Context: an optimization exercise on an open-source flow, tuned for small area. The choices shown serve that exercise and are no tape-out recipe. RTL that was checked went through simulation tests only; none was proved equivalent to the original. Some runs may be left out. An edit can pass the tests and still lose a function that they never use. Only the layout flow was run in run 5; the RTL was not checked for function there.

<file path="design/flow/design.v">
`timescale 1ns / 1ps
module bin_counter #(parameter x = 3, parameter n=8)
(input clk, reset, enable, output reg [x-1:0]count);
always @(posedge clk) begin
 if (reset) begin
    count <= 0; 
 end
  else if(enable) begin
 if(count == n-1)begin
     count <= 0;
    end
  else begin
    count <= count +1;
        end
    end
 end
endmodule
`timescale 1ns / 1ps
module clk_divider #(parameter n = 50_000_000)
(input clk, rst, output reg clk_out, output tick);
wire [31:0] count;
bin_counter #(32,n) C1(.clk(clk), .reset(rst), .enable(1'b1),.count(count));
always @ (posedge clk) begin
if (rst)  
clk_out <= 0;
else if (count == n-1)
clk_out <= ~ clk_out;
end
assign tick = (count == n-1) & ~clk_out;
endmodule
`timescale 1ns / 1ps
module debouncer(input clk, rst, en, in, output out);
reg q1,q2,q3;
always@(posedge clk) begin
 if(rst) begin
 q1 <= 0;
 q2 <= 0;
 q3 <= 0;
 end
 else if (en) begin
 q1 <= in;
 q2 <= q1;
 q3 <= q2;
 end
end
assign out = (rst) ? 0 : q1&q2&q3;
endmodule
`timescale 1ns / 1ps
module synchronizer(input SIG, clk, rst, en, output reg SIG1);
reg META;
always @ (posedge clk) begin
if (rst) begin
META <= 0;
SIG1 <= 0;
end
else if (en) begin
META<= SIG;
SIG1<= META;
end
end
endmodule
`timescale 1ns / 1ps
module rising_egde_detect(input clk, rst, en, x, output z );
reg [1:0] state;
reg [1:0] next_state;
localparam  [1:0] A=2'b00,B=2'b01,C=2'b10;
always @ (*) begin
case (state)
A:if(x==0) 
next_state = A;
else 
next_state = B;
B:if(x==0) 
next_state = A;
else 
next_state = C;
C:if(x==0) 
next_state = A;
else 
next_state = C;
default: next_state = A;
endcase
end 
always @(posedge clk) begin 
if(rst)
state <= A;
else if (en)
state <=next_state ;
end
assign z = (state == B);
endmodule
`timescale 1ns / 1ps
module pushbutton_detect #(parameter n = 50_000) (input clk, rst, in, output out);
wire w1, w2, clk_out, tick;
clk_divider #(n) new_clk(.clk(clk),.rst(rst),.clk_out(clk_out),.tick(tick));
debouncer debounce(.clk(clk), .rst(rst), .en(tick), .in(in),.out(w1));
synchronizer sync(.SIG(w1),.clk(clk),.rst(rst),.en(tick),.SIG1(w2));
rising_egde_detect posedg(.clk(clk),.rst(rst),.en(tick),.x(w2),.z(out));
endmodule
`timescale 1ns / 1ps
module CU #(parameter n = 50_000) (input clk, input rst, input BTNL, input BTNR,
input BTNC, output sel_1,output sel_2, output reg load);
wire clk_out;
wire tick;
clk_divider #(n) clkdiv(.clk(clk), .rst(rst), .clk_out(clk_out), .tick(tick));
reg [1:0]counter;
  always @ (posedge clk) begin
  if (rst)
  load <= 1'b0;
  else if (tick)
  load <= BTNC;
  end
 always @(posedge clk ) begin
 if (rst)
 counter <= 2'b00;
 else if (tick) begin
 if (BTNL & ~BTNR) begin
 if (counter<2)
 counter <= counter + 1;
 end
 else if (BTNR & ~BTNL) begin
 if(counter>0)
 counter <= counter-1;
 end
else
begin
counter <=counter;
end
 end
 end
 assign {sel_1,sel_2}=counter;
endmodule
`timescale 1ns / 1ps
module multiplier(
    input  [7:0] MP,
    input [7:0]MC,
    input clk,
    input rst,
    input load, 
    output  sign,
    output   zero_flag,
    output   done,
    output reg  [15:0] product
    );
wire [7:0] MP_middle;
wire [7:0] MC_middle;
wire b0;
assign MP_middle = (MP[7] == 1'b1)? ~MP+1: MP;
assign MC_middle = (MC[7] == 1'b1)? ~MC+1:MC;
reg [15:0]Shift_Left;
reg [7:0]Shift_Right;
reg done_flag;
always @(posedge clk ) begin
if (rst)
begin
Shift_Left <=16'b0;
Shift_Right <=8'b1;
product <=16'b0;
done_flag <= 0;
end
else if(load)
begin
Shift_Left <={8'd0,MC_middle};
Shift_Right<=MP_middle;
product <=0;
done_flag  <= 1;
end
else if(~zero_flag)
begin
Shift_Left <=Shift_Left <<1;
Shift_Right <=Shift_Right >>1;
if(b0) begin
product <=product +Shift_Left; 
end
else begin
product <=product; 
end
end
end
assign zero_flag=!Shift_Right;   
assign b0=Shift_Right[0];
assign sign = (MC[7]^MP[7])&& product;
assign done = zero_flag && done_flag ;
endmodule
`timescale 1ns / 1ps
module bin_to_BCD (
    input [15:0] bin,
    output reg [19:0] bcd_output
);
  integer i, j;
  reg [20:0] BCD;
  always @* begin
    BCD = 21'b000_0000_0000_0000_0000_0000;
    BCD[15:0] = bin;
    for (i = 0; i <= 12; i = i + 1)
      for (j = 0; j <= i / 3; j = j + 1)
        if (BCD[16 - i + 4 * j -: 4] > 4)
          BCD[16 - i + 4 * j -: 4] = BCD[16 - i + 4 * j -: 4] + 4'd3;
  end
  always @* begin
    bcd_output = BCD[19:0];
  end
endmodule
`timescale 1ns / 1ps
module BCD_to_7seg(
input en, input [1:0]count,
input [3:0] num, input sign,
output reg [6:0] segments,
output reg [3:0] anode_active);
always @ (*) begin
    if(en) begin
    case(count)
    0: anode_active = 4'b1110;
    1: anode_active = 4'b1101;
    2: anode_active = 4'b1011;
    3: if(sign) anode_active = 4'b0111;
    else
    anode_active = 4'b1111;
    endcase
    end 
    else begin
        anode_active = 4'b1111;
    end
if (count < 3)
begin 
 case(num)
0: segments =7'b0000001;
1: segments =7'b1001111;
2: segments =7'b0010010;
3: segments =7'b0000110;
4: segments =7'b1001100;
5: segments =7'b0100100;
6: segments =7'b0100000;
7: segments =7'b0001111;
8: segments =7'b0000000;
9: segments =7'b0000100;
default: segments = 7'd0;
endcase
end
else
begin
case (sign)
0: segments =7'b1111111;  
1: segments =7'b1111110;  
default: segments = 7'd0;
endcase
end
end
endmodule
`timescale 1ns / 1ps
module Top_module(input clk, input rst, input BTNC, input BTNL, input BTNR, input [7:0] MP,input [7:0] MC, output  done, output [6:0] segments, output [3:0]anode_active);
localparam PB_DIV = 8;     
localparam DISP_DIV = 40;  
wire bright;
wire bleft;
wire bcenter;
pushbutton_detect #(PB_DIV) center_pb ( .clk(clk), .rst(rst), .in(BTNC), .out(bcenter));
pushbutton_detect #(PB_DIV) right_pb ( .clk(clk), .rst(rst), .in(BTNR), .out(bright));
pushbutton_detect #(PB_DIV) left_pb ( .clk(clk), .rst(rst), .in(BTNL), .out(bleft));
wire load_int;
wire [15:0] product;
wire zflag; 
wire sign;
multiplier multiply ( .MP(MP) ,.MC(MC),.clk(clk),.rst(rst),.load(load_int), .sign(sign), .zero_flag(zflag), .done(done), .product(product));  
wire s1;
wire s2;
CU #(PB_DIV) control( .clk(clk), .rst(rst), .BTNL(bleft),  .BTNR(bright),  .BTNC(bcenter), .sel_1(s1), .sel_2(s2), .load(load_int));  
wire [19:0] BCD_product;
bin_to_BCD BCD (.bin(product), .bcd_output(BCD_product));  
reg [3:0] digit_1;
reg [3:0] digit_2;
reg [3:0] digit_3;
always @ (*) begin
case ({s1,s2})
0: begin  
digit_1 = BCD_product [3:0];
digit_2 = BCD_product [7:4];
digit_3 = BCD_product [11:8];
end
1: begin
digit_1 = BCD_product [7:4];
digit_2 = BCD_product [11:8];
digit_3 = BCD_product [15:12];
end 
2: begin
digit_1 = BCD_product [11:8];
digit_2 = BCD_product [15:12];
digit_3 = BCD_product [19:16];
end 
default: begin
digit_1 = BCD_product [3:0];
digit_2 = BCD_product [7:4];
digit_3 = BCD_product [11:8];
end
endcase
end
wire const_zero;
assign const_zero = 1'b0;
wire clk_out;
wire disp_tick;
clk_divider #(DISP_DIV) clk_inst( .clk(clk), .rst(rst),.clk_out(clk_out),.tick(disp_tick));
wire const_one;
assign const_one = 1'b1; 
wire [1:0]dis_sel;
bin_counter #( 2, 3) count_dis (.clk(clk), .reset(rst), .enable(disp_tick), .count(dis_sel));
wire [1:0]count;
reg [3:0] num;
always @ (*) begin
case (count)
0: num = digit_1 ;
1: num = digit_2;
2: num = digit_3;
default: num = 4'b0;
endcase
end
bin_counter #( 2, 4) counter (.clk(clk), .reset(rst), .enable(disp_tick), .count(count));
BCD_to_7seg segment(.en(done), .count(count), .num(num), .sign(sign), .segments(segments),.anode_active(anode_active)); 
endmodule
</file>
<file path="design/flow/run.sh">
#!/bin/bash
# synth_recipe.tcl (not shown) runs the flow's synth.tcl, then flattens the netlist and writes it again
# the make line also repeats each setting of config.mk as NAME=value (left out here)
make -C /OpenROAD-flow-scripts/flow DESIGN_CONFIG=/design/flow/config.mk WORK_HOME=/design/flow/orfs CLKGATE_MAP_FILE= SYNTH_SCRIPT=/design/flow/synth_recipe.tcl finish
</file>
<file path="design/flow/config.mk">
export PLATFORM = sky130hd
export DESIGN_NAME = Top_module
export DESIGN_NICKNAME = Top_module
export VERILOG_FILES = /design/flow/design.v
export SDC_FILE = /design/flow/constraint.sdc
export NUM_CORES = 4
export LEC_CHECK = 0
export CAP_MARGIN = 20
export CORE_MARGIN = 2
export CORE_UTILIZATION = 40
export SLEW_MARGIN = 20
</file>
<file path="design/flow/constraint.sdc">
create_clock -name core_clock -period 15.0 [get_ports {clk}]
set_input_delay 3.0000 -clock core_clock [delete_from_list [all_inputs] [get_ports {clk}]]
set_output_delay 3.0000 -clock core_clock [all_outputs]
set_load 0.01 [all_outputs]
</file>
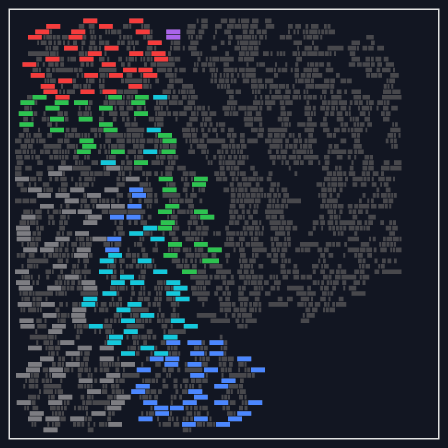
(run_1/blocks.png)
Other sequential cells in the stronger grey, the rest of the logic in the fainter grey.
| scope | colour | placed flops |
|---|---|---|
| counter | purple | 2 |
| control | cyan | 36 |
| clk_inst | red | 33 |
| multiply | green | 41 |
| left_pb | blue | 40 |

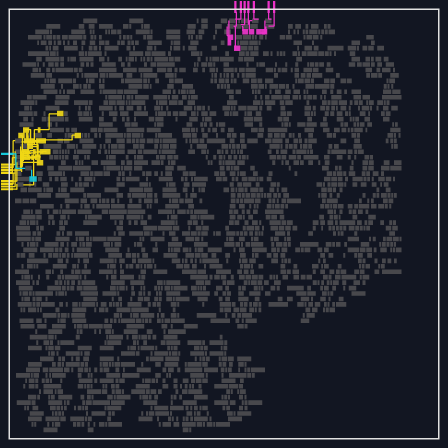
(run_1/port_trees.png)
| port | colour | direction | edge | end cells | buffers | wire |
|---|---|---|---|---|---|---|
| segments | magenta | output | top | 7 | 7 | 105 um |
| BTNC | cyan | input | left | 1 | 1 | 18.5 um |
| MP | yellow | input | left | 20 | 8 | 300 um |
top-level I/O count: 33
Port Buf Inserts: 32

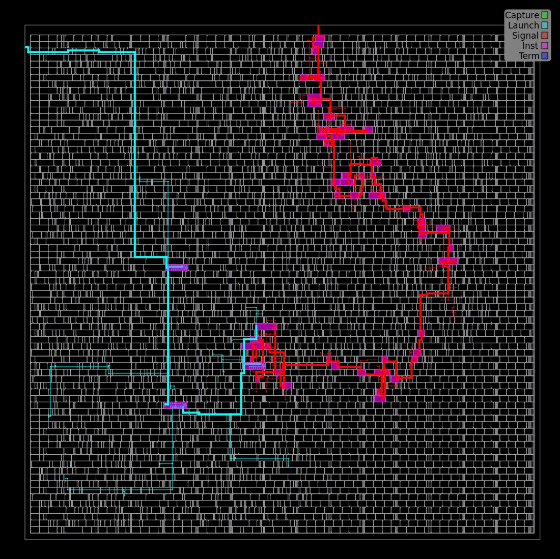
(run_1/critical_path.png)
filler-free cell count of the finished design: 2,833
min cycle time layout: 14.48 ns
sum of negative setup slack: 0 ns

==> run 1: what timing repair did <==
action,CTS,global route
pin swaps,0,19
setup endpoints to repair,7,7
resized for setup,10,57
buffers inserted,0,26
==> run 1: worst paths after layout <==
path | from | end
hold reg to reg | clk_inst.C1.count[0] | clk_inst.C1.count[0]
setup reg to reg | multiply.product[1] | multiply.product[15]
hold / removal | clk_inst.C1.count[0] | clk_inst.C1.count[0]
setup / recovery | multiply.product[13] | segments[6]
==> run 1: cells in the mapped netlist, drive strengths merged, types with 36 or more instances <==
library cell / number
nor2: 341
dfxtp: 232
nand2: 167
xor2: 118
a21oi: 111
nand3: 102
ha: 82
xnor2: 80
inv: 77
mux2i: 72
o21ai: 68
nor3: 64
clkbuf: 55
nor4: 53
and3: 47
nand4: 42
a211oi: 36
==> run 1: cells by family (layout without fill, tap and decap cells) <==
| group | after synthesis | count (layout) | share of synthesized area (%) |
|---|---|---|---|
| AOI/OAI and AO/OA | 510 | 510 | 22.48 |
| xor gates and xnor gates | 200 | 200 | 10.22 |
| adders and majority gates | 84 | 84 | 6.021 |
| buffers and inverters | 168 | 213 | 4.083 |
| DFF | 232 | 232 | 26.45 |
| muxes | 89 | 89 | 5.365 |
| and+or+nand+nor | 920 | 920 | 25.39 |
==> run 1: registers in the layout, summed over array words and instances, names as in the netlist, 2 cells and up <==
register,flops
center_pb.new_clk.C1.count,32
center_pb.posedg.state,2
right_pb.posedg.state,2
counter.count,2
multiply.product,16
right_pb.new_clk.C1.count,32
control.clkdiv.C1.count,32
multiply.Shift_Right,8
multiply.Shift_Left,16
clk_inst.C1.count,32
left_pb.new_clk.C1.count,32
control.counter,2
left_pb.posedg.state,2
==> run 1: per-layer routing <==
metal	up-vias	global-route usage [%]
met4	0	4.430
li1	8078	-
met1	7606	26.07
met3	63	1.801
met2	438	31.30
met5	-	0
==> run 1: worst reg2reg max path, stage by stage (launching register included) <==
cell and delay (ns):
sky130_fd_sc_hd__dfxtp_1 0.46, sky130_fd_sc_hd__ha_1 0.29, sky130_fd_sc_hd__a21o_1 0.16, sky130_fd_sc_hd__a21oi_1 0.23
sky130_fd_sc_hd__o21bai_1 0.09, sky130_fd_sc_hd__a21oi_1 0.23, sky130_fd_sc_hd__o21bai_1 0.10, sky130_fd_sc_hd__a21oi_1 0.23
sky130_fd_sc_hd__o21bai_1 0.10, sky130_fd_sc_hd__a21oi_1 0.22, sky130_fd_sc_hd__o21bai_1 0.10, sky130_fd_sc_hd__a21oi_1 0.24
sky130_fd_sc_hd__o21bai_1 0.10, sky130_fd_sc_hd__a21oi_1 0.24, sky130_fd_sc_hd__o21bai_1 0.09, sky130_fd_sc_hd__a21oi_1 0.18
sky130_fd_sc_hd__xnor2_1 0.13, sky130_fd_sc_hd__nand2_1 0.08, sky130_fd_sc_hd__xor2_1 0.18, sky130_fd_sc_hd__nor2_1 0.05
==> run 1: cell type report <==
type | instances | area (sq um)
repair buffers | 93 | 785.8
clock buffers | 30 | 651.9
flip-flops and latches | 232 | 4651
fillers | 4241 | 23480
well taps | 585 | 732.0
inverters | 79 | 296.5
multi-input cells | 1803 | 12460
clock inverters | 11 | 112.6
==> key figures, run 1 <==
Yosys
  – Sequential cell area fraction in the yosys report: 26.45%
  – Async set or reset register ratio after synthesis: 0%
  – Instance count of the mapped netlist: 2,203

Clocking
  – Post-cts hold buffer count: 0
  – CTS H-Tree Depth: 1

Global routing
  – Largest net degree at the start of global routing: 55
  – All-layer global routing usage: 18.75%
  – Number of global-route vias before repair: 15,030
  – Global-route wire length before repair: 73.06 mm

Timing
  – Worst max-slew margin expressed relative to the limit: 34.52%
  – Skew final: 0.01823 ns
  – Worst path setup slack after routing: 0.5198 ns
  – Transition time at the pin with the least slew margin: 0.9809 ns

Drt
  – Final wirelength: 43.52 mm
  – Met1 Wirelength: 20.49 mm
  – Met2 wire length: 20.41 mm

Worst hold path
  – Cell depth of the worst min-delay path: 1

Critical path
  – Cell depth of the worst setup path: 53
  – Worst path top cell family by delay: compound AO/OA/AOI/OAI gates
  – Cell with the biggest individual delay on the critical path: sky130_fd_sc_hd__clkdlybuf4s50_1
  – Arrival time at the worst endpoint: 11.48 ns

Finish
  – Most common cell after layout, fill and taps aside: sky130_fd_sc_hd__nor2_1
  – Area Growth Syn to Fin: 12.12%

Outcome
  – Run status: finished clean

Floorplan
  – Core region area: 0.04317 sq mm
  – Starting density of the core: 40.68%
--- run 2 (changed files replaced; the others as in run 1) ---
==> design/flow/design.v <==
`timescale 1ns / 1ps
module bin_counter(input clk, reset, enable, output reg [1:0] count);
reg [2:0] c5;
always @(posedge clk) begin
  if (reset) begin
    c5 <= 3'd2;
    count <= 2'd0;
  end else if (enable) begin
    c5 <= c5[2] ? 3'd0 : c5 + 3'd1;
    if (c5[2]) count <= count + 2'd1;
  end
end
endmodule
`timescale 1ns / 1ps
module clk_divider(input clk, rst, output tick);
reg [3:0] c16;
always @(posedge clk) begin
  if (rst) c16 <= 4'd8;
  else c16 <= c16 + 4'd1;
end
assign tick = &c16;
endmodule
`timescale 1ns / 1ps
`timescale 1ns / 1ps
`timescale 1ns / 1ps
`timescale 1ns / 1ps
module pushbutton_detect(input clk, rst, en, in, output out);
reg [1:0] run;
reg [2:0] pos;
always @(posedge clk) begin
  if (rst) begin
    run <= 2'd0;
    pos <= 3'd0;
  end else if (en) begin
    run <= in ? (run == 2'd3 ? 2'd3 : run + 2'd1) : 2'd0;
    pos <= (in && run == 2'd2) ? 3'd4 : (pos != 3'd0 ? pos - 3'd1 : 3'd0);
  end
end
assign out = (pos == 3'd1);
endmodule
`timescale 1ns / 1ps
module CU(input clk, input rst, input en, input BTNL, input BTNR,
input BTNC, output reg [1:0] window, output reg load);
always @(posedge clk) begin
  if (rst) begin
    load <= 1'b0;
    window <= 2'd0;
  end else if (en) begin
    load <= BTNC;
    if (BTNL & ~BTNR) begin
      if (window != 2'd2) window <= window + 2'd1;
    end else if (BTNR & ~BTNL) begin
      if (window != 2'd0) window <= window - 2'd1;
    end
  end
end
endmodule
`timescale 1ns / 1ps
module bcd_add_digit(input [3:0] a, input [3:0] b, input ci, output [3:0] r, output co);
wire [4:0] k;
wire [3:0] z;
assign k[0] = ci;
genvar j;
generate for (j = 0; j < 4; j = j + 1) begin : fa
  assign z[j] = a[j] ^ b[j] ^ k[j];
  assign k[j+1] = (a[j] & b[j]) | (k[j] & (a[j] ^ b[j]));
end endgenerate
assign co = k[4];
assign r[0] = z[0];
assign r[1] = z[1] ^ co;
assign r[2] = z[2] ^ (co & ~z[1]);
assign r[3] = z[3] ^ (co & (z[2] | z[1]));
endmodule
module multiplier(
    input  [7:0] MP,
    input  [7:0] MC,
    input clk,
    input rst,
    input load,
    output sign,
    output done,
    output reg [16:0] product
    );
wire [7:0] mp_mag = MP[7] ? -MP : MP;
wire [8:0] mc_bcd;
bin_to_BCD conv(.bin(MC), .bcd(mc_bcd));
localparam [16:0] ZERO = 17'h06666;
reg [7:0] R;
reg [16:0] S;
reg done_flag;
wire [16:0] S2;
wire [3:0] q0, q1, q2, q3;
bcd_dbl b0(.d(S[3:0]), .q(q0));
bcd_dbl b1(.d(S[7:4]), .q(q1));
bcd_dbl b2(.d(S[11:8]), .q(q2));
bcd_dbl b3(.d(S[15:12]), .q(q3));
assign S2 = {q3[3], q3[2:0], q2[3], q2[2:0], q1[3], q1[2:0], q0[3], q0[2:0], 1'b0};
wire [16:0] sum;
wire c1, c2, c3, c4;
bcd_add_digit a0(.a(product[3:0]),   .b(S[3:0]),   .ci(1'b0), .r(sum[3:0]),   .co(c1));
bcd_add_digit a1(.a(product[7:4]),   .b(S[7:4]),   .ci(c1),   .r(sum[7:4]),   .co(c2));
bcd_add_digit a2(.a(product[11:8]),  .b(S[11:8]),  .ci(c2),   .r(sum[11:8]),  .co(c3));
bcd_add_digit a3(.a(product[15:12]), .b(S[15:12]), .ci(c3),   .r(sum[15:12]), .co(c4));
assign sum[16] = product[16] | S[16] | c4;
wire zero_flag = ~|R;
always @(posedge clk) begin
  if (rst) begin
    product <= ZERO;
    done_flag <= 1'b0;
  end else if (load) begin
    product <= ZERO;
    done_flag <= 1'b1;
  end else if (done_flag & R[0]) begin
    product <= sum;
  end
end
always @(posedge clk) begin
  if (load) begin
    R <= mp_mag;
    S <= {8'd0, mc_bcd};
  end else begin
    R <= R >> 1;
    S <= S2;
  end
end
assign sign = (MC[7] ^ MP[7]) & (product != ZERO);
assign done = zero_flag & done_flag;
endmodule
`timescale 1ns / 1ps
module bcd_dbl(input [3:0] d, output [3:0] q);
assign q[0] = (d[3] & ~d[0]) | (~d[3] & ~d[2] & d[0]) | (d[2] & d[1] & ~d[0]);
assign q[1] = (d[3] & ~d[0]) | (~d[2] & d[1]) | (d[1] & d[0]);
assign q[2] = (d[3] & d[0]) | (d[2] & ~d[1] & ~d[0]);
assign q[3] = (d[2] & d[0]) | (d[2] & d[1]) | d[3];
endmodule
module bin_to_BCD(input [7:0] bin, output [8:0] bcd);
wire s = bin[7];
wire [6:0] a = bin[6:0];
wire [6:0] below;
assign below[0] = 1'b0;
genvar i;
generate for (i = 1; i < 7; i = i + 1) begin : neg
  assign below[i] = below[i-1] | a[i-1];
end endgenerate
wire [6:0] m = a ^ ({7{s}} & below);
wire big = s & ~|a;
wire [3:0] o1, o2, o3, o4, t1;
bcd_dbl d1(.d({1'b0, m[6:4]}), .q(o1));
bcd_dbl d2(.d({o1[2:0], m[3]}), .q(o2));
bcd_dbl d3(.d({o2[2:0], m[2]}), .q(o3));
bcd_dbl d4(.d({o3[2:0], m[1]}), .q(o4));
bcd_dbl d5(.d({1'b0, o1[3], o2[3], o3[3]}), .q(t1));
assign bcd[3:0] = {o4[2] | big, o4[1:0], m[0]};
assign bcd[7:4] = {t1[2:1], t1[0] | big, o4[3]};
assign bcd[8] = t1[3] | big;
endmodule
`timescale 1ns / 1ps
module BCD_to_7seg(input [3:0] d, output [6:0] segments);
assign segments[0] = (~d[3] & d[1]) | (d[2] & ~d[1] & d[0]);
assign segments[1] = (~d[3] & d[0]) | (~d[2] & ~d[1]) | (~d[1] & d[0]);
assign segments[2] = d[0] | (~d[2] & d[1]);
assign segments[3] = (~d[3] & d[0]) | (~d[2] & d[1] & ~d[0]) | (d[2] & ~d[1] & d[0]);
assign segments[4] = (~d[2] & ~d[1] & ~d[0]) | (~d[3] & ~d[2]);
assign segments[5] = (~d[2] & d[1] & d[0]) | (d[2] & ~d[1] & ~d[0]) | (~d[3] & ~d[2]);
assign segments[6] = (~d[2] & d[1] & ~d[0]) | (~d[3] & d[0]);
endmodule
`timescale 1ns / 1ps
module Top_module(input clk, input rst, input BTNC, input BTNL, input BTNR, input [7:0] MP,input [7:0] MC, output  done, output [6:0] segments, output [3:0]anode_active);
wire tick;
clk_divider div(.clk(clk), .rst(rst), .tick(tick));
wire bcenter, bleft, bright;
pushbutton_detect center_pb(.clk(clk), .rst(rst), .en(tick), .in(BTNC), .out(bcenter));
pushbutton_detect right_pb (.clk(clk), .rst(rst), .en(tick), .in(BTNR), .out(bright));
pushbutton_detect left_pb  (.clk(clk), .rst(rst), .en(tick), .in(BTNL), .out(bleft));
wire load;
wire [1:0] w;
CU control(.clk(clk), .rst(rst), .en(tick), .BTNL(bleft), .BTNR(bright), .BTNC(bcenter), .window(w), .load(load));
wire [16:0] p;
wire sign;
multiplier multiply(.MP(MP), .MC(MC), .clk(clk), .rst(rst), .load(load), .sign(sign), .done(done), .product(p));
wire [1:0] c;
bin_counter counter(.clk(clk), .reset(rst), .enable(tick), .count(c));
reg [3:0] num;
always @(*) begin
  case ({w, c})
    4'b00_00: num = p[3:0];
    4'b00_01, 4'b01_00: num = p[7:4];
    4'b00_10, 4'b01_01, 4'b10_00: num = p[11:8];
    4'b01_10, 4'b10_01: num = p[15:12];
    4'b10_10: num = {3'b011, p[16]};
    default: num = {2'b00, ~sign, 1'b1};
  endcase
end
BCD_to_7seg segment(.d(num), .segments(segments));
wire on = done & ~(c[1] & c[0] & ~sign);
assign anode_active = ~({4{on}} & (4'b0001 << c));
endmodule
==> key figures, run 2 <==
Yosys
  – Async set or reset register ratio after synthesis: 0% (unchanged)
  – Synthesis warning total: 6
  – Sequential cell area fraction in the yosys report: 29.20% (+2.8 points)
  – Top-count cell post-synth: sky130_fd_sc_hd__nand2_1
  – Synth Flop Type: sky130_fd_sc_hd__dfxtp_1
  – Instance count of the mapped netlist: 623 (-72%)
  – List of most frequent post-synthesis cells: sky130_fd_sc_hd__nand2_1, sky130_fd_sc_hd__dfxtp_1, sky130_fd_sc_hd__nor2_1
  – Number of flip-flops and latches in the synthesized netlist: 70

Floorplan
  – Core region area: 0.01196 sq mm (-72%)
  – Top-level I/O count: 33 (unchanged)
  – X dimension of the die: 114.3 um
  – Starting density of the core: 40.69% (about the same)

Finish
  – Final nets: 683
  – Flip-flop count of the largest register, all copies and words added: 17
  – Largest reg by FF count: multiply.product
  – Leading cell types in the layout, fill and taps excluded: sky130_fd_sc_hd__nand2_1, sky130_fd_sc_hd__dfxtp_1, sky130_fd_sc_hd__nor2_1, sky130_fd_sc_hd__a21oi_1, sky130_fd_sc_hd__inv_1
  – Most common cell after layout, fill and taps aside: sky130_fd_sc_hd__nand2_1
  – Top flop regs: multiply.product: 17 flops, multiply.S: 13 flops, multiply.R: 8 flops
  – Number of antenna cells inserted: 0

Global routing
  – Number of global-route vias before repair: 3,881 (-74%)
  – Global-route wire length before repair: 17.91 mm (-75%)
  – Largest net degree at the start of global routing: 47 (-15%)
  – All-layer global routing usage: 16.64% (-2.1 points)

Timing
  – Transition time at the pin with the least slew margin: 1.042 ns (+0.06061 ns)
  – Worst max-slew margin expressed relative to the limit: 28.58% (-5.9 points)
  – Skew final: 0.007717 ns (-0.01051 ns)
  – RSZ-0062 raised after global routing: false
  – Min cycle time layout: 8.831 ns (-5.649 ns)
  – Sum of negative setup slack: 0 ns (unchanged)
  – Final-report max-slew violation count: 0

Clocking
  – Post-cts hold buffer count: 0 (unchanged)
  – Post_cts resized: 0 (-10)
  – CTS H-Tree Depth: 3 (+2)
  – # Post-CTS Setup Buffers: 0 (unchanged)

Outcome
  – Run status: finished clean

Drt
  – DR iter-0 viols: 205
  – Number of nets with antenna violations after detailed routing: 0
  – Topmost layer with routed signal wires: met4
  – Met1 Wirelength: 5.022 mm (-75%)
  – Final wirelength: 10.40 mm (-76%)
  – Routed wl met3: 368 um
  – Met2 wire length: 4.845 mm (-76%)

Worst hold path
  – Min-Delay Path Class: register to register

Place
  – Port Buf Inserts: 32 (unchanged)

Critical path
  – Arrival time at the worst endpoint: 5.83 ns (-5.65 ns)
-- run 2: cells by family (layout without fill, tap and decap cells) --
group           count (synthesis)  count (layout)  synth area share, %
simple gates                  236             236                24.06
compound gates                160             160                21.34
buf+inv                        85              94                7.198
flops                          70              70                29.20
fa+ha+maj                      33              33                10.80
xor+xnor                       26              26                4.678
mux                            13              13                2.725
-- run 2: layout make-up --
| class | count | area, sq um |
|---|---|---|
| Sequential cell | 70 | 1421 |
| Timing Repair Buffer | 34 | 335.3 |
| Tap cell | 147 | 183.9 |
| Inverter | 46 | 172.7 |
| Multi-Input combinational cell | 468 | 3095 |
| Clock buffer | 14 | 285.3 |
| Fill cell | 1120 | 6467 |
-- run 2: final timing paths --
path / start / end / slack (ns) / cells past startpoint
worst max register to register: multiply.S[0] / multiply.product[14] / 8.59 / 28
worst max-delay path: MC[7] / segments[6] / 6.17 / 7
worst min-delay path: multiply.R[2] / multiply.R[1] / 0.47 / 2
worst min register to register: multiply.R[2] / multiply.R[1] / 0.47 / 2
-- run 2: layer usage --
metal  GRT usage, %  up-vias
met5              0        -
met4          6.585        0
met3          2.488       13
met2          26.67       82
met1          22.57     2027
li1               -     2202
-- run 2: critical path: stages --
cell                              delay [ns]
sky130_fd_sc_hd__clkdlybuf4s50_1        0.84
sky130_fd_sc_hd__xnor2_1                0.52
sky130_fd_sc_hd__a31oi_1                0.11
sky130_fd_sc_hd__mux2_2                 0.35
sky130_fd_sc_hd__or2_2                  0.33
sky130_fd_sc_hd__mux2i_1                0.13
sky130_fd_sc_hd__clkdlybuf4s50_1        0.55
-- run 2: through the flow --
| step | hold slack, ns | utilization, % | worst slack, ns | cells | area [sq um] |
|---|---|---|---|---|---|
| final | 0.4657 | 45.93 | 6.169 | 779 | 5494 |
| after global routing | 0.4836 | 45.93 | 6.016 | 779 | 5494 |
| after CTS | 0.4681 | 45.93 | 6.191 | 779 | 5494 |
| after detailed placement | 0.4559 | 43.55 | 6.190 | 765 | 5209 |
| after global placement | 0.4498 | 43.55 | 6.230 | 765 | 5209 |
| after floorplan | 0.4301 | - | 7.697 | 623 | 4867 |
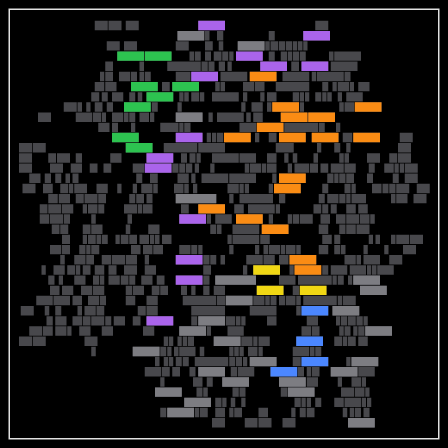
(run_2/ff_map.png)
Other sequential cells in the stronger grey, the rest of the logic in the fainter grey.
| signal | colour | placed flops |
|---|---|---|
| multiply.R | green | 8 |
| multiply.S | purple | 13 |
| counter.c5 | yellow | 3 |
| div.c16 | blue | 4 |
| multiply.product | orange | 17 |
not coloured: 25

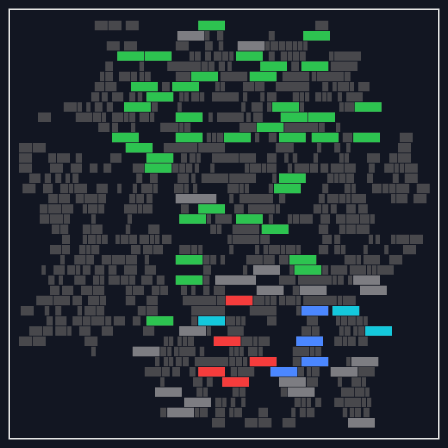
(run_2/blocks.png)
Other sequential cells in the stronger grey, the rest of the logic in the fainter grey.
Die Outline Area: 0.01307 sq mm
Post-Route Utilization: 45.93%
filler-free cell count of the finished design: 779

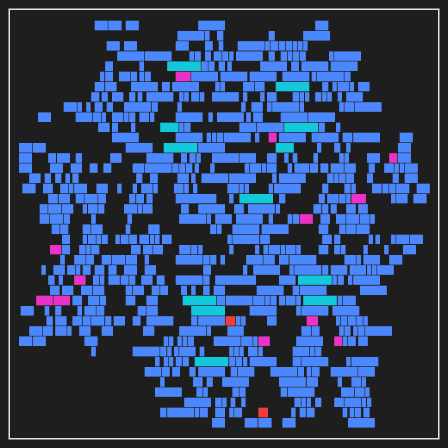
(run_2/sizing.png)
| size | colour | cells | share |
|---|---|---|---|
| x3 and x4 | red | 2 | 0.32% |
| x2 | magenta | 12 | 1.9% |
| x1 and smaller | blue | 606 | 96% |
| x6 and larger | cyan | 12 | 1.9% |
Area Growth Syn to Fin: 12.88%
fin area: 0.005494 sq mm
count of plain and timing-repair buffers in the layout: 34

==> run 2 -> run 3 <==
--- a/design/flow/config.mk
+++ b/design/flow/config.mk
@@ -6,6 +6,7 @@
 export NUM_CORES = 4
 export LEC_CHECK = 0
+export ABC_AREA = 1
 export CAP_MARGIN = 20
 export CORE_MARGIN = 2
-export CORE_UTILIZATION = 40
+export CORE_UTILIZATION = 70
 export SLEW_MARGIN = 20
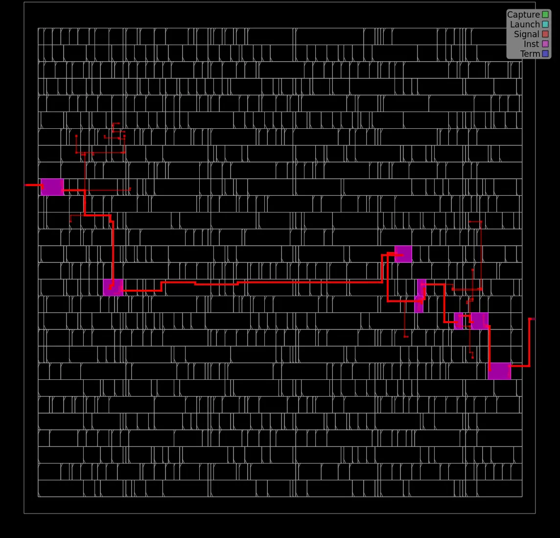
(run_3/critical_path.png)
min cycle time layout: 8.415 ns
filler-free cell count of the finished design: 720
worst path setup slack after routing: 6.585 ns
Post-Route Utilization: 82.12%

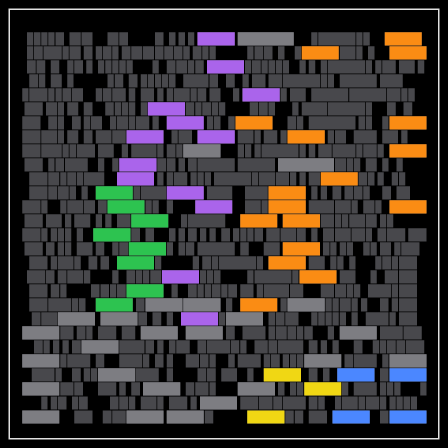
(run_3/ff_map.png)
Other sequential cells in the stronger grey, the rest of the logic in the fainter grey.
| signal | colour | placed flops |
|---|---|---|
| div.c16 | blue | 4 |
| multiply.product | orange | 17 |
| multiply.S | purple | 13 |
| counter.c5 | yellow | 3 |
| multiply.R | green | 8 |
not coloured: 25

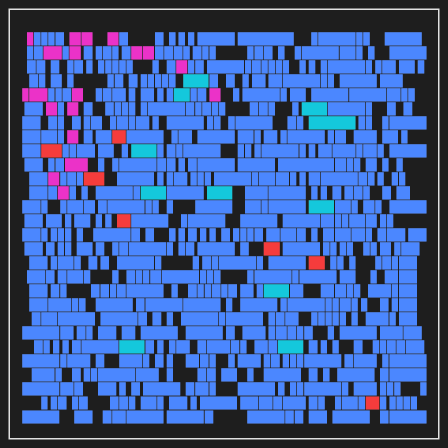
(run_3/sizing.png)
Area Growth Syn to Fin: 12.28%
fin area: 0.004920 sq mm

==> key figures, run 3 <==
Outcome
  – Run status: finished clean

Clocking
  – CTS H-Tree Depth: 3 (unchanged)
  – Post_cts resized: 0 (unchanged)
  – Post-cts hold buffer count: 0 (unchanged)
  – # Post-CTS Setup Buffers: 0 (unchanged)

Yosys
  – Instance count of the mapped netlist: 610 (-2.1%)
  – List of most frequent post-synthesis cells: sky130_fd_sc_hd__nand2_1, sky130_fd_sc_hd__inv_1, sky130_fd_sc_hd__dfxtp_1
  – Sequential cell area fraction in the yosys report: 32.44% (+3.2 points)
  – Cells taking the most area after synthesis: sky130_fd_sc_hd__dfxtp_1, sky130_fd_sc_hd__nand2_1, sky130_fd_sc_hd__inv_1, sky130_fd_sc_hd__fa_1, sky130_fd_sc_hd__nand3_1
  – Number of flip-flops and latches in the synthesized netlist: 70 (unchanged)
  – Synthesis warning total: 6 (unchanged)
  – Synth Flop Type: sky130_fd_sc_hd__dfxtp_1
  – Async set or reset register ratio after synthesis: 0% (unchanged)
  – Post-synth top area share: 31.07%

Global routing
  – Global-route met2 utilization: 50.07% (+23 points)
  – Global-route wire length before repair: 16.47 mm (-8.0%)
  – Met1 demand-to-capacity share in global routing: 35.49% (+13 points)
  – Largest net degree at the start of global routing: 33 (-30%)
  – GRT Max-Usage Layer: met2
  – All-layer global routing usage: 28.71% (+12 points)
  – Number of global-route vias before repair: 3,861 (-0.52%)

Timing
  – Part of the cycle the worst path needs: 56.10%
  – Hold WS: 0.4550 ns (-0.01074 ns)
  – Transition time at the pin with the least slew margin: 1.055 ns (+0.01343 ns)
  – Sum of negative setup slack: 0 ns (unchanged)
  – Worst max-slew margin expressed relative to the limit: 29.41% (+0.83 points)
  – RSZ-0062 raised after global routing: false
  – Final-report max-slew violation count: 0 (unchanged)
  – Skew final: 0.01420 ns (+0.006485 ns)

Finish
  – Number of antenna cells inserted: 0 (unchanged)
  – Largest reg by FF count: multiply.product
  – Final nets: 694 (+1.6%)
  – Number of filler cells placed in the layout: 414 (-63%)
  – Top flop regs: multiply.product: 17 flops, multiply.S: 13 flops, multiply.R: 8 flops
  – Most common cell after layout, fill and taps aside: sky130_fd_sc_hd__nand2_1
  – Leading cell types in the layout, fill and taps excluded: sky130_fd_sc_hd__nand2_1, sky130_fd_sc_hd__inv_1, sky130_fd_sc_hd__dfxtp_1, sky130_fd_sc_hd__nor2_1, sky130_fd_sc_hd__nand3_1

Floorplan
  – Top-level I/O count: 33 (unchanged)
  – X dimension of the die: 83.12 um (-27%)
  – Core region area: 0.005991 sq mm (-50%)
  – Die Outline Area: 0.006908 sq mm (-47%)
  – Starting density of the core: 73.14% (+32 points)

Critical path
  – Startpoint of the worst setup timing path: MC[7]
  – Reg2Reg Launch Point: multiply.S[0]
  – Arrival time at the worst endpoint: 5.41 ns (-0.42 ns)
  – Kind of end point of the critical path: output port

Place
  – Port Buf Inserts: 32 (unchanged)
  – Setup slack at placement: 6.612 ns (+0.4215 ns)

Drt
  – Number of nets with antenna violations after detailed routing: 0 (unchanged)
  – Final wirelength: 9.517 mm (-8.5%)

Run
  – Number of max-capacitance violations reported: 0

Worst hold path
  – Startpoint of the tightest hold check path: div.c16[0]
  – Min-Delay Path Class: register to register
-- run 3: metal layers --
layer | up-vias | wire [um]
li1 | 2055 | -
met1 | 1840 | 4146
met2 | 149 | 4691
met3 | 21 | 518
met4 | 0 | 161
met5 | - | 0
-- run 3: path summary, 6_finish.rpt --
check,end,slack (ns),cells past startpoint
worst max-delay path,segments[4],6.59,8
worst min-delay path,div.c16[0],0.45,1
worst max register to register,multiply.product[14],8.52,28
worst min register to register,div.c16[0],0.45,1
-- run 3: cell families (layout without fill, tap and decap cells) --
family                     count (synthesis)  after routing  share of synthesized area (%)
AOI/OAI and AO/OA                        111            111                          15.36
xor gates and xnor gates                  14             14                          2.798
adders and majority gates                 33             33                          11.99
buffers and inverters                    119            154                          10.77
DFF                                       70             70                          32.44
and+or+nand+nor                          263            263                          26.64
-- run 3: area by class of cell --
cell class	count	area [sq um]	share of cell area, %
Tap cell	75	93.84	1.907
Sequential cell	70	1421	28.89
Multi-Input combinational cell	421	2489	50.58
Clock buffer	11	152.6	3.103
Timing Repair Buffer	33	327.8	6.663
Clock inverter	5	41.29	0.8393
Inverter	105	394.1	8.011
-- run 3: metrics by stage --
step	cell area, sq um	std cells
2_1_floorplan	4382	610
3_3_place_gp	4726	704
5_1_grt	4920	720
3_5_place_dp	4726	704
4_1_cts	4920	720
6_report	4920	720
-- run 3: worst max-delay path, stage by stage --
cell	delay (ns)
sky130_fd_sc_hd__clkdlybuf4s50_1	0.74
sky130_fd_sc_hd__xor2_1	0.31
sky130_fd_sc_hd__o21a_1	0.21
sky130_fd_sc_hd__nand2_1	0.06
sky130_fd_sc_hd__nand2_1	0.17
sky130_fd_sc_hd__inv_1	0.10
sky130_fd_sc_hd__o31ai_1	0.26
sky130_fd_sc_hd__clkdlybuf4s50_1	0.58
==> run 3 -> run 4 <==
--- a/design/flow/design.v
+++ b/design/flow/design.v
@@ -16,6 +16,6 @@
 reg [3:0] c16;
 always @(posedge clk) begin
-  if (rst) c16 <= 4'd8;
-  else c16 <= c16 + 4'd1;
+  if (rst) c16 <= 4'b1000;
+  else c16 <= c16 ^ {c16[2] & c16[1] & c16[0], c16[1] & c16[0], c16[0], 1'b1};
 end
 assign tick = &c16;
@@ -82,11 +82,13 @@
     output reg [16:0] product
     );
-wire [7:0] mp_mag = MP[7] ? -MP : MP;
+localparam [16:0] ZERO = 17'h06666;
 wire [8:0] mc_bcd;
 bin_to_BCD conv(.bin(MC), .bcd(mc_bcd));
-localparam [16:0] ZERO = 17'h06666;
 reg [7:0] R;
+reg inv;
 reg [16:0] S;
 reg done_flag;
+wire bit_k = R[0] ^ inv;
+wire zero_flag = ~|R | (inv & &R);
 wire [16:0] S2;
 wire [3:0] q0, q1, q2, q3;
@@ -96,29 +98,29 @@
 bcd_dbl b3(.d(S[15:12]), .q(q3));
 assign S2 = {q3[3], q3[2:0], q2[3], q2[2:0], q1[3], q1[2:0], q0[3], q0[2:0], 1'b0};
+wire add = done_flag & bit_k;
+wire [16:0] Sa = S & {17{add}};
 wire [16:0] sum;
 wire c1, c2, c3, c4;
-bcd_add_digit a0(.a(product[3:0]),   .b(S[3:0]),   .ci(1'b0), .r(sum[3:0]),   .co(c1));
-bcd_add_digit a1(.a(product[7:4]),   .b(S[7:4]),   .ci(c1),   .r(sum[7:4]),   .co(c2));
-bcd_add_digit a2(.a(product[11:8]),  .b(S[11:8]),  .ci(c2),   .r(sum[11:8]),  .co(c3));
-bcd_add_digit a3(.a(product[15:12]), .b(S[15:12]), .ci(c3),   .r(sum[15:12]), .co(c4));
-assign sum[16] = product[16] | S[16] | c4;
-wire zero_flag = ~|R;
+bcd_add_digit a0(.a(product[3:0]),   .b(Sa[3:0]),   .ci(1'b0), .r(sum[3:0]),   .co(c1));
+bcd_add_digit a1(.a(product[7:4]),   .b(Sa[7:4]),   .ci(c1),   .r(sum[7:4]),   .co(c2));
+bcd_add_digit a2(.a(product[11:8]),  .b(Sa[11:8]),  .ci(c2),   .r(sum[11:8]),  .co(c3));
+bcd_add_digit a3(.a(product[15:12]), .b(Sa[15:12]), .ci(c3),   .r(sum[15:12]), .co(c4));
+assign sum[16] = product[16] | Sa[16] | c4;
 always @(posedge clk) begin
-  if (rst) begin
-    product <= ZERO;
-    done_flag <= 1'b0;
-  end else if (load) begin
-    product <= ZERO;
-    done_flag <= 1'b1;
-  end else if (done_flag & R[0]) begin
-    product <= sum;
-  end
+  if (rst | load) product <= ZERO;
+  else product <= sum;
+end
+always @(posedge clk) begin
+  if (rst) done_flag <= 1'b0;
+  else if (load) done_flag <= 1'b1;
 end
 always @(posedge clk) begin
   if (load) begin
-    R <= mp_mag;
+    R <= MP;
+    inv <= 1'b0;
     S <= {8'd0, mc_bcd};
   end else begin
-    R <= R >> 1;
+    R <= {R[7], R[7:1]};
+    inv <= inv | (R[7] & R[0]);
     S <= S2;
   end
@@ -181,15 +183,15 @@
 wire [1:0] c;
 bin_counter counter(.clk(clk), .reset(rst), .enable(tick), .count(c));
-reg [3:0] num;
-always @(*) begin
-  case ({w, c})
-    4'b00_00: num = p[3:0];
-    4'b00_01, 4'b01_00: num = p[7:4];
-    4'b00_10, 4'b01_01, 4'b10_00: num = p[11:8];
-    4'b01_10, 4'b10_01: num = p[15:12];
-    4'b10_10: num = {3'b011, p[16]};
-    default: num = {2'b00, ~sign, 1'b1};
-  endcase
-end
+wire c3 = c[1] & c[0];
+wire s0 = ~w[1] & ~w[0] & ~c[1] & ~c[0];
+wire s1 = ~w[1] & ((~w[0] & ~c[1] & c[0]) | (w[0] & ~c[1] & ~c[0]));
+wire s2 = (~w[1] & ~w[0] & c[1] & ~c[0]) | (~w[1] & w[0] & ~c[1] & c[0]) | (w[1] & ~c[1] & ~c[0]);
+wire s3 = (w[0] & c[1] & ~c[0]) | (w[1] & ~c[1] & c[0]);
+wire s4 = w[1] & c[1] & ~c[0];
+wire [3:0] num;
+assign num[3] = (s0 & p[3]) | (s1 & p[7]) | (s2 & p[11]) | (s3 & p[15]);
+assign num[2] = (s0 & p[2]) | (s1 & p[6]) | (s2 & p[10]) | (s3 & p[14]) | s4;
+assign num[1] = (s0 & p[1]) | (s1 & p[5]) | (s2 & p[9])  | (s3 & p[13]) | s4 | (c3 & ~sign);
+assign num[0] = (s0 & p[0]) | (s1 & p[4]) | (s2 & p[8])  | (s3 & p[12]) | (s4 & p[16]) | c3;
 BCD_to_7seg segment(.d(num), .segments(segments));
 wire on = done & ~(c[1] & c[0] & ~sign);
--- a/design/flow/config.mk
+++ b/design/flow/config.mk
@@ -9,4 +9,4 @@
 export CAP_MARGIN = 20
 export CORE_MARGIN = 2
-export CORE_UTILIZATION = 70
+export CORE_UTILIZATION = 80
 export SLEW_MARGIN = 20
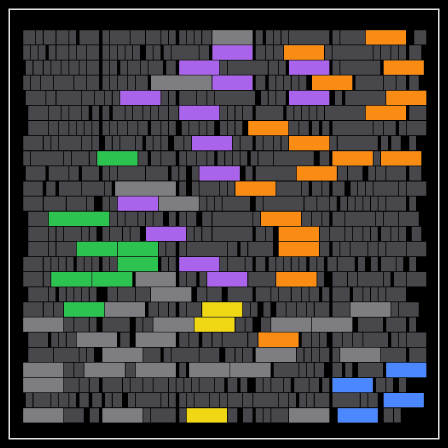
(run_4/ff_map.png)
Other sequential cells in the stronger grey, the rest of the logic in the fainter grey.
| signal | colour | placed flops |
|---|---|---|
| div.c16 | blue | 4 |
| multiply.R | green | 8 |
| multiply.S | purple | 13 |
| multiply.product | orange | 17 |
| counter.c5 | yellow | 3 |

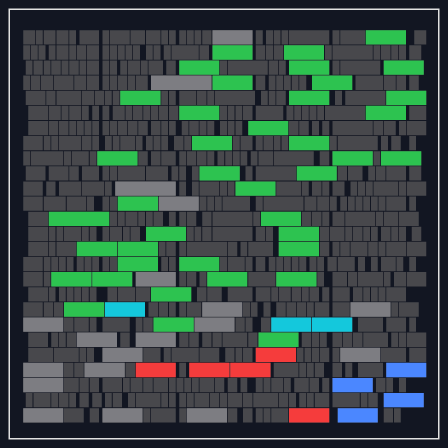
(run_4/blocks.png)
Other sequential cells in the stronger grey, the rest of the logic in the fainter grey.
filler-free cell count of the finished design: 702
Post-Route Utilization: 93.89%
Die Outline Area: 0.005930 sq mm

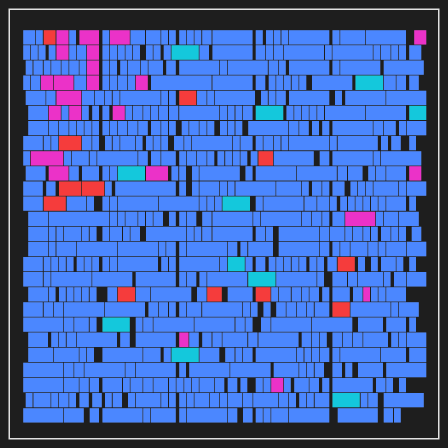
(run_4/sizing.png)
| size | colour | cells | share |
|---|---|---|---|
| x3 and x4 | red | 12 | 1.9% |
| x6 and larger | cyan | 11 | 1.7% |
| x1 and smaller | blue | 586 | 93% |
| x2 | magenta | 23 | 3.6% |
fin area: 0.004826 sq mm
Area Growth Syn to Fin: 13.17%
worst path setup slack after routing: 6.554 ns

==> key figures, run 4 <==
Outcome
  – Run status: finished clean

Critical path
  – Worst reg2reg path endpoint: multiply.product[15]
  – Reg2Reg Launch Point: multiply.R[0]
  – Kind of end point of the critical path: output port
  – Depth of the most critical reg-to-reg path: 32 (+14%)

Global routing
  – Number of global-route vias before repair: 4,486 (+16%)
  – Global-route wire length before repair: 20.16 mm (+22%)
  – Largest net degree at the start of global routing: 28 (-15%)
  – All-layer global routing usage: 42.64% (+14 points)

Timing
  – RSZ-0062 raised after global routing: false
  – Final-report max-slew violation count: 0 (unchanged)
  – Min cycle time layout: 8.446 ns (+0.03146 ns)
  – Worst max-slew margin expressed relative to the limit: 42.81% (+13 points)
  – Part of the cycle the worst path needs: 56.31% (+0.21 points)
  – Transition time at the pin with the least slew margin: 0.8558 ns (-0.1991 ns)

Clocking
  – CTS H-Tree Depth: 3 (unchanged)
  – # Post-CTS Setup Buffers: 0 (unchanged)

Drt
  – Met1 Wirelength: 4.234 mm (+2.1%)
  – Number of nets with antenna violations after detailed routing: 0 (unchanged)
  – Routed wl met3: 978 um (+89%)

Finish
  – Area used by multi-input combinational logic: 0.002431 sq mm (-2.3%)
  – Number of filler cells placed in the layout: 168 (-59%)
  – Number of antenna cells inserted: 0 (unchanged)
  – Largest reg by FF count: multiply.product
  – Most common cell after layout, fill and taps aside: sky130_fd_sc_hd__nand2_1

Yosys
  – Cells taking the most area after synthesis: sky130_fd_sc_hd__dfxtp_1, sky130_fd_sc_hd__nand2_1, sky130_fd_sc_hd__inv_1, sky130_fd_sc_hd__fa_1, sky130_fd_sc_hd__nand3_1
  – List of most frequent post-synthesis cells: sky130_fd_sc_hd__nand2_1, sky130_fd_sc_hd__inv_1, sky130_fd_sc_hd__dfxtp_1
  – Async set or reset register ratio after synthesis: 0% (unchanged)
  – Instance count of the mapped netlist: 592 (-3.0%)
  – Sequential cell area fraction in the yosys report: 34.04% (+1.6 points)

Worst hold path
  – Min-Delay Path Class: register to register
  – Cell depth of the worst min-delay path: 2 (+1)

Place
  – Setup slack at placement: 6.646 ns (+0.03485 ns)
run 4: worst min path at each step:
stage | from | to
finish | multiply.R[1] | multiply.R[0]
detailed placement | div.c16[0] | div.c16[0]
global route | multiply.done_flag | multiply.done_flag
floorplan | div.c16[0] | div.c16[0]
CTS | div.c16[0] | div.c16[0]
global placement | counter.c5[1] | counter.c5[1]
run 4: cell type report:
cell class,instances,share of cell area [%]
Multi-Input combinational cell,421,50.38
Sequential cell,71,30.08
Inverter,90,7.052
Timing Repair Buffer,34,6.948
Clock buffer,9,2.567
Tap cell,70,1.815
Clock inverter,7,1.167
run 4: cells by family (layout without fill, tap and decap cells):
| family | after synthesis | count (layout) | synth area share (%) |
|---|---|---|---|
| AND/OR/NAND/NOR | 291 | 291 | 30.69 |
| XOR/XNOR | 6 | 6 | 1.409 |
| flip-flops | 71 | 71 | 34.04 |
| AO/OA/AOI/OAI | 92 | 92 | 12.88 |
| adder cells (fa/ha/maj) | 32 | 32 | 12.03 |
| buffers and inverters | 100 | 140 | 8.950 |
run 4: metal layers:
layer / GRT usage [%] / up-vias
met2: 72.72 / 330
met5: 0 / -
li1: - / 1998
met3: 12.35 / 110
met4: 24.46 / 0
met1: 47.50 / 1966
run 4: through the flow:
| step | utilization (%) | instance area, sq um | hold slack, ns |
|---|---|---|---|
| 3_5_place_dp | 90.38 | 4646 | 0.4489 |
| 3_3_place_gp | 90.38 | 4646 | 0.4466 |
| 6_report | 93.89 | 4826 | 0.4870 |
| 4_1_cts | 93.89 | 4826 | 0.4844 |
| 5_1_grt | 93.89 | 4826 | 0.5040 |
| 2_1_floorplan | - | 4264 | 0.4302 |
run 4: worst max-delay path, cell delays in order:
cell                              delay, ns
sky130_fd_sc_hd__clkdlybuf4s50_1       0.75
sky130_fd_sc_hd__xnor2_1               0.21
sky130_fd_sc_hd__o21ai_0               0.38
sky130_fd_sc_hd__nand2_1               0.19
sky130_fd_sc_hd__nor2_1                0.19
sky130_fd_sc_hd__nand2_1               0.07
sky130_fd_sc_hd__o211ai_1              0.10
sky130_fd_sc_hd__clkdlybuf4s50_1       0.56
## Run 5: files that changed since run 4, shown whole
removed: design/flow/run.sh
==> design/flow/design.v <==
`timescale 1ns / 1ps
module bin_counter(input clk, reset, enable, output reg [1:0] count);
reg [2:0] c5;
wire dtick = c5[2] & ~c5[1];
always @(posedge clk) begin
  if (reset) begin
    c5 <= 3'b111;
    count <= 2'b00;
  end else if (enable) begin
    c5 <= {c5[1:0], ~(c5[2] & c5[1])};
    if (dtick) count <= {count[0], ~count[1]};
  end
end
endmodule
`timescale 1ns / 1ps
module clk_divider(input clk, rst, output tick);
reg [3:0] c16;
wire f = c16[3] ^ c16[2] ^ (c16[2:0] == 3'b000);
always @(posedge clk) begin
  if (rst) c16 <= 4'b0000;
  else c16 <= {c16[2:0], f};
end
assign tick = (c16 == 4'b1101);
endmodule
`timescale 1ns / 1ps
`timescale 1ns / 1ps
`timescale 1ns / 1ps
`timescale 1ns / 1ps
module pushbutton_detect #(parameter L = 3) (input clk, rst, en, in, output out);
reg [1:0] run;
reg [L-1:0] s;
wire newp = in & run[1] & run[0];
always @(posedge clk) begin
  if (rst) begin
    run <= 2'b00;
    s <= 0;
  end else if (en) begin
    run <= {in & (run[0] | run[1]), in & ~run[1]};
    s <= {newp | (s[L-1] & ~s[L-2]), s[L-1:1]};
  end
end
assign out = s[0] & ~s[1];
endmodule
`timescale 1ns / 1ps
module CU(input clk, input rst, input en, input BTNL, input BTNR,
output reg [1:0] window);
wire inc = BTNL & ~BTNR;
wire dec = BTNR & ~BTNL;
always @(posedge clk) begin
  if (rst) window <= 2'b00;
  else if (en) begin
    if (inc) window <= {window[0], 1'b1};
    else if (dec) window <= {1'b0, window[1]};
  end
end
endmodule
`timescale 1ns / 1ps
module bcd_add_digit(input [3:0] a, input [3:0] b, input ci, output [3:0] r, output co);
wire [4:0] k;
wire [3:0] z;
assign k[0] = ci;
genvar j;
generate for (j = 0; j < 4; j = j + 1) begin : fa
  assign z[j] = a[j] ^ b[j] ^ k[j];
  assign k[j+1] = (a[j] & b[j]) | (k[j] & (a[j] ^ b[j]));
end endgenerate
assign co = k[4];
assign r[0] = z[0];
assign r[1] = z[1] ^ co;
assign r[2] = z[2] ^ (co & ~z[1]);
assign r[3] = z[3] ^ (co & (z[2] | z[1]));
endmodule
module multiplier(
    input  [7:0] MP,
    input  [7:0] MC,
    input clk,
    input rst,
    input load,
    output sign,
    output done,
    output reg [16:0] product
    );
localparam [16:0] ZERO = 17'h06666;
wire [7:0] mc_half;
bin_to_BCD conv(.bin(MC), .bcd(mc_half));
reg [7:0] R;
reg inv;
reg [16:0] S;
reg done_flag;
wire bit_k = R[0] ^ inv;
wire zero_flag = ~|R | (inv & &R);
wire [15:0] Sd = load ? {8'd0, mc_half} : S[15:0];
wire [16:0] S2;
wire [3:0] q0, q1, q2, q3;
bcd_dbl b0(.d(Sd[3:0]), .q(q0));
bcd_dbl b1(.d(Sd[7:4]), .q(q1));
bcd_dbl b2(.d(Sd[11:8]), .q(q2));
bcd_dbl b3(.d(Sd[15:12]), .q(q3));
assign S2 = {q3[3], q3[2:0], q2[3], q2[2:0], q1[3], q1[2:0], q0[3], q0[2:0], load & MC[0]};
wire add = done_flag & bit_k;
wire [16:0] Sa = S & {17{add}};
wire [16:0] sum;
wire c1, c2, c3, c4;
bcd_add_digit a0(.a(product[3:0]),   .b(Sa[3:0]),   .ci(1'b0), .r(sum[3:0]),   .co(c1));
bcd_add_digit a1(.a(product[7:4]),   .b(Sa[7:4]),   .ci(c1),   .r(sum[7:4]),   .co(c2));
bcd_add_digit a2(.a(product[11:8]),  .b(Sa[11:8]),  .ci(c2),   .r(sum[11:8]),  .co(c3));
bcd_add_digit a3(.a(product[15:12]), .b(Sa[15:12]), .ci(c3),   .r(sum[15:12]), .co(c4));
assign sum[16] = product[16] | Sa[16] | c4;
always @(posedge clk) begin
  if (rst | load) product <= ZERO;
  else product <= sum;
end
always @(posedge clk) begin
  if (rst) done_flag <= 1'b0;
  else if (load) done_flag <= 1'b1;
end
always @(posedge clk) begin
  if (load) begin
    R <= MP;
    inv <= 1'b0;
  end else begin
    R <= {R[7], R[7:1]};
    inv <= inv | (R[7] & R[0]);
  end
  S <= S2;
end
assign sign = (MC[7] ^ MP[7]) & (product != ZERO);
assign done = zero_flag & done_flag;
endmodule
`timescale 1ns / 1ps
module bcd_dbl(input [3:0] d, output [3:0] q);
assign q[0] = (d[3] & ~d[0]) | (~d[3] & ~d[2] & d[0]) | (d[2] & d[1] & ~d[0]);
assign q[1] = (d[3] & ~d[0]) | (~d[2] & d[1]) | (d[1] & d[0]);
assign q[2] = (d[3] & d[0]) | (d[2] & ~d[1] & ~d[0]);
assign q[3] = (d[2] & d[0]) | (d[2] & d[1]) | d[3];
endmodule
module bin_to_BCD(input [7:0] bin, output [7:0] bcd);
wire s = bin[7];
wire [6:0] a = bin[6:0];
wire [6:0] below;
assign below[0] = 1'b0;
genvar i;
generate for (i = 1; i < 7; i = i + 1) begin : neg
  assign below[i] = below[i-1] | a[i-1];
end endgenerate
wire [6:1] m = a[6:1] ^ ({6{s}} & below[6:1]);
wire big = s & ~|a;
wire [3:0] o1, o2, o3;
bcd_dbl d1(.d({1'b0, m[6:4]}), .q(o1));
bcd_dbl d2(.d({o1[2:0], m[3]}), .q(o2));
bcd_dbl d3(.d({o2[2:0], m[2]}), .q(o3));
assign bcd[3:0] = {o3[2:0], m[1]} | {1'b0, big, 2'b00};
assign bcd[7:4] = {1'b0, o1[3], o2[3], o3[3]} | {1'b0, big, big, 1'b0};
endmodule
`timescale 1ns / 1ps
module BCD_to_7seg(input [3:0] d, output [6:0] segments);
assign segments[0] = (~d[3] & d[1]) | (d[2] & ~d[1] & d[0]);
assign segments[1] = (~d[3] & d[0]) | (~d[2] & ~d[1]) | (~d[1] & d[0]);
assign segments[2] = d[0] | (~d[2] & d[1]);
assign segments[3] = (~d[3] & d[0]) | (~d[2] & d[1] & ~d[0]) | (d[2] & ~d[1] & d[0]);
assign segments[4] = (~d[2] & ~d[1] & ~d[0]) | (~d[3] & ~d[2]);
assign segments[5] = (~d[2] & d[1] & d[0]) | (d[2] & ~d[1] & ~d[0]) | (~d[3] & ~d[2]);
assign segments[6] = (~d[2] & d[1] & ~d[0]) | (~d[3] & d[0]);
endmodule
`timescale 1ns / 1ps
module Top_module(input clk, input rst, input BTNC, input BTNL, input BTNR, input [7:0] MP,input [7:0] MC, output  done, output [6:0] segments, output [3:0]anode_active);
wire tick;
clk_divider div(.clk(clk), .rst(rst), .tick(tick));
wire load, bleft, bright;
pushbutton_detect #(4) center_pb(.clk(clk), .rst(rst), .en(tick), .in(BTNC), .out(load));
pushbutton_detect #(3) right_pb (.clk(clk), .rst(rst), .en(tick), .in(BTNR), .out(bright));
pushbutton_detect #(3) left_pb  (.clk(clk), .rst(rst), .en(tick), .in(BTNL), .out(bleft));
wire [1:0] w;
CU control(.clk(clk), .rst(rst), .en(tick), .BTNL(bleft), .BTNR(bright), .window(w));
wire [16:0] p;
wire sign;
multiplier multiply(.MP(MP), .MC(MC), .clk(clk), .rst(rst), .load(load), .sign(sign), .done(done), .product(p));
wire [1:0] c;
bin_counter counter(.clk(clk), .reset(rst), .enable(tick), .count(c));
wire cd0 = ~c[1] & ~c[0], cd1 = ~c[1] & c[0], cd2 = c[1] & c[0], c3 = c[1] & ~c[0];
wire wd0 = ~w[0], wd1 = w[0] & ~w[1], wd2 = w[1];
wire s0 = wd0 & cd0;
wire s1 = (wd0 & cd1) | (wd1 & cd0);
wire s2 = (wd0 & cd2) | (wd1 & cd1) | (wd2 & cd0);
wire s3 = (wd1 & cd2) | (wd2 & cd1);
wire s4 = wd2 & cd2;
wire [3:0] num;
assign num[3] = (s0 & p[3]) | (s1 & p[7]) | (s2 & p[11]) | (s3 & p[15]);
assign num[2] = (s0 & p[2]) | (s1 & p[6]) | (s2 & p[10]) | (s3 & p[14]) | s4;
assign num[1] = (s0 & p[1]) | (s1 & p[5]) | (s2 & p[9])  | (s3 & p[13]) | s4 | (c3 & ~sign);
assign num[0] = (s0 & p[0]) | (s1 & p[4]) | (s2 & p[8])  | (s3 & p[12]) | (s4 & p[16]) | c3;
BCD_to_7seg segment(.d(num), .segments(segments));
assign anode_active = ~({4{done}} & {c3 & sign, cd2, cd1, cd0});
endmodule
==> design/flow/flow/run.sh <==
#!/bin/bash
set -euo pipefail
here=$(pwd)

# 1. standard synthesis with the stronger ABC script
rm -rf "$here/scripts_synth"
cp -r "$FLOW_HOME/scripts" "$here/scripts_synth"
cp "$here/flow/abc_area.script" "$here/scripts_synth/abc_area.script"
SCRIPTS_DIR="$here/scripts_synth" bash standard.sh synth > "$here/synth.log" 2>&1

# 2. and 3. the rest of the standard flow's layout
export BUFFER_PORTS_ARGS="-buffer_cell sky130_fd_sc_hd__buf_1"
export CTS_ARGS="-sink_clustering_enable -repair_clock_nets -dont_use_dummy_load -buf_list sky130_fd_sc_hd__clkbuf_4 -root_buf sky130_fd_sc_hd__clkbuf_8"
bash standard.sh finish > "$here/layout.log" 2>&1
test -s "$here/out/final.def"
==> design/flow/flow/abc_area.script <==
strash
&get -n
&deepsyn -T 60
&put
dch -f
map -a
strash
dch -f
map -a
topo
stime -c
==> design/flow/standard.sh <==
#!/bin/bash
# synth_recipe.tcl (not shown) runs the flow's synth.tcl, then flattens the netlist and writes it again
# the make line also repeats each setting of config.mk as NAME=value (left out here)
make -C /OpenROAD-flow-scripts/flow DESIGN_CONFIG=/design/flow/config.mk WORK_HOME=/design/flow/orfs CLKGATE_MAP_FILE= SYNTH_SCRIPT=/design/flow/synth_recipe.tcl "${@:-finish}"
==> design/flow/config.mk <==
export PLATFORM = sky130hd
export DESIGN_NAME = Top_module
export DESIGN_NICKNAME = Top_module
export VERILOG_FILES = /design/flow/design.v
export SDC_FILE = /design/flow/constraint.sdc
export NUM_CORES = 4
export LEC_CHECK = 0
export ABC_AREA = 1
export CAP_MARGIN = 20
export CORE_MARGIN = 2
export CORE_UTILIZATION = 70
export SLEW_MARGIN = 20
==> key figures, run 5 <==
Global routing
  – Number of global-route vias before repair: 2,881 (-36%)
  – Global-route wire length before repair: 12.17 mm (-40%)
  – Largest net degree at the start of global routing: 31 (+11%)
  – All-layer global routing usage: 29.02% (-14 points)

Clocking
  – # Post-CTS Setup Buffers: 0 (unchanged)
  – CTS H-Tree Depth: 3 (unchanged)
  – CTS tree: yes
  – Buffer cell driving the clock tree root: sky130_fd_sc_hd__clkbuf_8

Timing
  – Transition time at the pin with the least slew margin: 0.5946 ns (-0.2612 ns)
  – Part of the cycle the worst path needs: 50.78% (-5.5 points)
  – Worst max-slew margin expressed relative to the limit: 60.21% (+17 points)
  – Final-report max-slew violation count: 0 (unchanged)
  – RSZ-0062 raised after global routing: false
  – Sum of negative setup slack: 0 ns
  – Hold Fails Final Rpt: 0

Outcome
  – Run status: finished clean

Critical path
  – Critical Path Most Common Cell: sky130_fd_sc_hd__fa_1
  – Kind of end point of the critical path: register
  – Worst path top cell family by delay: adder cells
  – Critical-path maximum fanout: 10
  – Critical Path Max Stage Delay: 0.52 ns (-0.23 ns)
  – Cell with the biggest individual delay on the critical path: sky130_fd_sc_hd__fa_1
  – Combined buffer and inverter count along the critical path: 9 (+7)

Finish
  – Most common cell after layout, fill and taps aside: sky130_fd_sc_hd__nand2_1
  – Number of antenna cells inserted: 0 (unchanged)
  – Area Growth Syn to Fin: 9.612%
  – Number of filler cells placed in the layout: 345 (+110%)
  – Area used by multi-input combinational logic: 0.001785 sq mm (-27%)

Worst hold path
  – Min-Delay Path Class: register to register

Drt
  – Via count normalized by instance count: 5.507
  – Number of nets with antenna violations after detailed routing: 0 (unchanged)

Yosys
  – Async set or reset register ratio after synthesis: 0% (unchanged)
  – Instance count of the mapped netlist: 459 (-22%)
  – Cells taking the most area after synthesis: sky130_fd_sc_hd__dfxtp_1, sky130_fd_sc_hd__nand2_1, sky130_fd_sc_hd__clkinv_1, sky130_fd_sc_hd__fa_1, sky130_fd_sc_hd__nor2_1
  – Sequential cell area fraction in the yosys report: 40.73% (+6.7 points)
  – Synth Flop Type: sky130_fd_sc_hd__dfxtp_1
  – List of most frequent post-synthesis cells: sky130_fd_sc_hd__nand2_1, sky130_fd_sc_hd__clkinv_1, sky130_fd_sc_hd__dfxtp_1
  – Cell variety after synth: 32

Floorplan
  – Cell Rows: 25
  – Die Outline Area: 0.005604 sq mm (-5.5%)
  – Chip Height: 74.86 um

Place
  – Setup slack at placement: 7.455 ns (+0.8083 ns)
[run 5: changes by cell type in the layout (fill, tap and decap cells not counted), moves of 7 or more]
cell                              before  now
sky130_fd_sc_hd__a211oi_1              9    0
sky130_fd_sc_hd__a21oi_1              35   28
sky130_fd_sc_hd__buf_1                 0   32
sky130_fd_sc_hd__clkdlybuf4s50_1      32    0
sky130_fd_sc_hd__clkinv_1              3   80
sky130_fd_sc_hd__ha_1                 17    7
sky130_fd_sc_hd__inv_1                85    0
sky130_fd_sc_hd__nand2_1             148   84
sky130_fd_sc_hd__nand2_2               9    0
sky130_fd_sc_hd__nand3_1              47   16
sky130_fd_sc_hd__nor2_1               45   60
sky130_fd_sc_hd__o22ai_1               2   16
[run 5: per-layer routing]
metal,vias to the layer above,GRT usage [%],routed length [um]
met5,-,0,0
met1,1405,36.82,3340
li1,1605,-,-
met4,0,12.30,122
met3,16,7.229,393
met2,102,47.37,3402
[run 5: logic make-up after synthesis]
| logic type | share of synthesized area [%] |
|---|---|
| AOI/OAI and AO/OA | 16.06 |
| buffers and inverters | 8.544 |
| and+or+nand+nor | 21.64 |
| DFF | 40.73 |
| xor gates and xnor gates | 1.994 |
| adders and majority gates | 11.04 |
[run 5: final cells by class]
cell class | instances | share of cell area, %
multi-input combinational | 308 | 46.35
sequential | 71 | 37.15
inverter | 80 | 7.795
timing repair buffer | 33 | 3.313
clock buffer | 9 | 3.215
tap | 67 | 2.176
[run 5: metrics by stage]
step                std cells  hold WS (ns)  area [sq um]
global route              568        0.4767          3852
CTS                       568        0.4322          3852
detailed placement        559        0.4400          3729
finish                    568        0.4301          3852
floorplan                 459        0.4181          3515
global placement          559        0.4231          3729
[run 5: worst paths after layout]
path	startpoint	end	slack [ns]	cells after the start
min reg2reg	counter.c5[0]	counter.c5[1]	0.43	2
max	multiply.R[0]	multiply.product[15]	7.38	31
max reg2reg	multiply.R[0]	multiply.product[15]	7.38	31
min	counter.c5[0]	counter.c5[1]	0.43	2
[run 5: worst reg2reg max path, delay by kind of cell (launching register included)]
family / cells / cell delay [ns]
adder cells (fa/ha/maj): 16 / 5.17
flip-flops: 1 / 0.33
buffers and inverters: 9 / 0.97
AO/OA/AOI/OAI: 2 / 0.28
AND/OR/NAND/NOR: 4 / 0.76
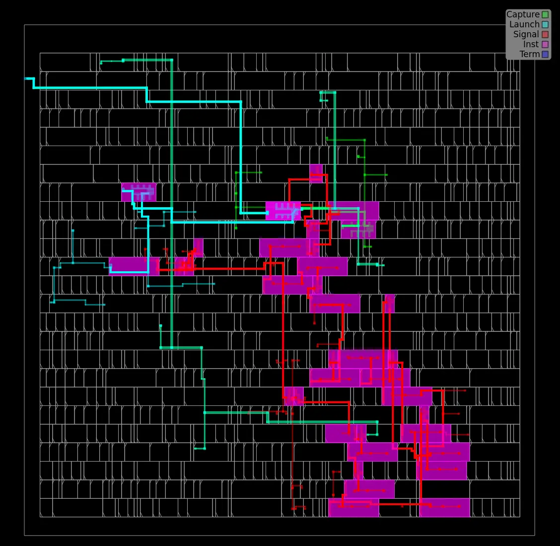
(run_5/critical_path.png)
Post-Route Utilization: 80.50%
min cycle time layout: 7.618 ns
filler-free cell count of the finished design: 568
worst path setup slack after routing: 7.382 ns

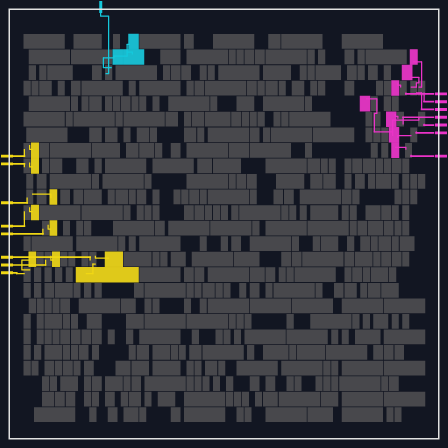
(run_5/port_trees.png)
| port | colour | direction | edge | end cells | buffers | wire |
|---|---|---|---|---|---|---|
| BTNC | cyan | input | top | 3 | 1 | 23.9 um |
| segments | magenta | output | right | 7 | 7 | 66.3 um |
| MP | yellow | input | left | 9 | 8 | 62.9 um |

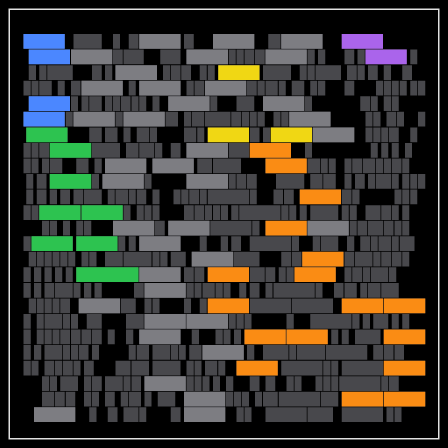
(run_5/ff_map.png)
Other sequential cells in the stronger grey, the rest of the logic in the fainter grey.
FF/Latch Area: 0.001431 sq mm

==> run 5 -> run 6 <==
--- a/design/flow/design.v
+++ b/design/flow/design.v
@@ -87,5 +87,5 @@
 reg inv;
 reg [16:0] S;
-reg done_flag;
+wire done_flag = ~inv | R[7];
 wire bit_k = R[0] ^ inv;
 wire zero_flag = ~|R | (inv & &R);
@@ -112,15 +112,17 @@
 end
 always @(posedge clk) begin
-  if (rst) done_flag <= 1'b0;
-  else if (load) done_flag <= 1'b1;
+  if (rst) begin
+    R[7] <= 1'b0;
+    inv <= 1'b1;
+  end else if (load) begin
+    R[7] <= MP[7];
+    inv <= 1'b0;
+  end else begin
+    inv <= inv | (R[7] & R[0]);
+  end
 end
 always @(posedge clk) begin
-  if (load) begin
-    R <= MP;
-    inv <= 1'b0;
-  end else begin
-    R <= {R[7], R[7:1]};
-    inv <= inv | (R[7] & R[0]);
-  end
+  if (load) R[6:0] <= MP[6:0];
+  else R[6:0] <= R[7:1];
   S <= S2;
 end
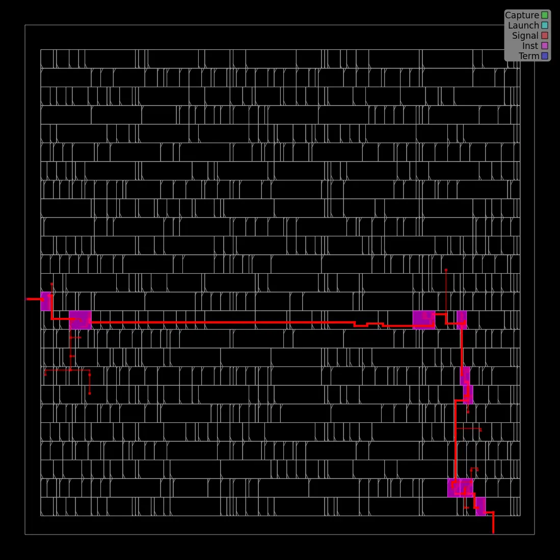
(run_6/critical_path.png)
worst path setup slack after routing: 7.544 ns
Post-Route Utilization: 80.16%

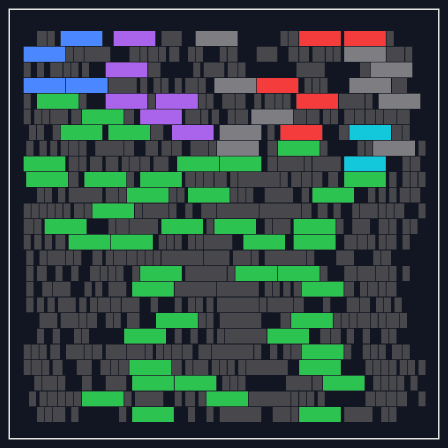
(run_6/blocks.png)
Other sequential cells in the stronger grey, the rest of the logic in the fainter grey.
| scope | colour | placed flops |
|---|---|---|
| left_pb | red | 5 |
| multiply | green | 43 |
| control | cyan | 2 |
| center_pb | purple | 6 |
| div | blue | 4 |
not coloured: 10
filler-free cell count of the finished design: 561
Die Outline Area: 0.005523 sq mm

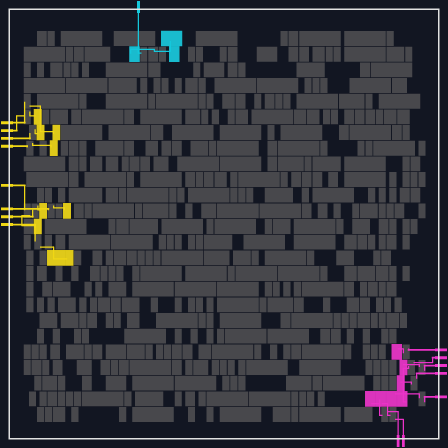
(run_6/port_trees.png)

==> key figures, run 6 <==
Outcome
  – Run status: finished clean

Yosys
  – Async set or reset register ratio after synthesis: 0% (unchanged)
  – Instance count of the mapped netlist: 451 (-1.7%)
  – List of most frequent post-synthesis cells: sky130_fd_sc_hd__nand2_1, sky130_fd_sc_hd__clkinv_1, sky130_fd_sc_hd__dfxtp_1
  – Cells taking the most area after synthesis: sky130_fd_sc_hd__dfxtp_1, sky130_fd_sc_hd__nand2_1, sky130_fd_sc_hd__fa_1, sky130_fd_sc_hd__clkinv_1, sky130_fd_sc_hd__nor2_1

Critical path
  – Combined buffer and inverter count along the critical path: 3 (-6)
  – Critical Path Max Stage Delay: 0.29 ns (-0.23 ns)
  – Critical-path maximum fanout: 7 (-3)
  – Cell with the biggest individual delay on the critical path: sky130_fd_sc_hd__xor2_1

Timing
  – Min cycle time layout: 7.456 ns (-0.1620 ns)
  – RSZ-0062 raised after global routing: false
  – Hold Fails Final Rpt: 0 (unchanged)
  – Worst max-slew margin expressed relative to the limit: 53.92% (-6.3 points)

Finish
  – Number of filler cells placed in the layout: 349 (+1.2%)
  – Most common cell after layout, fill and taps aside: sky130_fd_sc_hd__nand2_1
  – Area used by multi-input combinational logic: 0.001770 sq mm (-0.84%)
  – FF/Latch Area: 0.001401 sq mm (-2.1%)

Global routing
  – Number of global-route vias before repair: 2,869 (-0.42%)
  – Global-route wire length before repair: 11.76 mm (-3.4%)

Place
  – Setup slack at placement: 7.557 ns (+0.1020 ns)

Clocking
  – CTS tree: yes

Drt
  – Via count normalized by instance count: 5.496 (-0.21%)
  – Number of nets with antenna violations after detailed routing: 0 (unchanged)

Floorplan
  – Cell Rows: 25 (unchanged)
## run 6: final cells by class
type	count	area share, %
multi-input cells	302	46.45
flip-flops and latches	70	36.77
inverters	79	7.781
repair buffers	34	3.546
clock buffers	9	3.250
well taps	67	2.200
## run 6: cells by family (layout without fill, tap and decap cells)
group,count (synthesis),count (layout),synth area share (%)
flip-flops,70,70,40.49
adder cells (fa/ha/maj),22,22,11.21
AO/OA/AOI/OAI,94,94,16.02
buffers and inverters,79,122,8.568
AND/OR/NAND/NOR,174,174,20.68
XOR/XNOR,12,12,3.037
## run 6: through the flow
step / hold WS (ns) / area, sq um / cells
2_1_floorplan: 0.4182 / 3461 / 451
3_3_place_gp: 0.4342 / 3680 / 552
3_5_place_dp: 0.4384 / 3680 / 552
4_1_cts: 0.4493 / 3804 / 561
5_1_grt: 0.4634 / 3811 / 561
6_report: 0.4474 / 3811 / 561
## run 6: layer usage
layer | up-vias | GRT usage (%) | wire length (um) | share of wire [%]
met5 | - | 0 | 0 | 0
li1 | 1573 | - | - | -
met2 | 92 | 49.01 | 3347 | 48
met4 | 0 | 11.71 | 101 | 1.4
met1 | 1409 | 33.92 | 3182 | 46
met3 | 9 | 6.098 | 354 | 5.1
## run 6: tightest hold or removal path, delay by kind of cell (launching register included)
family | cells | cell delay, ns
DFF | 1 | 0.30
buffers and inverters | 1 | 0.05
AOI/OAI and AO/OA | 1 | 0.05
## run 6: final timing paths
| kind | slack (ns) | from | end | depth (start not counted) |
|---|---|---|---|---|
| max | 7.54 | MC[7] | segments[4] | 9 |
| min reg2reg | 0.45 | counter.c5[0] | counter.c5[0] | 2 |
| min | 0.45 | counter.c5[0] | counter.c5[0] | 2 |
| max reg2reg | 7.55 | multiply.R[0] | multiply.product[15] | 32 |
==> run_6/sizing.png <==
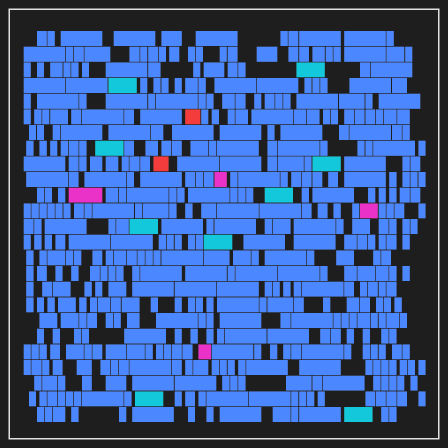

==> run 6 -> run 7 <==
--- a/design/flow/design.v
+++ b/design/flow/design.v
@@ -27,27 +27,31 @@
 `timescale 1ns / 1ps
 `timescale 1ns / 1ps
-module pushbutton_detect #(parameter L = 3) (input clk, rst, en, in, output out);
+module pushbutton_detect(input clk, rst, en, in, output out);
 reg [1:0] run;
-reg [L-1:0] s;
+reg [1:0] st;
 wire newp = in & run[1] & run[0];
+wire fresh = ~st[1] & st[0] & ~run[1] & run[0];
 always @(posedge clk) begin
   if (rst) begin
     run <= 2'b00;
-    s <= 0;
+    st <= 2'b00;
   end else if (en) begin
-    run <= {in & (run[0] | run[1]), in & ~run[1]};
-    s <= {newp | (s[L-1] & ~s[L-2]), s[L-1:1]};
-  end
-end
-assign out = s[0] & ~s[1];
+    run <= {in & ~newp & (run[1] | run[0]), newp | (in & ~run[1] & ~fresh)};
+    st <= {~newp & st[0] & ~fresh, newp | (st[0] & ~st[1])};
+  end
+end
+assign out = st[1] & ~st[0];
 endmodule
 `timescale 1ns / 1ps
 module CU(input clk, input rst, input en, input BTNL, input BTNR,
-output reg [1:0] window);
+input BTNC, output reg [1:0] window, output reg load);
 wire inc = BTNL & ~BTNR;
 wire dec = BTNR & ~BTNL;
 always @(posedge clk) begin
-  if (rst) window <= 2'b00;
-  else if (en) begin
+  if (rst) begin
+    window <= 2'b00;
+    load <= 1'b0;
+  end else if (en) begin
+    load <= BTNC;
     if (inc) window <= {window[0], 1'b1};
     else if (dec) window <= {1'b0, window[1]};
@@ -169,10 +173,11 @@
 wire tick;
 clk_divider div(.clk(clk), .rst(rst), .tick(tick));
-wire load, bleft, bright;
-pushbutton_detect #(4) center_pb(.clk(clk), .rst(rst), .en(tick), .in(BTNC), .out(load));
-pushbutton_detect #(3) right_pb (.clk(clk), .rst(rst), .en(tick), .in(BTNR), .out(bright));
-pushbutton_detect #(3) left_pb  (.clk(clk), .rst(rst), .en(tick), .in(BTNL), .out(bleft));
+wire bcenter, bleft, bright;
+pushbutton_detect center_pb(.clk(clk), .rst(rst), .en(tick), .in(BTNC), .out(bcenter));
+pushbutton_detect right_pb (.clk(clk), .rst(rst), .en(tick), .in(BTNR), .out(bright));
+pushbutton_detect left_pb  (.clk(clk), .rst(rst), .en(tick), .in(BTNL), .out(bleft));
+wire load;
 wire [1:0] w;
-CU control(.clk(clk), .rst(rst), .en(tick), .BTNL(bleft), .BTNR(bright), .window(w));
+CU control(.clk(clk), .rst(rst), .en(tick), .BTNL(bleft), .BTNR(bright), .BTNC(bcenter), .window(w), .load(load));
 wire [16:0] p;
 wire sign;
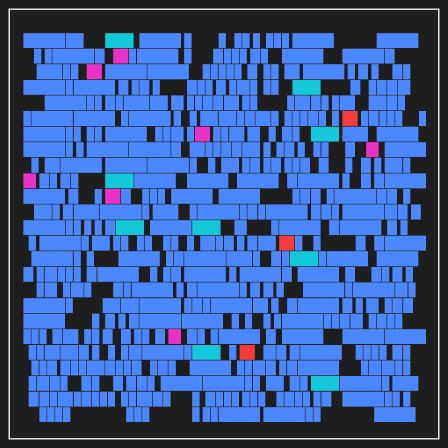
(run_7/sizing.png)
worst path setup slack after routing: 7.397 ns
count of plain and timing-repair buffers in the layout: 35

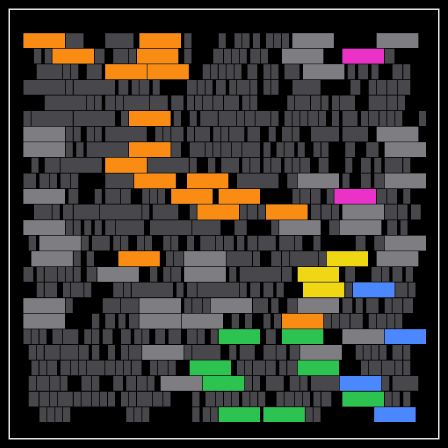
(run_7/ff_map.png)
Other sequential cells in the stronger grey, the rest of the logic in the fainter grey.
Post-Route Utilization: 80.42%

==> key figures, run 7 <==
Global routing
  – Largest net degree at the start of global routing: 31
  – Global-route wire length before repair: 12.45 mm (+5.9%)
  – Number of global-route vias before repair: 3,067 (+6.9%)

Floorplan
  – Chip Height: 74.70 um
  – Cell Rows: 25 (unchanged)
  – X dimension of the die: 74.70 um
  – Die Outline Area: 0.005579 sq mm (+1.0%)

Critical path
  – Worst path top cell family by delay: compound AO/OA/AOI/OAI gates
  – Critical-path maximum fanout: 8 (+1)
  – Reg2Reg Launch Point: multiply.R[0]
  – Depth of the most critical reg-to-reg path: 32 (unchanged)
  – Worst reg2reg path endpoint: multiply.product[14]
  – Arrival time at the worst endpoint: 4.60 ns
  – Cell with the biggest individual delay on the critical path: sky130_fd_sc_hd__buf_1
  – Critical path class: primary input to output port
  – Combined buffer and inverter count along the critical path: 2 (-1)
  – Critical Path Max Stage Delay: 0.32 ns (+0.03 ns)
  – FF-to-FF setup slack: 7.50 ns (-0.05 ns)

Finish
  – Area used by multi-input combinational logic: 0.001834 sq mm (+3.6%)
  – FF/Latch Area: 0.001341 sq mm (-4.3%)
  – Most common cell after layout, fill and taps aside: sky130_fd_sc_hd__clkinv_1
  – Fin area: 0.003849 sq mm (+0.98%)
  – Number of filler cells placed in the layout: 357 (+2.3%)

Worst hold path
  – Cell depth of the worst min-delay path: 2 (unchanged)
  – Startpoint of the tightest hold check path: div.c16[1]
  – End point of the worst hold path: div.c16[2]

Drt
  – Final wirelength: 7.323 mm
  – Count of unresolved DRC violations after routing: 0
  – Average wire per standard cell: 12.60 um
  – DR iter-0 viols: 164
  – Via count normalized by instance count: 5.604 (+2.0%)
  – Number of nets with antenna violations after detailed routing: 0 (unchanged)

Timing
  – Hold WS: 0.4498 ns (+0.002324 ns)
  – Worst max-slew margin expressed relative to the limit: 43.54% (-10 points)
  – Final-report max-slew violation count: 0
  – Hold Fails Final Rpt: 0 (unchanged)
  – RSZ-0062 raised after global routing: false

Place
  – Port Buf Inserts: 32
  – Placed cells: 572 (+3.6%)
  – Area after detailed placement: 0.003725 sq mm (+1.2%)
  – Setup slack at placement: 7.400 ns (-0.1564 ns)

Yosys
  – List of most frequent post-synthesis cells: sky130_fd_sc_hd__clkinv_1, sky130_fd_sc_hd__nand2_1, sky130_fd_sc_hd__dfxtp_1
  – Async set or reset register ratio after synthesis: 0% (unchanged)
  – Cells taking the most area after synthesis: sky130_fd_sc_hd__dfxtp_1, sky130_fd_sc_hd__clkinv_1, sky130_fd_sc_hd__fa_1, sky130_fd_sc_hd__nand2_1, sky130_fd_sc_hd__nor2_1
  – Post-synthesis cell area: 0.003498 sq mm
  – Instance count of the mapped netlist: 470 (+4.2%)

Clocking
  – Clock insertion delay at the later pin of the skew report: 0.34 ns
  – Clock Pin Slew Worst Setup and Hold Paths: 0.06 ns
  – CTS tree: yes

Outcome
  – Run status: finished clean
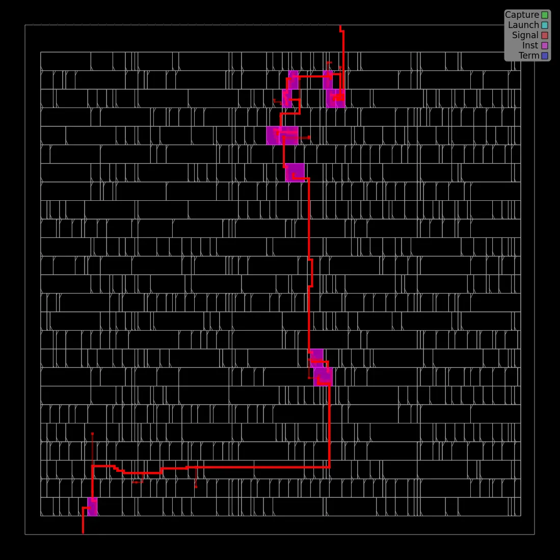
(run_7/critical_path.png)
filler-free cell count of the finished design: 581
min cycle time layout: 7.603 ns

## run 7: area by class of cell
type	count	share of cell area (%)
Multi-Input combinational cell	317	47.66
Sequential cell	67	34.85
Inverter	86	8.388
Timing Repair Buffer	35	3.706
Clock buffer	9	3.218
Tap cell	67	2.178
## run 7: logic make-up (layout without fill, tap and decap cells)
family | Yosys count | in the layout | synth area share (%)
AO/OA/AOI/OAI | 110 | 110 | 17.78
XOR/XNOR | 9 | 9 | 2.253
adder cells (fa/ha/maj) | 22 | 22 | 11.09
buffers and inverters | 86 | 130 | 9.227
flip-flops | 67 | 67 | 38.34
AND/OR/NAND/NOR | 176 | 176 | 21.32
## run 7: routing by layer
metal	GRT usage, %	part of all wire (%)
met1	31.52	41
met2	54.67	51
met3	6.560	4.1
met4	12.70	3.1
met5	0	0
## run 7: worst max path at each step
stage	start	to	slack (ns)	cells past startpoint
3_3_place_gp	MC[7]	segments[6]	7.44	11
6_report	MC[7]	segments[3]	7.40	11
4_1_cts	MC[7]	segments[6]	7.40	11
2_1_floorplan	multiply.R[0]	multiply.product[14]	7.64	31
3_5_place_dp	MC[7]	segments[6]	7.40	11
5_1_grt	multiply.R[0]	multiply.product[14]	6.98	32
## run 7: worst min-delay path, delay by kind of cell (launching register included)
family                 cells  cell delay (ns)
AND/OR/NAND/NOR            1             0.04
flip-flops                 1             0.30
buffers and inverters      1             0.07
## run 7: per-stage QoR
stage               util [%]
floorplan                  -
CTS                    80.42
global placement       77.83
finish                 80.42
global route           80.42
detailed placement     77.83
==> run_7/port_trees.png <==
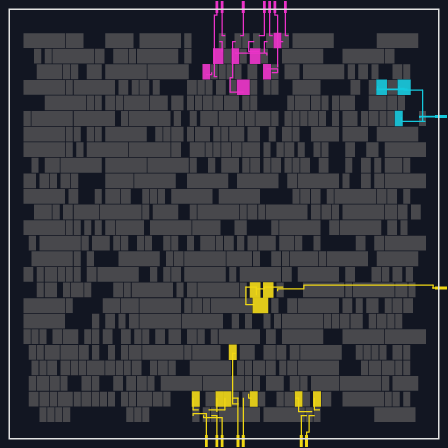

==> run 7 -> run 8 <==
==> design/flow/flow/abc_area.script (replaced) <==
strash
&get -n
&deepsyn -T 60
&dch -f
&nf -R 1000 -p -a
&put
topo
stime -c
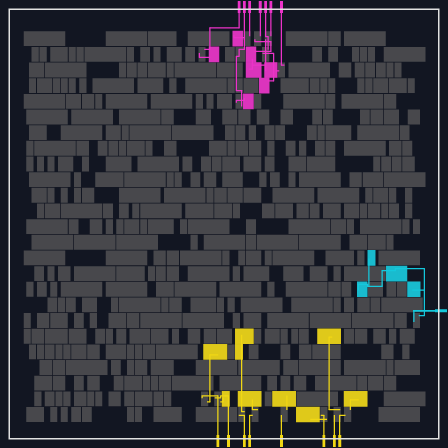
(run_8/port_trees.png)
| port | colour | direction | edge | end cells | buffers | wire |
|---|---|---|---|---|---|---|
| segments | magenta | output | top | 7 | 7 | 93.8 um |
| MP | yellow | input | bottom | 9 | 8 | 94.4 um |
| BTNC | cyan | input | right | 4 | 1 | 37.6 um |

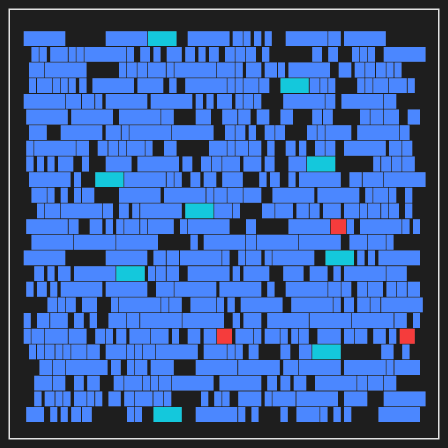
(run_8/sizing.png)
| size | colour | cells | share |
|---|---|---|---|
| x1 and smaller | blue | 431 | 97% |
| x3 and x4 | red | 3 | 0.68% |
| x6 and larger | cyan | 9 | 2.0% |

==> key figures, run 8 <==
Global routing
  – Largest net degree at the start of global routing: 31 (unchanged)
  – Global-route wire length before repair: 11.16 mm (-10%)
  – Initial antenna violation count: 0
  – Number of global-route vias before repair: 2,653 (-13%)

Clocking
  – CTS tree: yes
  – Clock insertion delay at the later pin of the skew report: 0.34 ns (about the same)
  – Clock Pin Slew Worst Setup and Hold Paths: 0.07 ns (about the same)

Timing
  – Final-report max-slew violation count: 0 (unchanged)
  – Hold Fails Final Rpt: 0 (unchanged)
  – RSZ-0062 raised after global routing: false
  – Hold WS: 0.4861 ns (+0.03636 ns)
  – Min cycle time layout: 7.818 ns (+0.2150 ns)

Yosys
  – Async set or reset register ratio after synthesis: 0% (unchanged)
  – Post-synthesis share of cell area spent on full adders, half adders and majority gates: 11.20% (+0.11 points)
  – Portion of netlist area occupied by mux cells: 2.854% (+2.9 points)
  – Combinational family with the most area after synthesis: simple AND/OR/NAND/NOR gates
  – Post-synthesis cell area: 0.003463 sq mm (-1.0%)
  – Share of synthesized cell area in and, or, nand and nor gates: 21.64% (+0.32 points)
  – Fraction of the mapped netlist area in compound gates: 19.26% (+1.5 points)
  – Cells taking the most area after synthesis: sky130_fd_sc_hd__dfxtp_1, sky130_fd_sc_hd__fa_1, sky130_fd_sc_hd__nand2_1, sky130_fd_sc_hd__a21oi_1, sky130_fd_sc_hd__nor2_1
  – List of most frequent post-synthesis cells: sky130_fd_sc_hd__dfxtp_1, sky130_fd_sc_hd__nand2_1, sky130_fd_sc_hd__a21oi_1
  – Xor and xnor area share after synthesis: 3.288% (+1.0 points)

Floorplan
  – Die Outline Area: 0.005526 sq mm (-0.95%)
  – Cell Rows: 25 (unchanged)
  – X dimension of the die: 74.34 um (-0.48%)
  – Chip Height: 74.34 um (-0.48%)

Drt
  – Met1 Wirelength: 3.152 mm (+3.9%)
  – Via count normalized by instance count: 5.637 (+0.59%)
  – Topmost layer with routed signal wires: met4
  – Number of nets with antenna violations after detailed routing: 0 (unchanged)
  – Count of unresolved DRC violations after routing: 0 (unchanged)
  – Routed wl met3: 191 um (-36%)
  – Met2 wire length: 3.156 mm (-16%)
  – Average wire per standard cell: 13.01 um (+3.2%)

Outcome
  – Run status: finished clean

Finish
  – Most common cell after layout, fill and taps aside: sky130_fd_sc_hd__dfxtp_1

Critical path
  – Arrival time at the worst endpoint: 4.82 ns (+0.22 ns)
  – Combined buffer and inverter count along the critical path: 2 (unchanged)
  – Critical path class: primary input to output port
  – Critical-path maximum fanout: 10 (+2)

Place
  – Port Buf Inserts: 32 (unchanged)
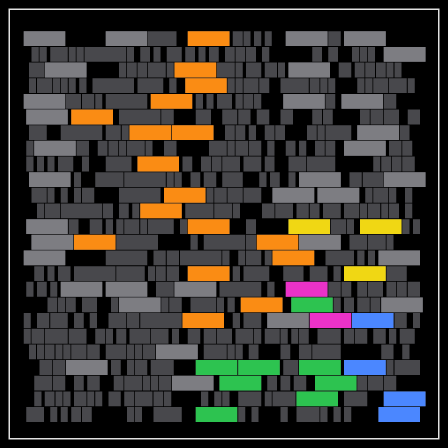
(run_8/ff_map.png)
Other sequential cells in the stronger grey, the rest of the logic in the fainter grey.
| signal | colour | placed flops |
|---|---|---|
| counter.c5 | yellow | 3 |
| multiply.R | green | 8 |
| div.c16 | blue | 4 |
| multiply.product | orange | 17 |
| center_pb.st | magenta | 2 |

==> run 8: cell count changes in the layout (fill, tap and decap cells not counted), moves of 6 or more <==
cell,previous run,this run
sky130_fd_sc_hd__a21boi_0,0,6
sky130_fd_sc_hd__and2_0,0,16
sky130_fd_sc_hd__clkinv_1,86,28
sky130_fd_sc_hd__mux2_1,0,7
sky130_fd_sc_hd__nand2_1,69,49
sky130_fd_sc_hd__nand2b_1,0,16
sky130_fd_sc_hd__nand3_1,17,10
sky130_fd_sc_hd__nor2_1,61,32
sky130_fd_sc_hd__nor2b_1,0,8
sky130_fd_sc_hd__o21ai_0,42,22
==> run 8: layer usage <==
metal / vias to the layer above / global-route usage (%)
met1: 1327 / 31.57
met3: 13 / 5.556
li1: 1493 / -
met5: - / 0
met4: 0 / 11.90
met2: 42 / 46.73
==> run 8: path summary, 6_finish.rpt <==
check	from	to	slack (ns)	cells after the start
hold / removal	multiply.R[4]	multiply.R[3]	0.49	1
setup / recovery	MC[7]	segments[3]	7.18	8
hold reg to reg	multiply.R[4]	multiply.R[3]	0.49	1
setup reg to reg	multiply.R[0]	multiply.product[14]	7.86	30
==> run 8: logic make-up after synthesis <==
kind of cell | count (synthesis)
AND/OR/NAND/NOR | 155
buffers and inverters | 28
flip-flops | 67
multiplexers | 9
adder cells (fa/ha/maj) | 22
XOR/XNOR | 13
AO/OA/AOI/OAI | 105
==> run 8: area by class of cell <==
class / instances / area (sq um)
Clock buffer: 9 / 123.9
Fill cell: 351 / 940.9
Inverter: 28 / 105.1
Multi-Input combinational cell: 304 / 2017
Sequential cell: 67 / 1341
Tap cell: 67 / 83.83
Timing Repair Buffer: 35 / 142.6
==> run 8: through the flow <==
stage	util [%]	instance area, sq um	std cells	worst slack [ns]
after floorplan	-	3463	399	7.630
after CTS	80.21	3814	510	7.221
final	80.21	3814	510	7.182
after global routing	80.21	3814	510	7.001
after detailed placement	77.61	3690	501	7.223
after global placement	77.61	3690	501	7.272
==> run 8 -> run 9 <==
--- a/design/flow/flow/run.sh
+++ b/design/flow/flow/run.sh
@@ -11,5 +11,5 @@
 # 2. and 3. the rest of the standard flow's layout
 export BUFFER_PORTS_ARGS="-buffer_cell sky130_fd_sc_hd__buf_1"
-export CTS_ARGS="-sink_clustering_enable -repair_clock_nets -dont_use_dummy_load -buf_list sky130_fd_sc_hd__clkbuf_4 -root_buf sky130_fd_sc_hd__clkbuf_8"
+export CTS_ARGS="-sink_clustering_enable -repair_clock_nets -dont_use_dummy_load -buf_list sky130_fd_sc_hd__clkbuf_4 -root_buf sky130_fd_sc_hd__clkbuf_4"
 bash standard.sh finish > "$here/layout.log" 2>&1
 test -s "$here/out/final.def"
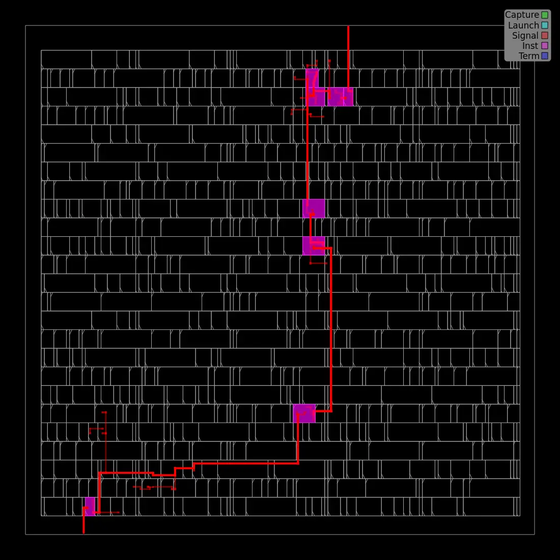
(run_9/critical_path.png)
Post-Route Utilization: 79.03%
worst path setup slack after routing: 7.164 ns

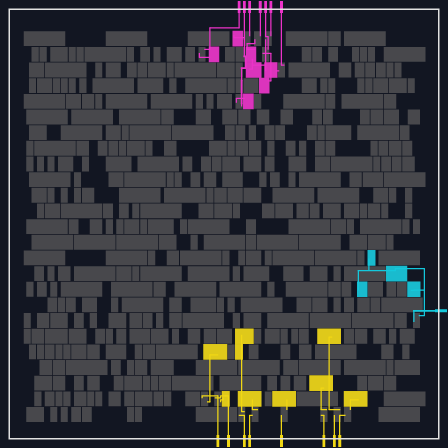
(run_9/port_trees.png)

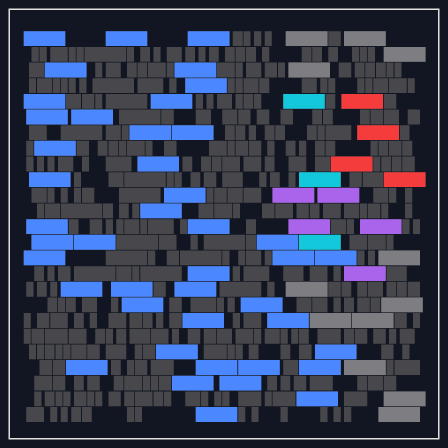
(run_9/blocks.png)
Other sequential cells in the stronger grey, the rest of the logic in the fainter grey.
| scope | colour | placed flops |
|---|---|---|
| control | cyan | 3 |
| left_pb | red | 4 |
| counter | purple | 5 |
| multiply | blue | 43 |
not coloured: 12

==> key figures, run 9 <==
Outcome
  – Run status: finished clean

Critical path
  – Arrival time at the worst endpoint: 4.84 ns (+0.02 ns)
  – Critical-path maximum fanout: 10 (unchanged)
  – Critical path class: primary input to output port
  – Data required, critical path: 12.00 ns

Timing
  – Hold WS: 0.4790 ns (-0.007112 ns)
  – Hold Fails Final Rpt: 0 (unchanged)
  – Final-report max-slew violation count: 0 (unchanged)
  – Final Setup Violations: 0
  – Worst max-slew margin expressed relative to the limit: 42.16%
  – RSZ-0062 raised after global routing: false
  – Min cycle time layout: 7.836 ns (+0.01776 ns)

Yosys
  – Average instance area after synthesis: 8.680 sq um
  – Async set or reset register ratio after synthesis: 0% (unchanged)
  – Mapped Nets: 442
  – Cell variety after synth: 44
  – List of most frequent post-synthesis cells: sky130_fd_sc_hd__dfxtp_1, sky130_fd_sc_hd__nand2_1, sky130_fd_sc_hd__a21oi_1
  – Post-synth top area share: 38.73%
  – Post-synthesis cell area: 0.003463 sq mm (unchanged)

Finish
  – Final nets: 488
  – Top flop regs: multiply.S: 17 flops, multiply.product: 17 flops, multiply.R: 8 flops
  – Fin area: 0.003757 sq mm (-1.5%)
  – Number of filler cells placed in the layout: 363 (+3.4%)
  – Leading cell types in the layout, fill and taps excluded: sky130_fd_sc_hd__dfxtp_1, sky130_fd_sc_hd__nand2_1, sky130_fd_sc_hd__a21oi_1, sky130_fd_sc_hd__nor2_1, sky130_fd_sc_hd__buf_1
  – Number of antenna cells inserted: 0

Place
  – Routability congestion estimate: 0.7912
  – Area after detailed placement: 0.003690 sq mm (unchanged)
  – Port Buf Inserts: 32 (unchanged)

Floorplan
  – X dimension of the die: 74.34 um (unchanged)
  – Chip Height: 74.34 um (unchanged)
  – Die Outline Area: 0.005526 sq mm (unchanged)
  – Core region area: 0.004755 sq mm
  – Cell Rows: 25 (unchanged)

Clocking
  – Clock insertion delay at the later pin of the skew report: 0.40 ns (+0.06 ns)
  – CTS tree: yes
  – Clock Pin Slew Worst Setup and Hold Paths: 0.11 ns (+0.04 ns)
  – Buffer cell driving the clock tree root: sky130_fd_sc_hd__clkbuf_4

Global routing
  – Initial antenna violation count: 0 (unchanged)
  – Number of global-route vias before repair: 2,590 (-2.4%)
  – Global-route wire length before repair: 10.85 mm (-2.7%)

Drt
  – Via count normalized by instance count: 5.610 (-0.49%)
  – Average wire per standard cell: 12.58 um (-3.3%)
  – Count of unresolved DRC violations after routing: 0 (unchanged)
  – Vias: 2,861
  – Number of nets with antenna violations after detailed routing: 0 (unchanged)
[run 9: final cells by class]
class,count,area (sq um),area share (%)
clock buffer,9,67.56,1.798
inverter,28,105.1,2.797
multi-input combinational,304,2017,53.68
sequential,67,1341,35.70
tap,67,83.83,2.231
timing repair buffer,35,142.6,3.796
[run 9: final timing paths]
| check | start | endpoint | slack, ns | cells after the start |
|---|---|---|---|---|
| min reg2reg | multiply.R[4] | multiply.R[3] | 0.48 | 1 |
| max | MC[7] | segments[3] | 7.16 | 8 |
| min | multiply.R[4] | multiply.R[3] | 0.48 | 1 |
| max reg2reg | multiply.R[0] | multiply.product[14] | 7.92 | 30 |
[run 9: through the flow]
stage               setup WS [ns]  cells
global placement            7.272    501
finish                      7.164    510
global route                6.975    510
floorplan                   7.630    399
detailed placement          7.223    501
CTS                         7.221    510
[run 9: kinds of logic (layout without fill, tap and decap cells)]
kind of cell / count (synthesis) / count (layout) / share of synthesized area [%]
AO/OA/AOI/OAI: 105 / 105 / 19.26
XOR/XNOR: 13 / 13 / 3.288
adder cells (fa/ha/maj): 22 / 22 / 11.20
buffers and inverters: 28 / 72 / 3.035
flip-flops: 67 / 67 / 38.73
multiplexers: 9 / 9 / 2.854
AND/OR/NAND/NOR: 155 / 155 / 21.64
[run 9: layer usage]
| metal | share of wire [%] | GRT usage (%) |
|---|---|---|
| met1 | 47 | 31.34 |
| met2 | 47 | 44.84 |
| met4 | 2.2 | 12.70 |
| met5 | 0 | 0 |
| met3 | 4.3 | 3.930 |
[run 9: critical path, stage by stage]
cell and delay [ns]:
sky130_fd_sc_hd__buf_1 0.36, sky130_fd_sc_hd__xor2_1 0.26, sky130_fd_sc_hd__nand4b_1 0.15, sky130_fd_sc_hd__a32oi_1 0.43, sky130_fd_sc_hd__o21ai_0 0.19, sky130_fd_sc_hd__a21boi_0 0.18, sky130_fd_sc_hd__nand2b_1 0.15, sky130_fd_sc_hd__buf_1 0.12
==> run 9 -> run 10 <==
==> design/flow/flow/run.sh (replaced) <==
#!/bin/bash
# Own layout flow: the standard flow (standard.sh) with three changes that
# only affect which cells make up the layout:
#  1. synthesis is the standard synthesis script, but ABC maps the logic with
#     a stronger area script (flow/abc_area.script, deepsyn). It runs with four
#     random seeds side by side and the smallest netlist is kept. Yosys's
#     passes before ABC, and so the registers, are the same in all of them;
#  2. the port buffers are sky130_fd_sc_hd__buf_1;
#  3. clock tree synthesis adds no dummy loads and uses clkbuf_4 buffers.
# Each step's output goes to a log file of its own in this folder; ORFS's own
# logs are under orfs/logs and trial*/orfs/logs.
set -euo pipefail
here=$(pwd)

# 1. standard synthesis with the stronger ABC script, four seeds
for s in 0 1 2 3; do
  d="$here/trial$s"
  rm -rf "$d"; mkdir -p "$d"
  cp -r "$FLOW_HOME/scripts" "$d/scripts"
  sed "s/@SEED@/$s/" "$here/flow/abc_area.script" > "$d/scripts/abc_area.script"
  sed "s#WORK_HOME=[^ ]*#WORK_HOME=$d/orfs#" "$here/standard.sh" > "$d/standard.sh"
  (SCRIPTS_DIR="$d/scripts" bash "$d/standard.sh" synth > "$here/synth_seed$s.log" 2>&1) &
done
wait
best=""; bestarea=""
for s in 0 1 2 3; do
  f="$here/trial$s/orfs/reports/sky130hd/Top_module/base/synth_stat.txt"
  [[ -s "$here/trial$s/orfs/results/sky130hd/Top_module/base/1_synth.odb" ]] || continue
  a=$(awk '/Chip area for module/ {print $NF}' "$f" | tail -1)
  echo "seed $s: synthesized area $a" >> "$here/synth_pick.log"
  if [[ -z "$best" ]] || awk -v a="$a" -v b="$bestarea" 'BEGIN{exit !(a < b)}'; then
    best=$s; bestarea=$a
  fi
done
[[ -n "$best" ]]
echo "kept seed $best ($bestarea)" >> "$here/synth_pick.log"
rm -rf "$here/orfs"
mv "$here/trial$best/orfs" "$here/orfs"
for s in 0 1 2 3; do rm -rf "$here/trial$s"; done

# 2. and 3. the rest of the standard flow's layout
export BUFFER_PORTS_ARGS="-buffer_cell sky130_fd_sc_hd__buf_1"
export CTS_ARGS="-sink_clustering_enable -repair_clock_nets -dont_use_dummy_load -buf_list sky130_fd_sc_hd__clkbuf_4 -root_buf sky130_fd_sc_hd__clkbuf_4"
bash standard.sh finish > "$here/layout.log" 2>&1
test -s "$here/out/final.def"
==> design/flow/flow/abc_area.script (replaced) <==
strash
&get -n
&deepsyn -T 60 -S @SEED@
&dch -f
&nf -R 1000 -p -a
&put
topo
stime -c
==> key figures, run 10 <==
Outcome
  – Run status: finished clean

Drt
  – Count of unresolved DRC violations after routing: 0 (unchanged)
  – Met1 Wirelength: 3.219 mm (+6.8%)
  – Vias: 3,064 (+7.1%)
  – Topmost layer with routed signal wires: met4
  – Routed wl met3: 366 um (+34%)
  – Via count normalized by instance count: 5.870 (+4.6%)
  – Number of nets with antenna violations after detailed routing: 0 (unchanged)
  – Average wire per standard cell: 14.40 um (+14%)
  – Met2 wire length: 3.813 mm (+28%)

Yosys
  – Number of flip-flops and latches in the synthesized netlist: 67
  – Mapped Nets: 455 (+2.9%)
  – Synthesis warning total: 5
  – List of most frequent post-synthesis cells: sky130_fd_sc_hd__dfxtp_1, sky130_fd_sc_hd__nand2_1, sky130_fd_sc_hd__a21oi_1, sky130_fd_sc_hd__o21ai_0, sky130_fd_sc_hd__clkinv_1
  – Average instance area after synthesis: 8.415 sq um (-3.1%)
  – Async set or reset register ratio after synthesis: 0% (unchanged)
  – Post-synth top area share: 38.69% (-0.042 points)
  – Cell variety after synth: 41 (-6.8%)

Clocking
  – Clock buffer depth: 2
  – Buffer cell driving the clock tree root: sky130_fd_sc_hd__clkbuf_4
  – Clock insertion delay at the later pin of the skew report: 0.39 ns (about the same)
  – CTS tree: yes
  – Clock Pin Slew Worst Setup and Hold Paths: 0.09 ns (-0.02 ns)

Worst hold path
  – Cell depth of the worst min-delay path: 2 (+1)
  – Startpoint of the tightest hold check path: multiply.S[16]

Critical path
  – Critical path class: primary input to output port
  – Depth of the most critical reg-to-reg path: 31 (+3.3%)
  – Sequence of cells on the critical path: buf_1 > o21ai_0 > a21oi_1 > nand2_1 > a22oi_1 > o21ai_0 > a21boi_0 > nand2b_1 > buf_1
  – Arrival time at the worst endpoint: 4.81 ns (-0.03 ns)
  – Cell with the biggest individual delay on the critical path: sky130_fd_sc_hd__a22oi_1
  – Kind of start point of the critical path: primary input
  – Data required, critical path: 12.00 ns (about the same)
  – Critical Path Max Stage Delay: 0.37 ns (-0.06 ns)
  – Reg2Reg Launch Point: multiply.R[7]
  – Critical-path maximum fanout: 11 (+1)
  – Startpoint of the worst setup timing path: MC[7]

Place
  – Routability congestion estimate: 0.9504 (+20%)
  – Port Buf Inserts: 32 (unchanged)
  – Placed cells: 513 (+2.4%)

Floorplan
  – Core region area: 0.004755 sq mm (unchanged)
  – X dimension of the die: 74.38 um (about the same)
  – Chip Height: 74.38 um (about the same)
  – Cell Rows: 25 (unchanged)

Finish
  – Top flop regs: multiply.S: 17 flops, multiply.product: 17 flops, multiply.R: 8 flops
  – Final nets: 500 (+2.5%)
  – Number of antenna cells inserted: 0 (unchanged)
  – Leading cell types in the layout, fill and taps excluded: sky130_fd_sc_hd__dfxtp_1, sky130_fd_sc_hd__nand2_1, sky130_fd_sc_hd__a21oi_1, sky130_fd_sc_hd__o21ai_0, sky130_fd_sc_hd__buf_1

Timing
  – Hold Fails Final Rpt: 0 (unchanged)
  – Worst max-slew margin expressed relative to the limit: 43.77% (+1.6 points)
  – RSZ-0062 raised after global routing: false
  – Final Setup Violations: 0 (unchanged)
  – Final-report max-slew violation count: 0 (unchanged)
  – Transition time at the pin with the least slew margin: 0.8404 ns

Global routing
  – Global-route wire length before repair: 12.70 mm (+17%)
  – Number of global-route vias before repair: 2,896 (+12%)
  – Initial antenna violation count: 0 (unchanged)
[run 10: cell count changes after synthesis, sizes merged, moves of 5 or more]
cell and delta:
nand2 +7, nand2b -6, nand3 +10, nor3 -5, o21ai +17
[run 10: per-layer routing]
layer,vias to the layer above,track usage [%]
li1,1543,-
met1,1421,35.53
met2,88,53.49
met3,12,9.079
met4,0,9.524
met5,-,0
[run 10: cell type report]
| type | count | area (sq um) |
|---|---|---|
| multi-input cells | 316 | 2017 |
| repair buffers | 34 | 135.1 |
| inverters | 29 | 108.9 |
| fillers | 352 | 1001 |
| flip-flops and latches | 67 | 1341 |
| clock buffers | 9 | 67.56 |
| well taps | 67 | 83.83 |
[run 10: logic make-up (layout without fill, tap and decap cells)]
logic type	count (synthesis)	in the layout	share of synthesized area, %
DFF	67	67	38.69
xor gates and xnor gates	7	7	1.768
muxes	7	7	2.237
and+or+nand+nor	161	161	22.45
AOI/OAI and AO/OA	119	119	20.53
adders and majority gates	22	22	11.19
buffers and inverters	29	72	3.140
[run 10: critical path: cells and delay by family]
kind | cells | cell delay (ns)
AO/OA/AOI/OAI | 5 | 1.08
buffers and inverters | 2 | 0.43
AND/OR/NAND/NOR | 2 | 0.29
[run 10: worst paths after layout]
path,endpoint,slack (ns)
worst min-delay path,multiply.product[16],0.47
worst min register to register,multiply.product[16],0.47
worst max-delay path,segments[3],7.19
worst max register to register,multiply.product[14],7.90
[run 10: stage by stage]
step           utilization [%]  setup slack [ns]  cell area, sq um  hold WS (ns)
3_5_place_dp             77.53             7.256              3686        0.4514
2_1_floorplan                -             7.663              3467        0.4294
4_1_cts                  78.95             7.239              3754        0.4746
6_report                 78.95             7.188              3754        0.4707
5_1_grt                  78.95             7.014              3754        0.4905
3_3_place_gp             77.53             7.360              3686        0.4483
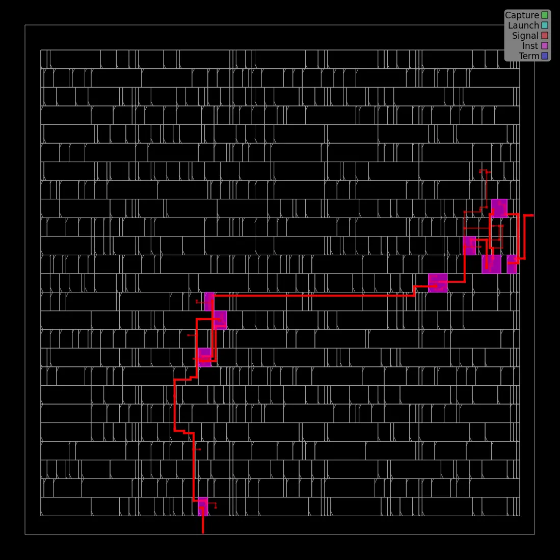
(run_10/critical_path.png)
Post-Route Utilization: 78.95%
min cycle time layout: 7.812 ns
filler-free cell count of the finished design: 522

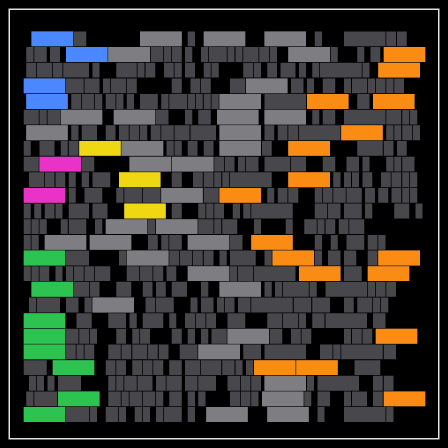
(run_10/ff_map.png)
Other sequential cells in the stronger grey, the rest of the logic in the fainter grey.
| signal | colour | placed flops |
|---|---|---|
| counter.c5 | yellow | 3 |
| multiply.product | orange | 17 |
| multiply.R | green | 8 |
| div.c16 | blue | 4 |
| center_pb.st | magenta | 2 |

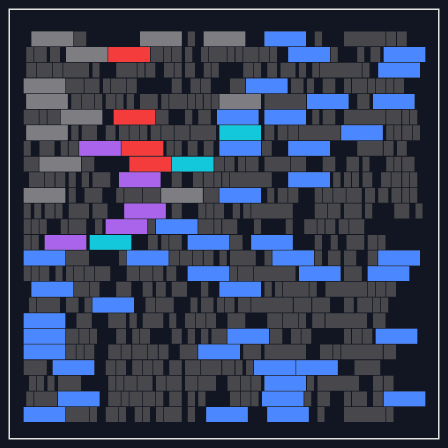
(run_10/blocks.png)
Other sequential cells in the stronger grey, the rest of the logic in the fainter grey.
| scope | colour | placed flops |
|---|---|---|
| control | cyan | 3 |
| left_pb | red | 4 |
| multiply | blue | 43 |
| counter | purple | 5 |
not coloured: 12
Die Outline Area: 0.005532 sq mm

==> run_10/port_trees.png <==
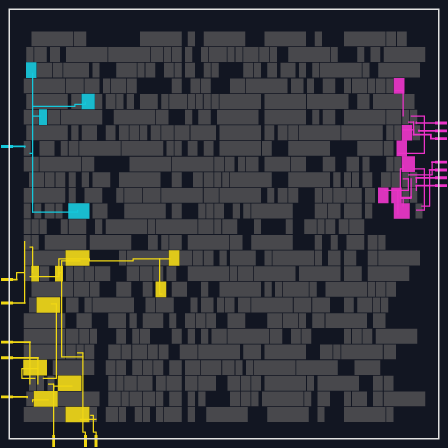

==> run 10 -> run 11 <==
--- a/design/flow/flow/run.sh
+++ b/design/flow/flow/run.sh
@@ -1,13 +1,3 @@
 #!/bin/bash
-# Own layout flow: the standard flow (standard.sh) with three changes that
-# only affect which cells make up the layout:
-#  1. synthesis is the standard synthesis script, but ABC maps the logic with
-#     a stronger area script (flow/abc_area.script, deepsyn). It runs with four
-#     random seeds side by side and the smallest netlist is kept. Yosys's
-#     passes before ABC, and so the registers, are the same in all of them;
-#  2. the port buffers are sky130_fd_sc_hd__buf_1;
-#  3. clock tree synthesis adds no dummy loads and uses clkbuf_4 buffers.
-# Each step's output goes to a log file of its own in this folder; ORFS's own
-# logs are under orfs/logs and trial*/orfs/logs.
 set -euo pipefail
 here=$(pwd)
@@ -41,5 +31,15 @@
 # 2. and 3. the rest of the standard flow's layout
 export BUFFER_PORTS_ARGS="-buffer_cell sky130_fd_sc_hd__buf_1"
-export CTS_ARGS="-sink_clustering_enable -repair_clock_nets -dont_use_dummy_load -buf_list sky130_fd_sc_hd__clkbuf_4 -root_buf sky130_fd_sc_hd__clkbuf_4"
-bash standard.sh finish > "$here/layout.log" 2>&1
+cts="-sink_clustering_enable -repair_clock_nets -dont_use_dummy_load"
+CTS_ARGS="$cts -buf_list sky130_fd_sc_hd__clkbuf_4 -root_buf sky130_fd_sc_hd__clkbuf_4" \
+  bash standard.sh finish > "$here/layout.log" 2>&1
+res="$here/orfs/results/sky130hd/Top_module/base"
+slew=$(RES="$res" openroad -no_init -exit "$here/flow/clkslew.tcl" 2>&1 | tee "$here/clkslew.log" | awk '/^CLKSLEW/ {print $2}') || slew=""
+if [[ -z "$slew" ]] || awk -v s="$slew" 'BEGIN{exit !(s > 120)}'; then
+  echo "clock pin slew ${slew:-unknown} ps: clock tree again with clkbuf_8" >> "$here/clkslew.log"
+  rm -f "$res"/4_* "$res"/5_* "$res"/6_* "$here/out/final.def"
+  CTS_ARGS="$cts -buf_list sky130_fd_sc_hd__clkbuf_8 -root_buf sky130_fd_sc_hd__clkbuf_8" \
+    bash standard.sh finish > "$here/layout_clkbuf8.log" 2>&1
+  RES="$res" openroad -no_init -exit "$here/flow/clkslew.tcl" >> "$here/clkslew.log" 2>&1 || true
+fi
 test -s "$here/out/final.def"
==> design/flow/flow/abc_area.script (replaced) <==
strash
&get -n
&deepsyn -T 150 -S @SEED@
&dch -f
&nf -R 1000 -p -a
&put
topo
stime -c
==> design/flow/flow/clkslew.tcl (new file) <==
# Largest slew at the flip-flop clock pins of the final layout, in ps: per pin
# the largest of its early and late slews on either edge, with the parasitics
# ORFS extracted.
set platform $::env(FLOW_HOME)/platforms/sky130hd
read_lef $platform/lef/sky130_fd_sc_hd.tlef
read_lef $platform/lef/sky130_fd_sc_hd_merged.lef
read_liberty $platform/lib/sky130_fd_sc_hd__tt_025C_1v80.lib
read_db $::env(RES)/6_final.odb
read_sdc $::env(RES)/6_final.sdc
read_spef $::env(RES)/6_final.spef
set_propagated_clock [all_clocks]
set worst 0
foreach pin [all_registers -clock_pins -edge_triggered] {
  foreach edge {rise fall} {
    foreach analysis {min max} {
      set s [sta::time_ui_sta [get_property $pin slew_${analysis}_$edge]]
      set worst [expr {max($worst, $s * 1e12)}]
    }
  }
}
puts "CLKSLEW $worst"
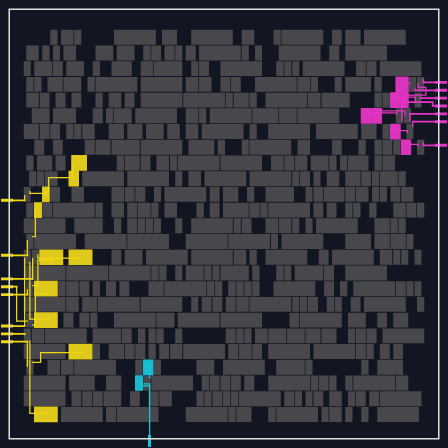
(run_11/port_trees.png)

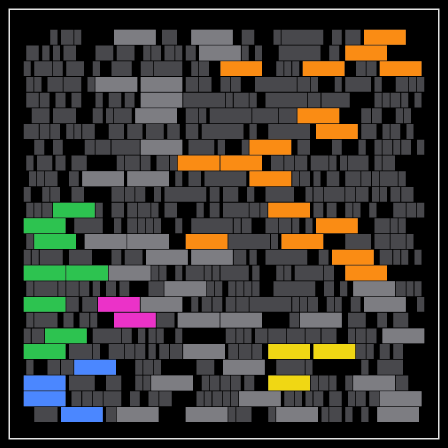
(run_11/ff_map.png)
Other sequential cells in the stronger grey, the rest of the logic in the fainter grey.
Post-Route Utilization: 79.87%
FF/Latch Area: 0.001341 sq mm
register share of the cell area: 35.56%

==> key figures, run 11 <==
Global routing
  – Global-route met2 utilization: 47.42% (-6.1 points)
  – Number of global-route vias before repair: 2,724 (-5.9%)

Drt
  – Vias: 3,014 (-1.6%)
  – Count of unresolved DRC violations after routing: 0 (unchanged)
  – Routed wl met3: 505 um (+38%)

Critical path
  – Worst reg2reg path endpoint: multiply.product[15]
  – Reg2Reg Launch Point: multiply.inv
  – Critical-path maximum fanout: 13 (+2)

Floorplan
  – Core region area: 0.004723 sq mm (-0.66%)

Timing
  – Worst max-slew margin expressed relative to the limit: 34.44% (-9.3 points)
  – Hold WS: 0.4556 ns (-0.01505 ns)
  – RSZ-0062 raised after global routing: false

Yosys
  – Synthesis warning total: 5 (unchanged)
  – Number of flip-flops and latches in the synthesized netlist: 67 (unchanged)

Outcome
  – Run status: finished clean

Finish
  – Non-clock buffering overhead: 3.383% (-0.22 points)
  – Final nets: 498 (-0.40%)
  – Top flop regs: multiply.S: 17 flops, multiply.product: 17 flops, multiply.R: 8 flops

Clocking
  – Buffer cell driving the clock tree root: sky130_fd_sc_hd__clkbuf_8

Place
  – Setup slack at placement: 7.431 ns (+0.1752 ns)
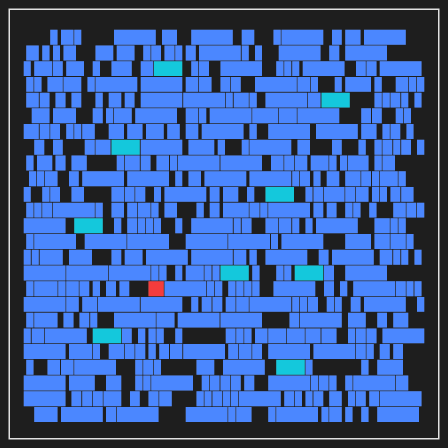
(run_11/sizing.png)
| size | colour | cells | share |
|---|---|---|---|
| x3 and x4 | red | 1 | 0.22% |
| x1 and smaller | blue | 443 | 98% |
| x6 and larger | cyan | 9 | 2.0% |

[run 11: critical path: stages]
cell and delay, ns:
sky130_fd_sc_hd__buf_1 0.22, sky130_fd_sc_hd__a21oi_1 0.20, sky130_fd_sc_hd__o211ai_1 0.19, sky130_fd_sc_hd__a22oi_1 0.37, sky130_fd_sc_hd__nand2_1 0.17, sky130_fd_sc_hd__nand2_1 0.12, sky130_fd_sc_hd__a21oi_1 0.05, sky130_fd_sc_hd__nand2b_1 0.14
sky130_fd_sc_hd__buf_1 0.12
[run 11: metrics by stage]
step	instances	area [sq um]
floorplan	411	3437
global placement	511	3649
detailed placement	511	3649
CTS	520	3772
global route	520	3772
finish	520	3772
[run 11: kinds of logic after synthesis]
group | synth area share [%]
AO/OA/AOI/OAI | 18.60
XOR/XNOR | 1.784
adder cells (fa/ha/maj) | 11.28
buffers and inverters | 3.167
flip-flops | 39.02
multiplexers | 2.257
AND/OR/NAND/NOR | 23.88

==> screenshots <==
Cell sizes after repair.
(a)
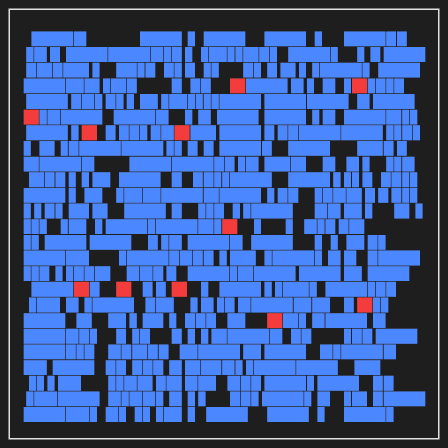
(b)
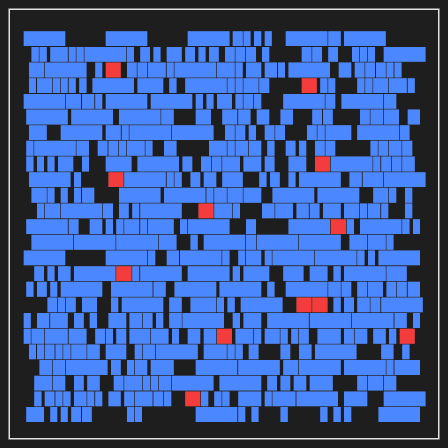
(c)
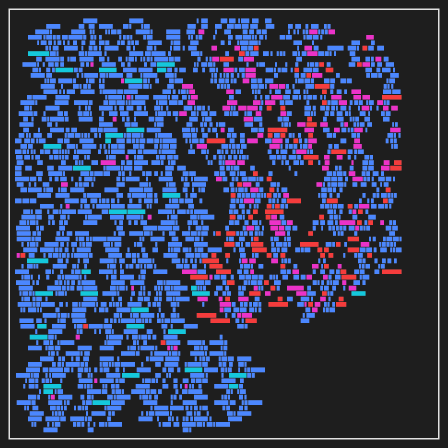
(d)
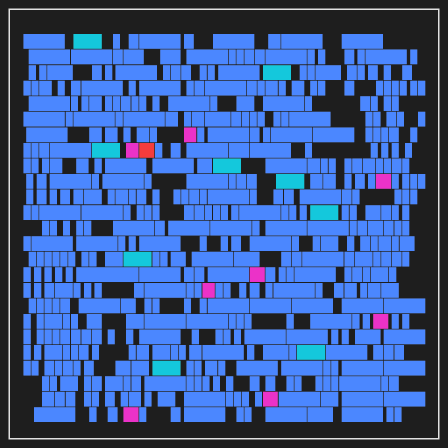
(a) -> run 10
(b) -> run 9
(d) -> run 5
(c) -> run 1


==> layout pictures side by side <==
Port wiring.
panel A
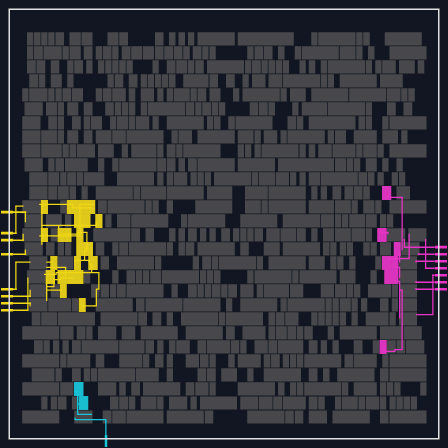
panel B
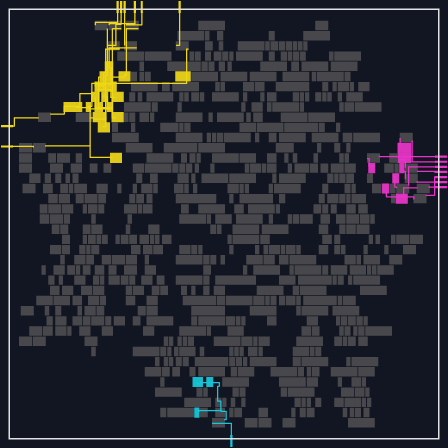
Run 3 is panel A.
Run 2 is panel B.

[port drivers added, routing unchanged]
The results above use ideal ports. As a check the final layouts listed here were re-extracted and re-timed, cells and wires unchanged. Step 1 sets driving cells, clkbuf_16 on the clock port and buf_2 on the other inputs (assumed; they add their load-dependent delay and slew). Step 2 times the ports against the registers' clock, not the clock port: input delays grow and output delays shrink by t, the midpoint of the rising clock arrivals with the driver on. Slacks: no drivers / after step 1 / after step 2; pairs: no drivers / after step 1.
run | shift t [ns] | slack for setup (ns) | latest minus earliest clock arrival (ns) | slew at the worst register clock pin (ns) | worst slew at a driven data input, ns
run 1 | 0.557 | 0.520 / 0.471 / 1.028 | 0.018 / 0.018 | 0.07 / 0.07 | 0.06
run 2 | 0.360 | 6.169 / 6.145 / 6.145 | 0.008 / 0.008 | 0.05 / 0.05 | 0.03
run 3 | 0.372 | 6.585 / 6.563 / 6.563 | 0.015 / 0.015 | 0.08 / 0.08 | 0.04
run 4 | 0.387 | 6.554 / 6.532 / 6.532 | 0.012 / 0.012 | 0.08 / 0.08 | 0.03
run 5 | 0.370 | 7.382 / 7.382 / 7.382 | 0.020 / 0.021 | 0.08 / 0.08 | 0.03
run 6 | 0.368 | 7.544 / 7.524 / 7.524 | 0.021 / 0.021 | 0.08 / 0.08 | 0.03
run 7 | 0.356 | 7.397 / 7.374 / 7.374 | 0.025 / 0.025 | 0.07 / 0.07 | 0.05
run 8 | 0.359 | 7.182 / 7.160 / 7.160 | 0.023 / 0.023 | 0.07 / 0.07 | 0.03
run 9 | 0.414 | 7.164 / 7.142 / 7.142 | 0.035 / 0.035 | 0.11 / 0.11 | 0.03
run 10 | 0.411 | 7.188 / 7.166 / 7.166 | 0.041 / 0.041 | 0.12 / 0.12 | 0.03
run 11 | 0.368 | 7.411 / 7.391 / 7.391 | 0.030 / 0.030 | 0.09 / 0.09 | 0.04
After both steps setup and hold are still met in every run listed. The setup slack of run 2, which loses most, moves by -0.024 ns with the drivers and by -0.024 ns with both steps.
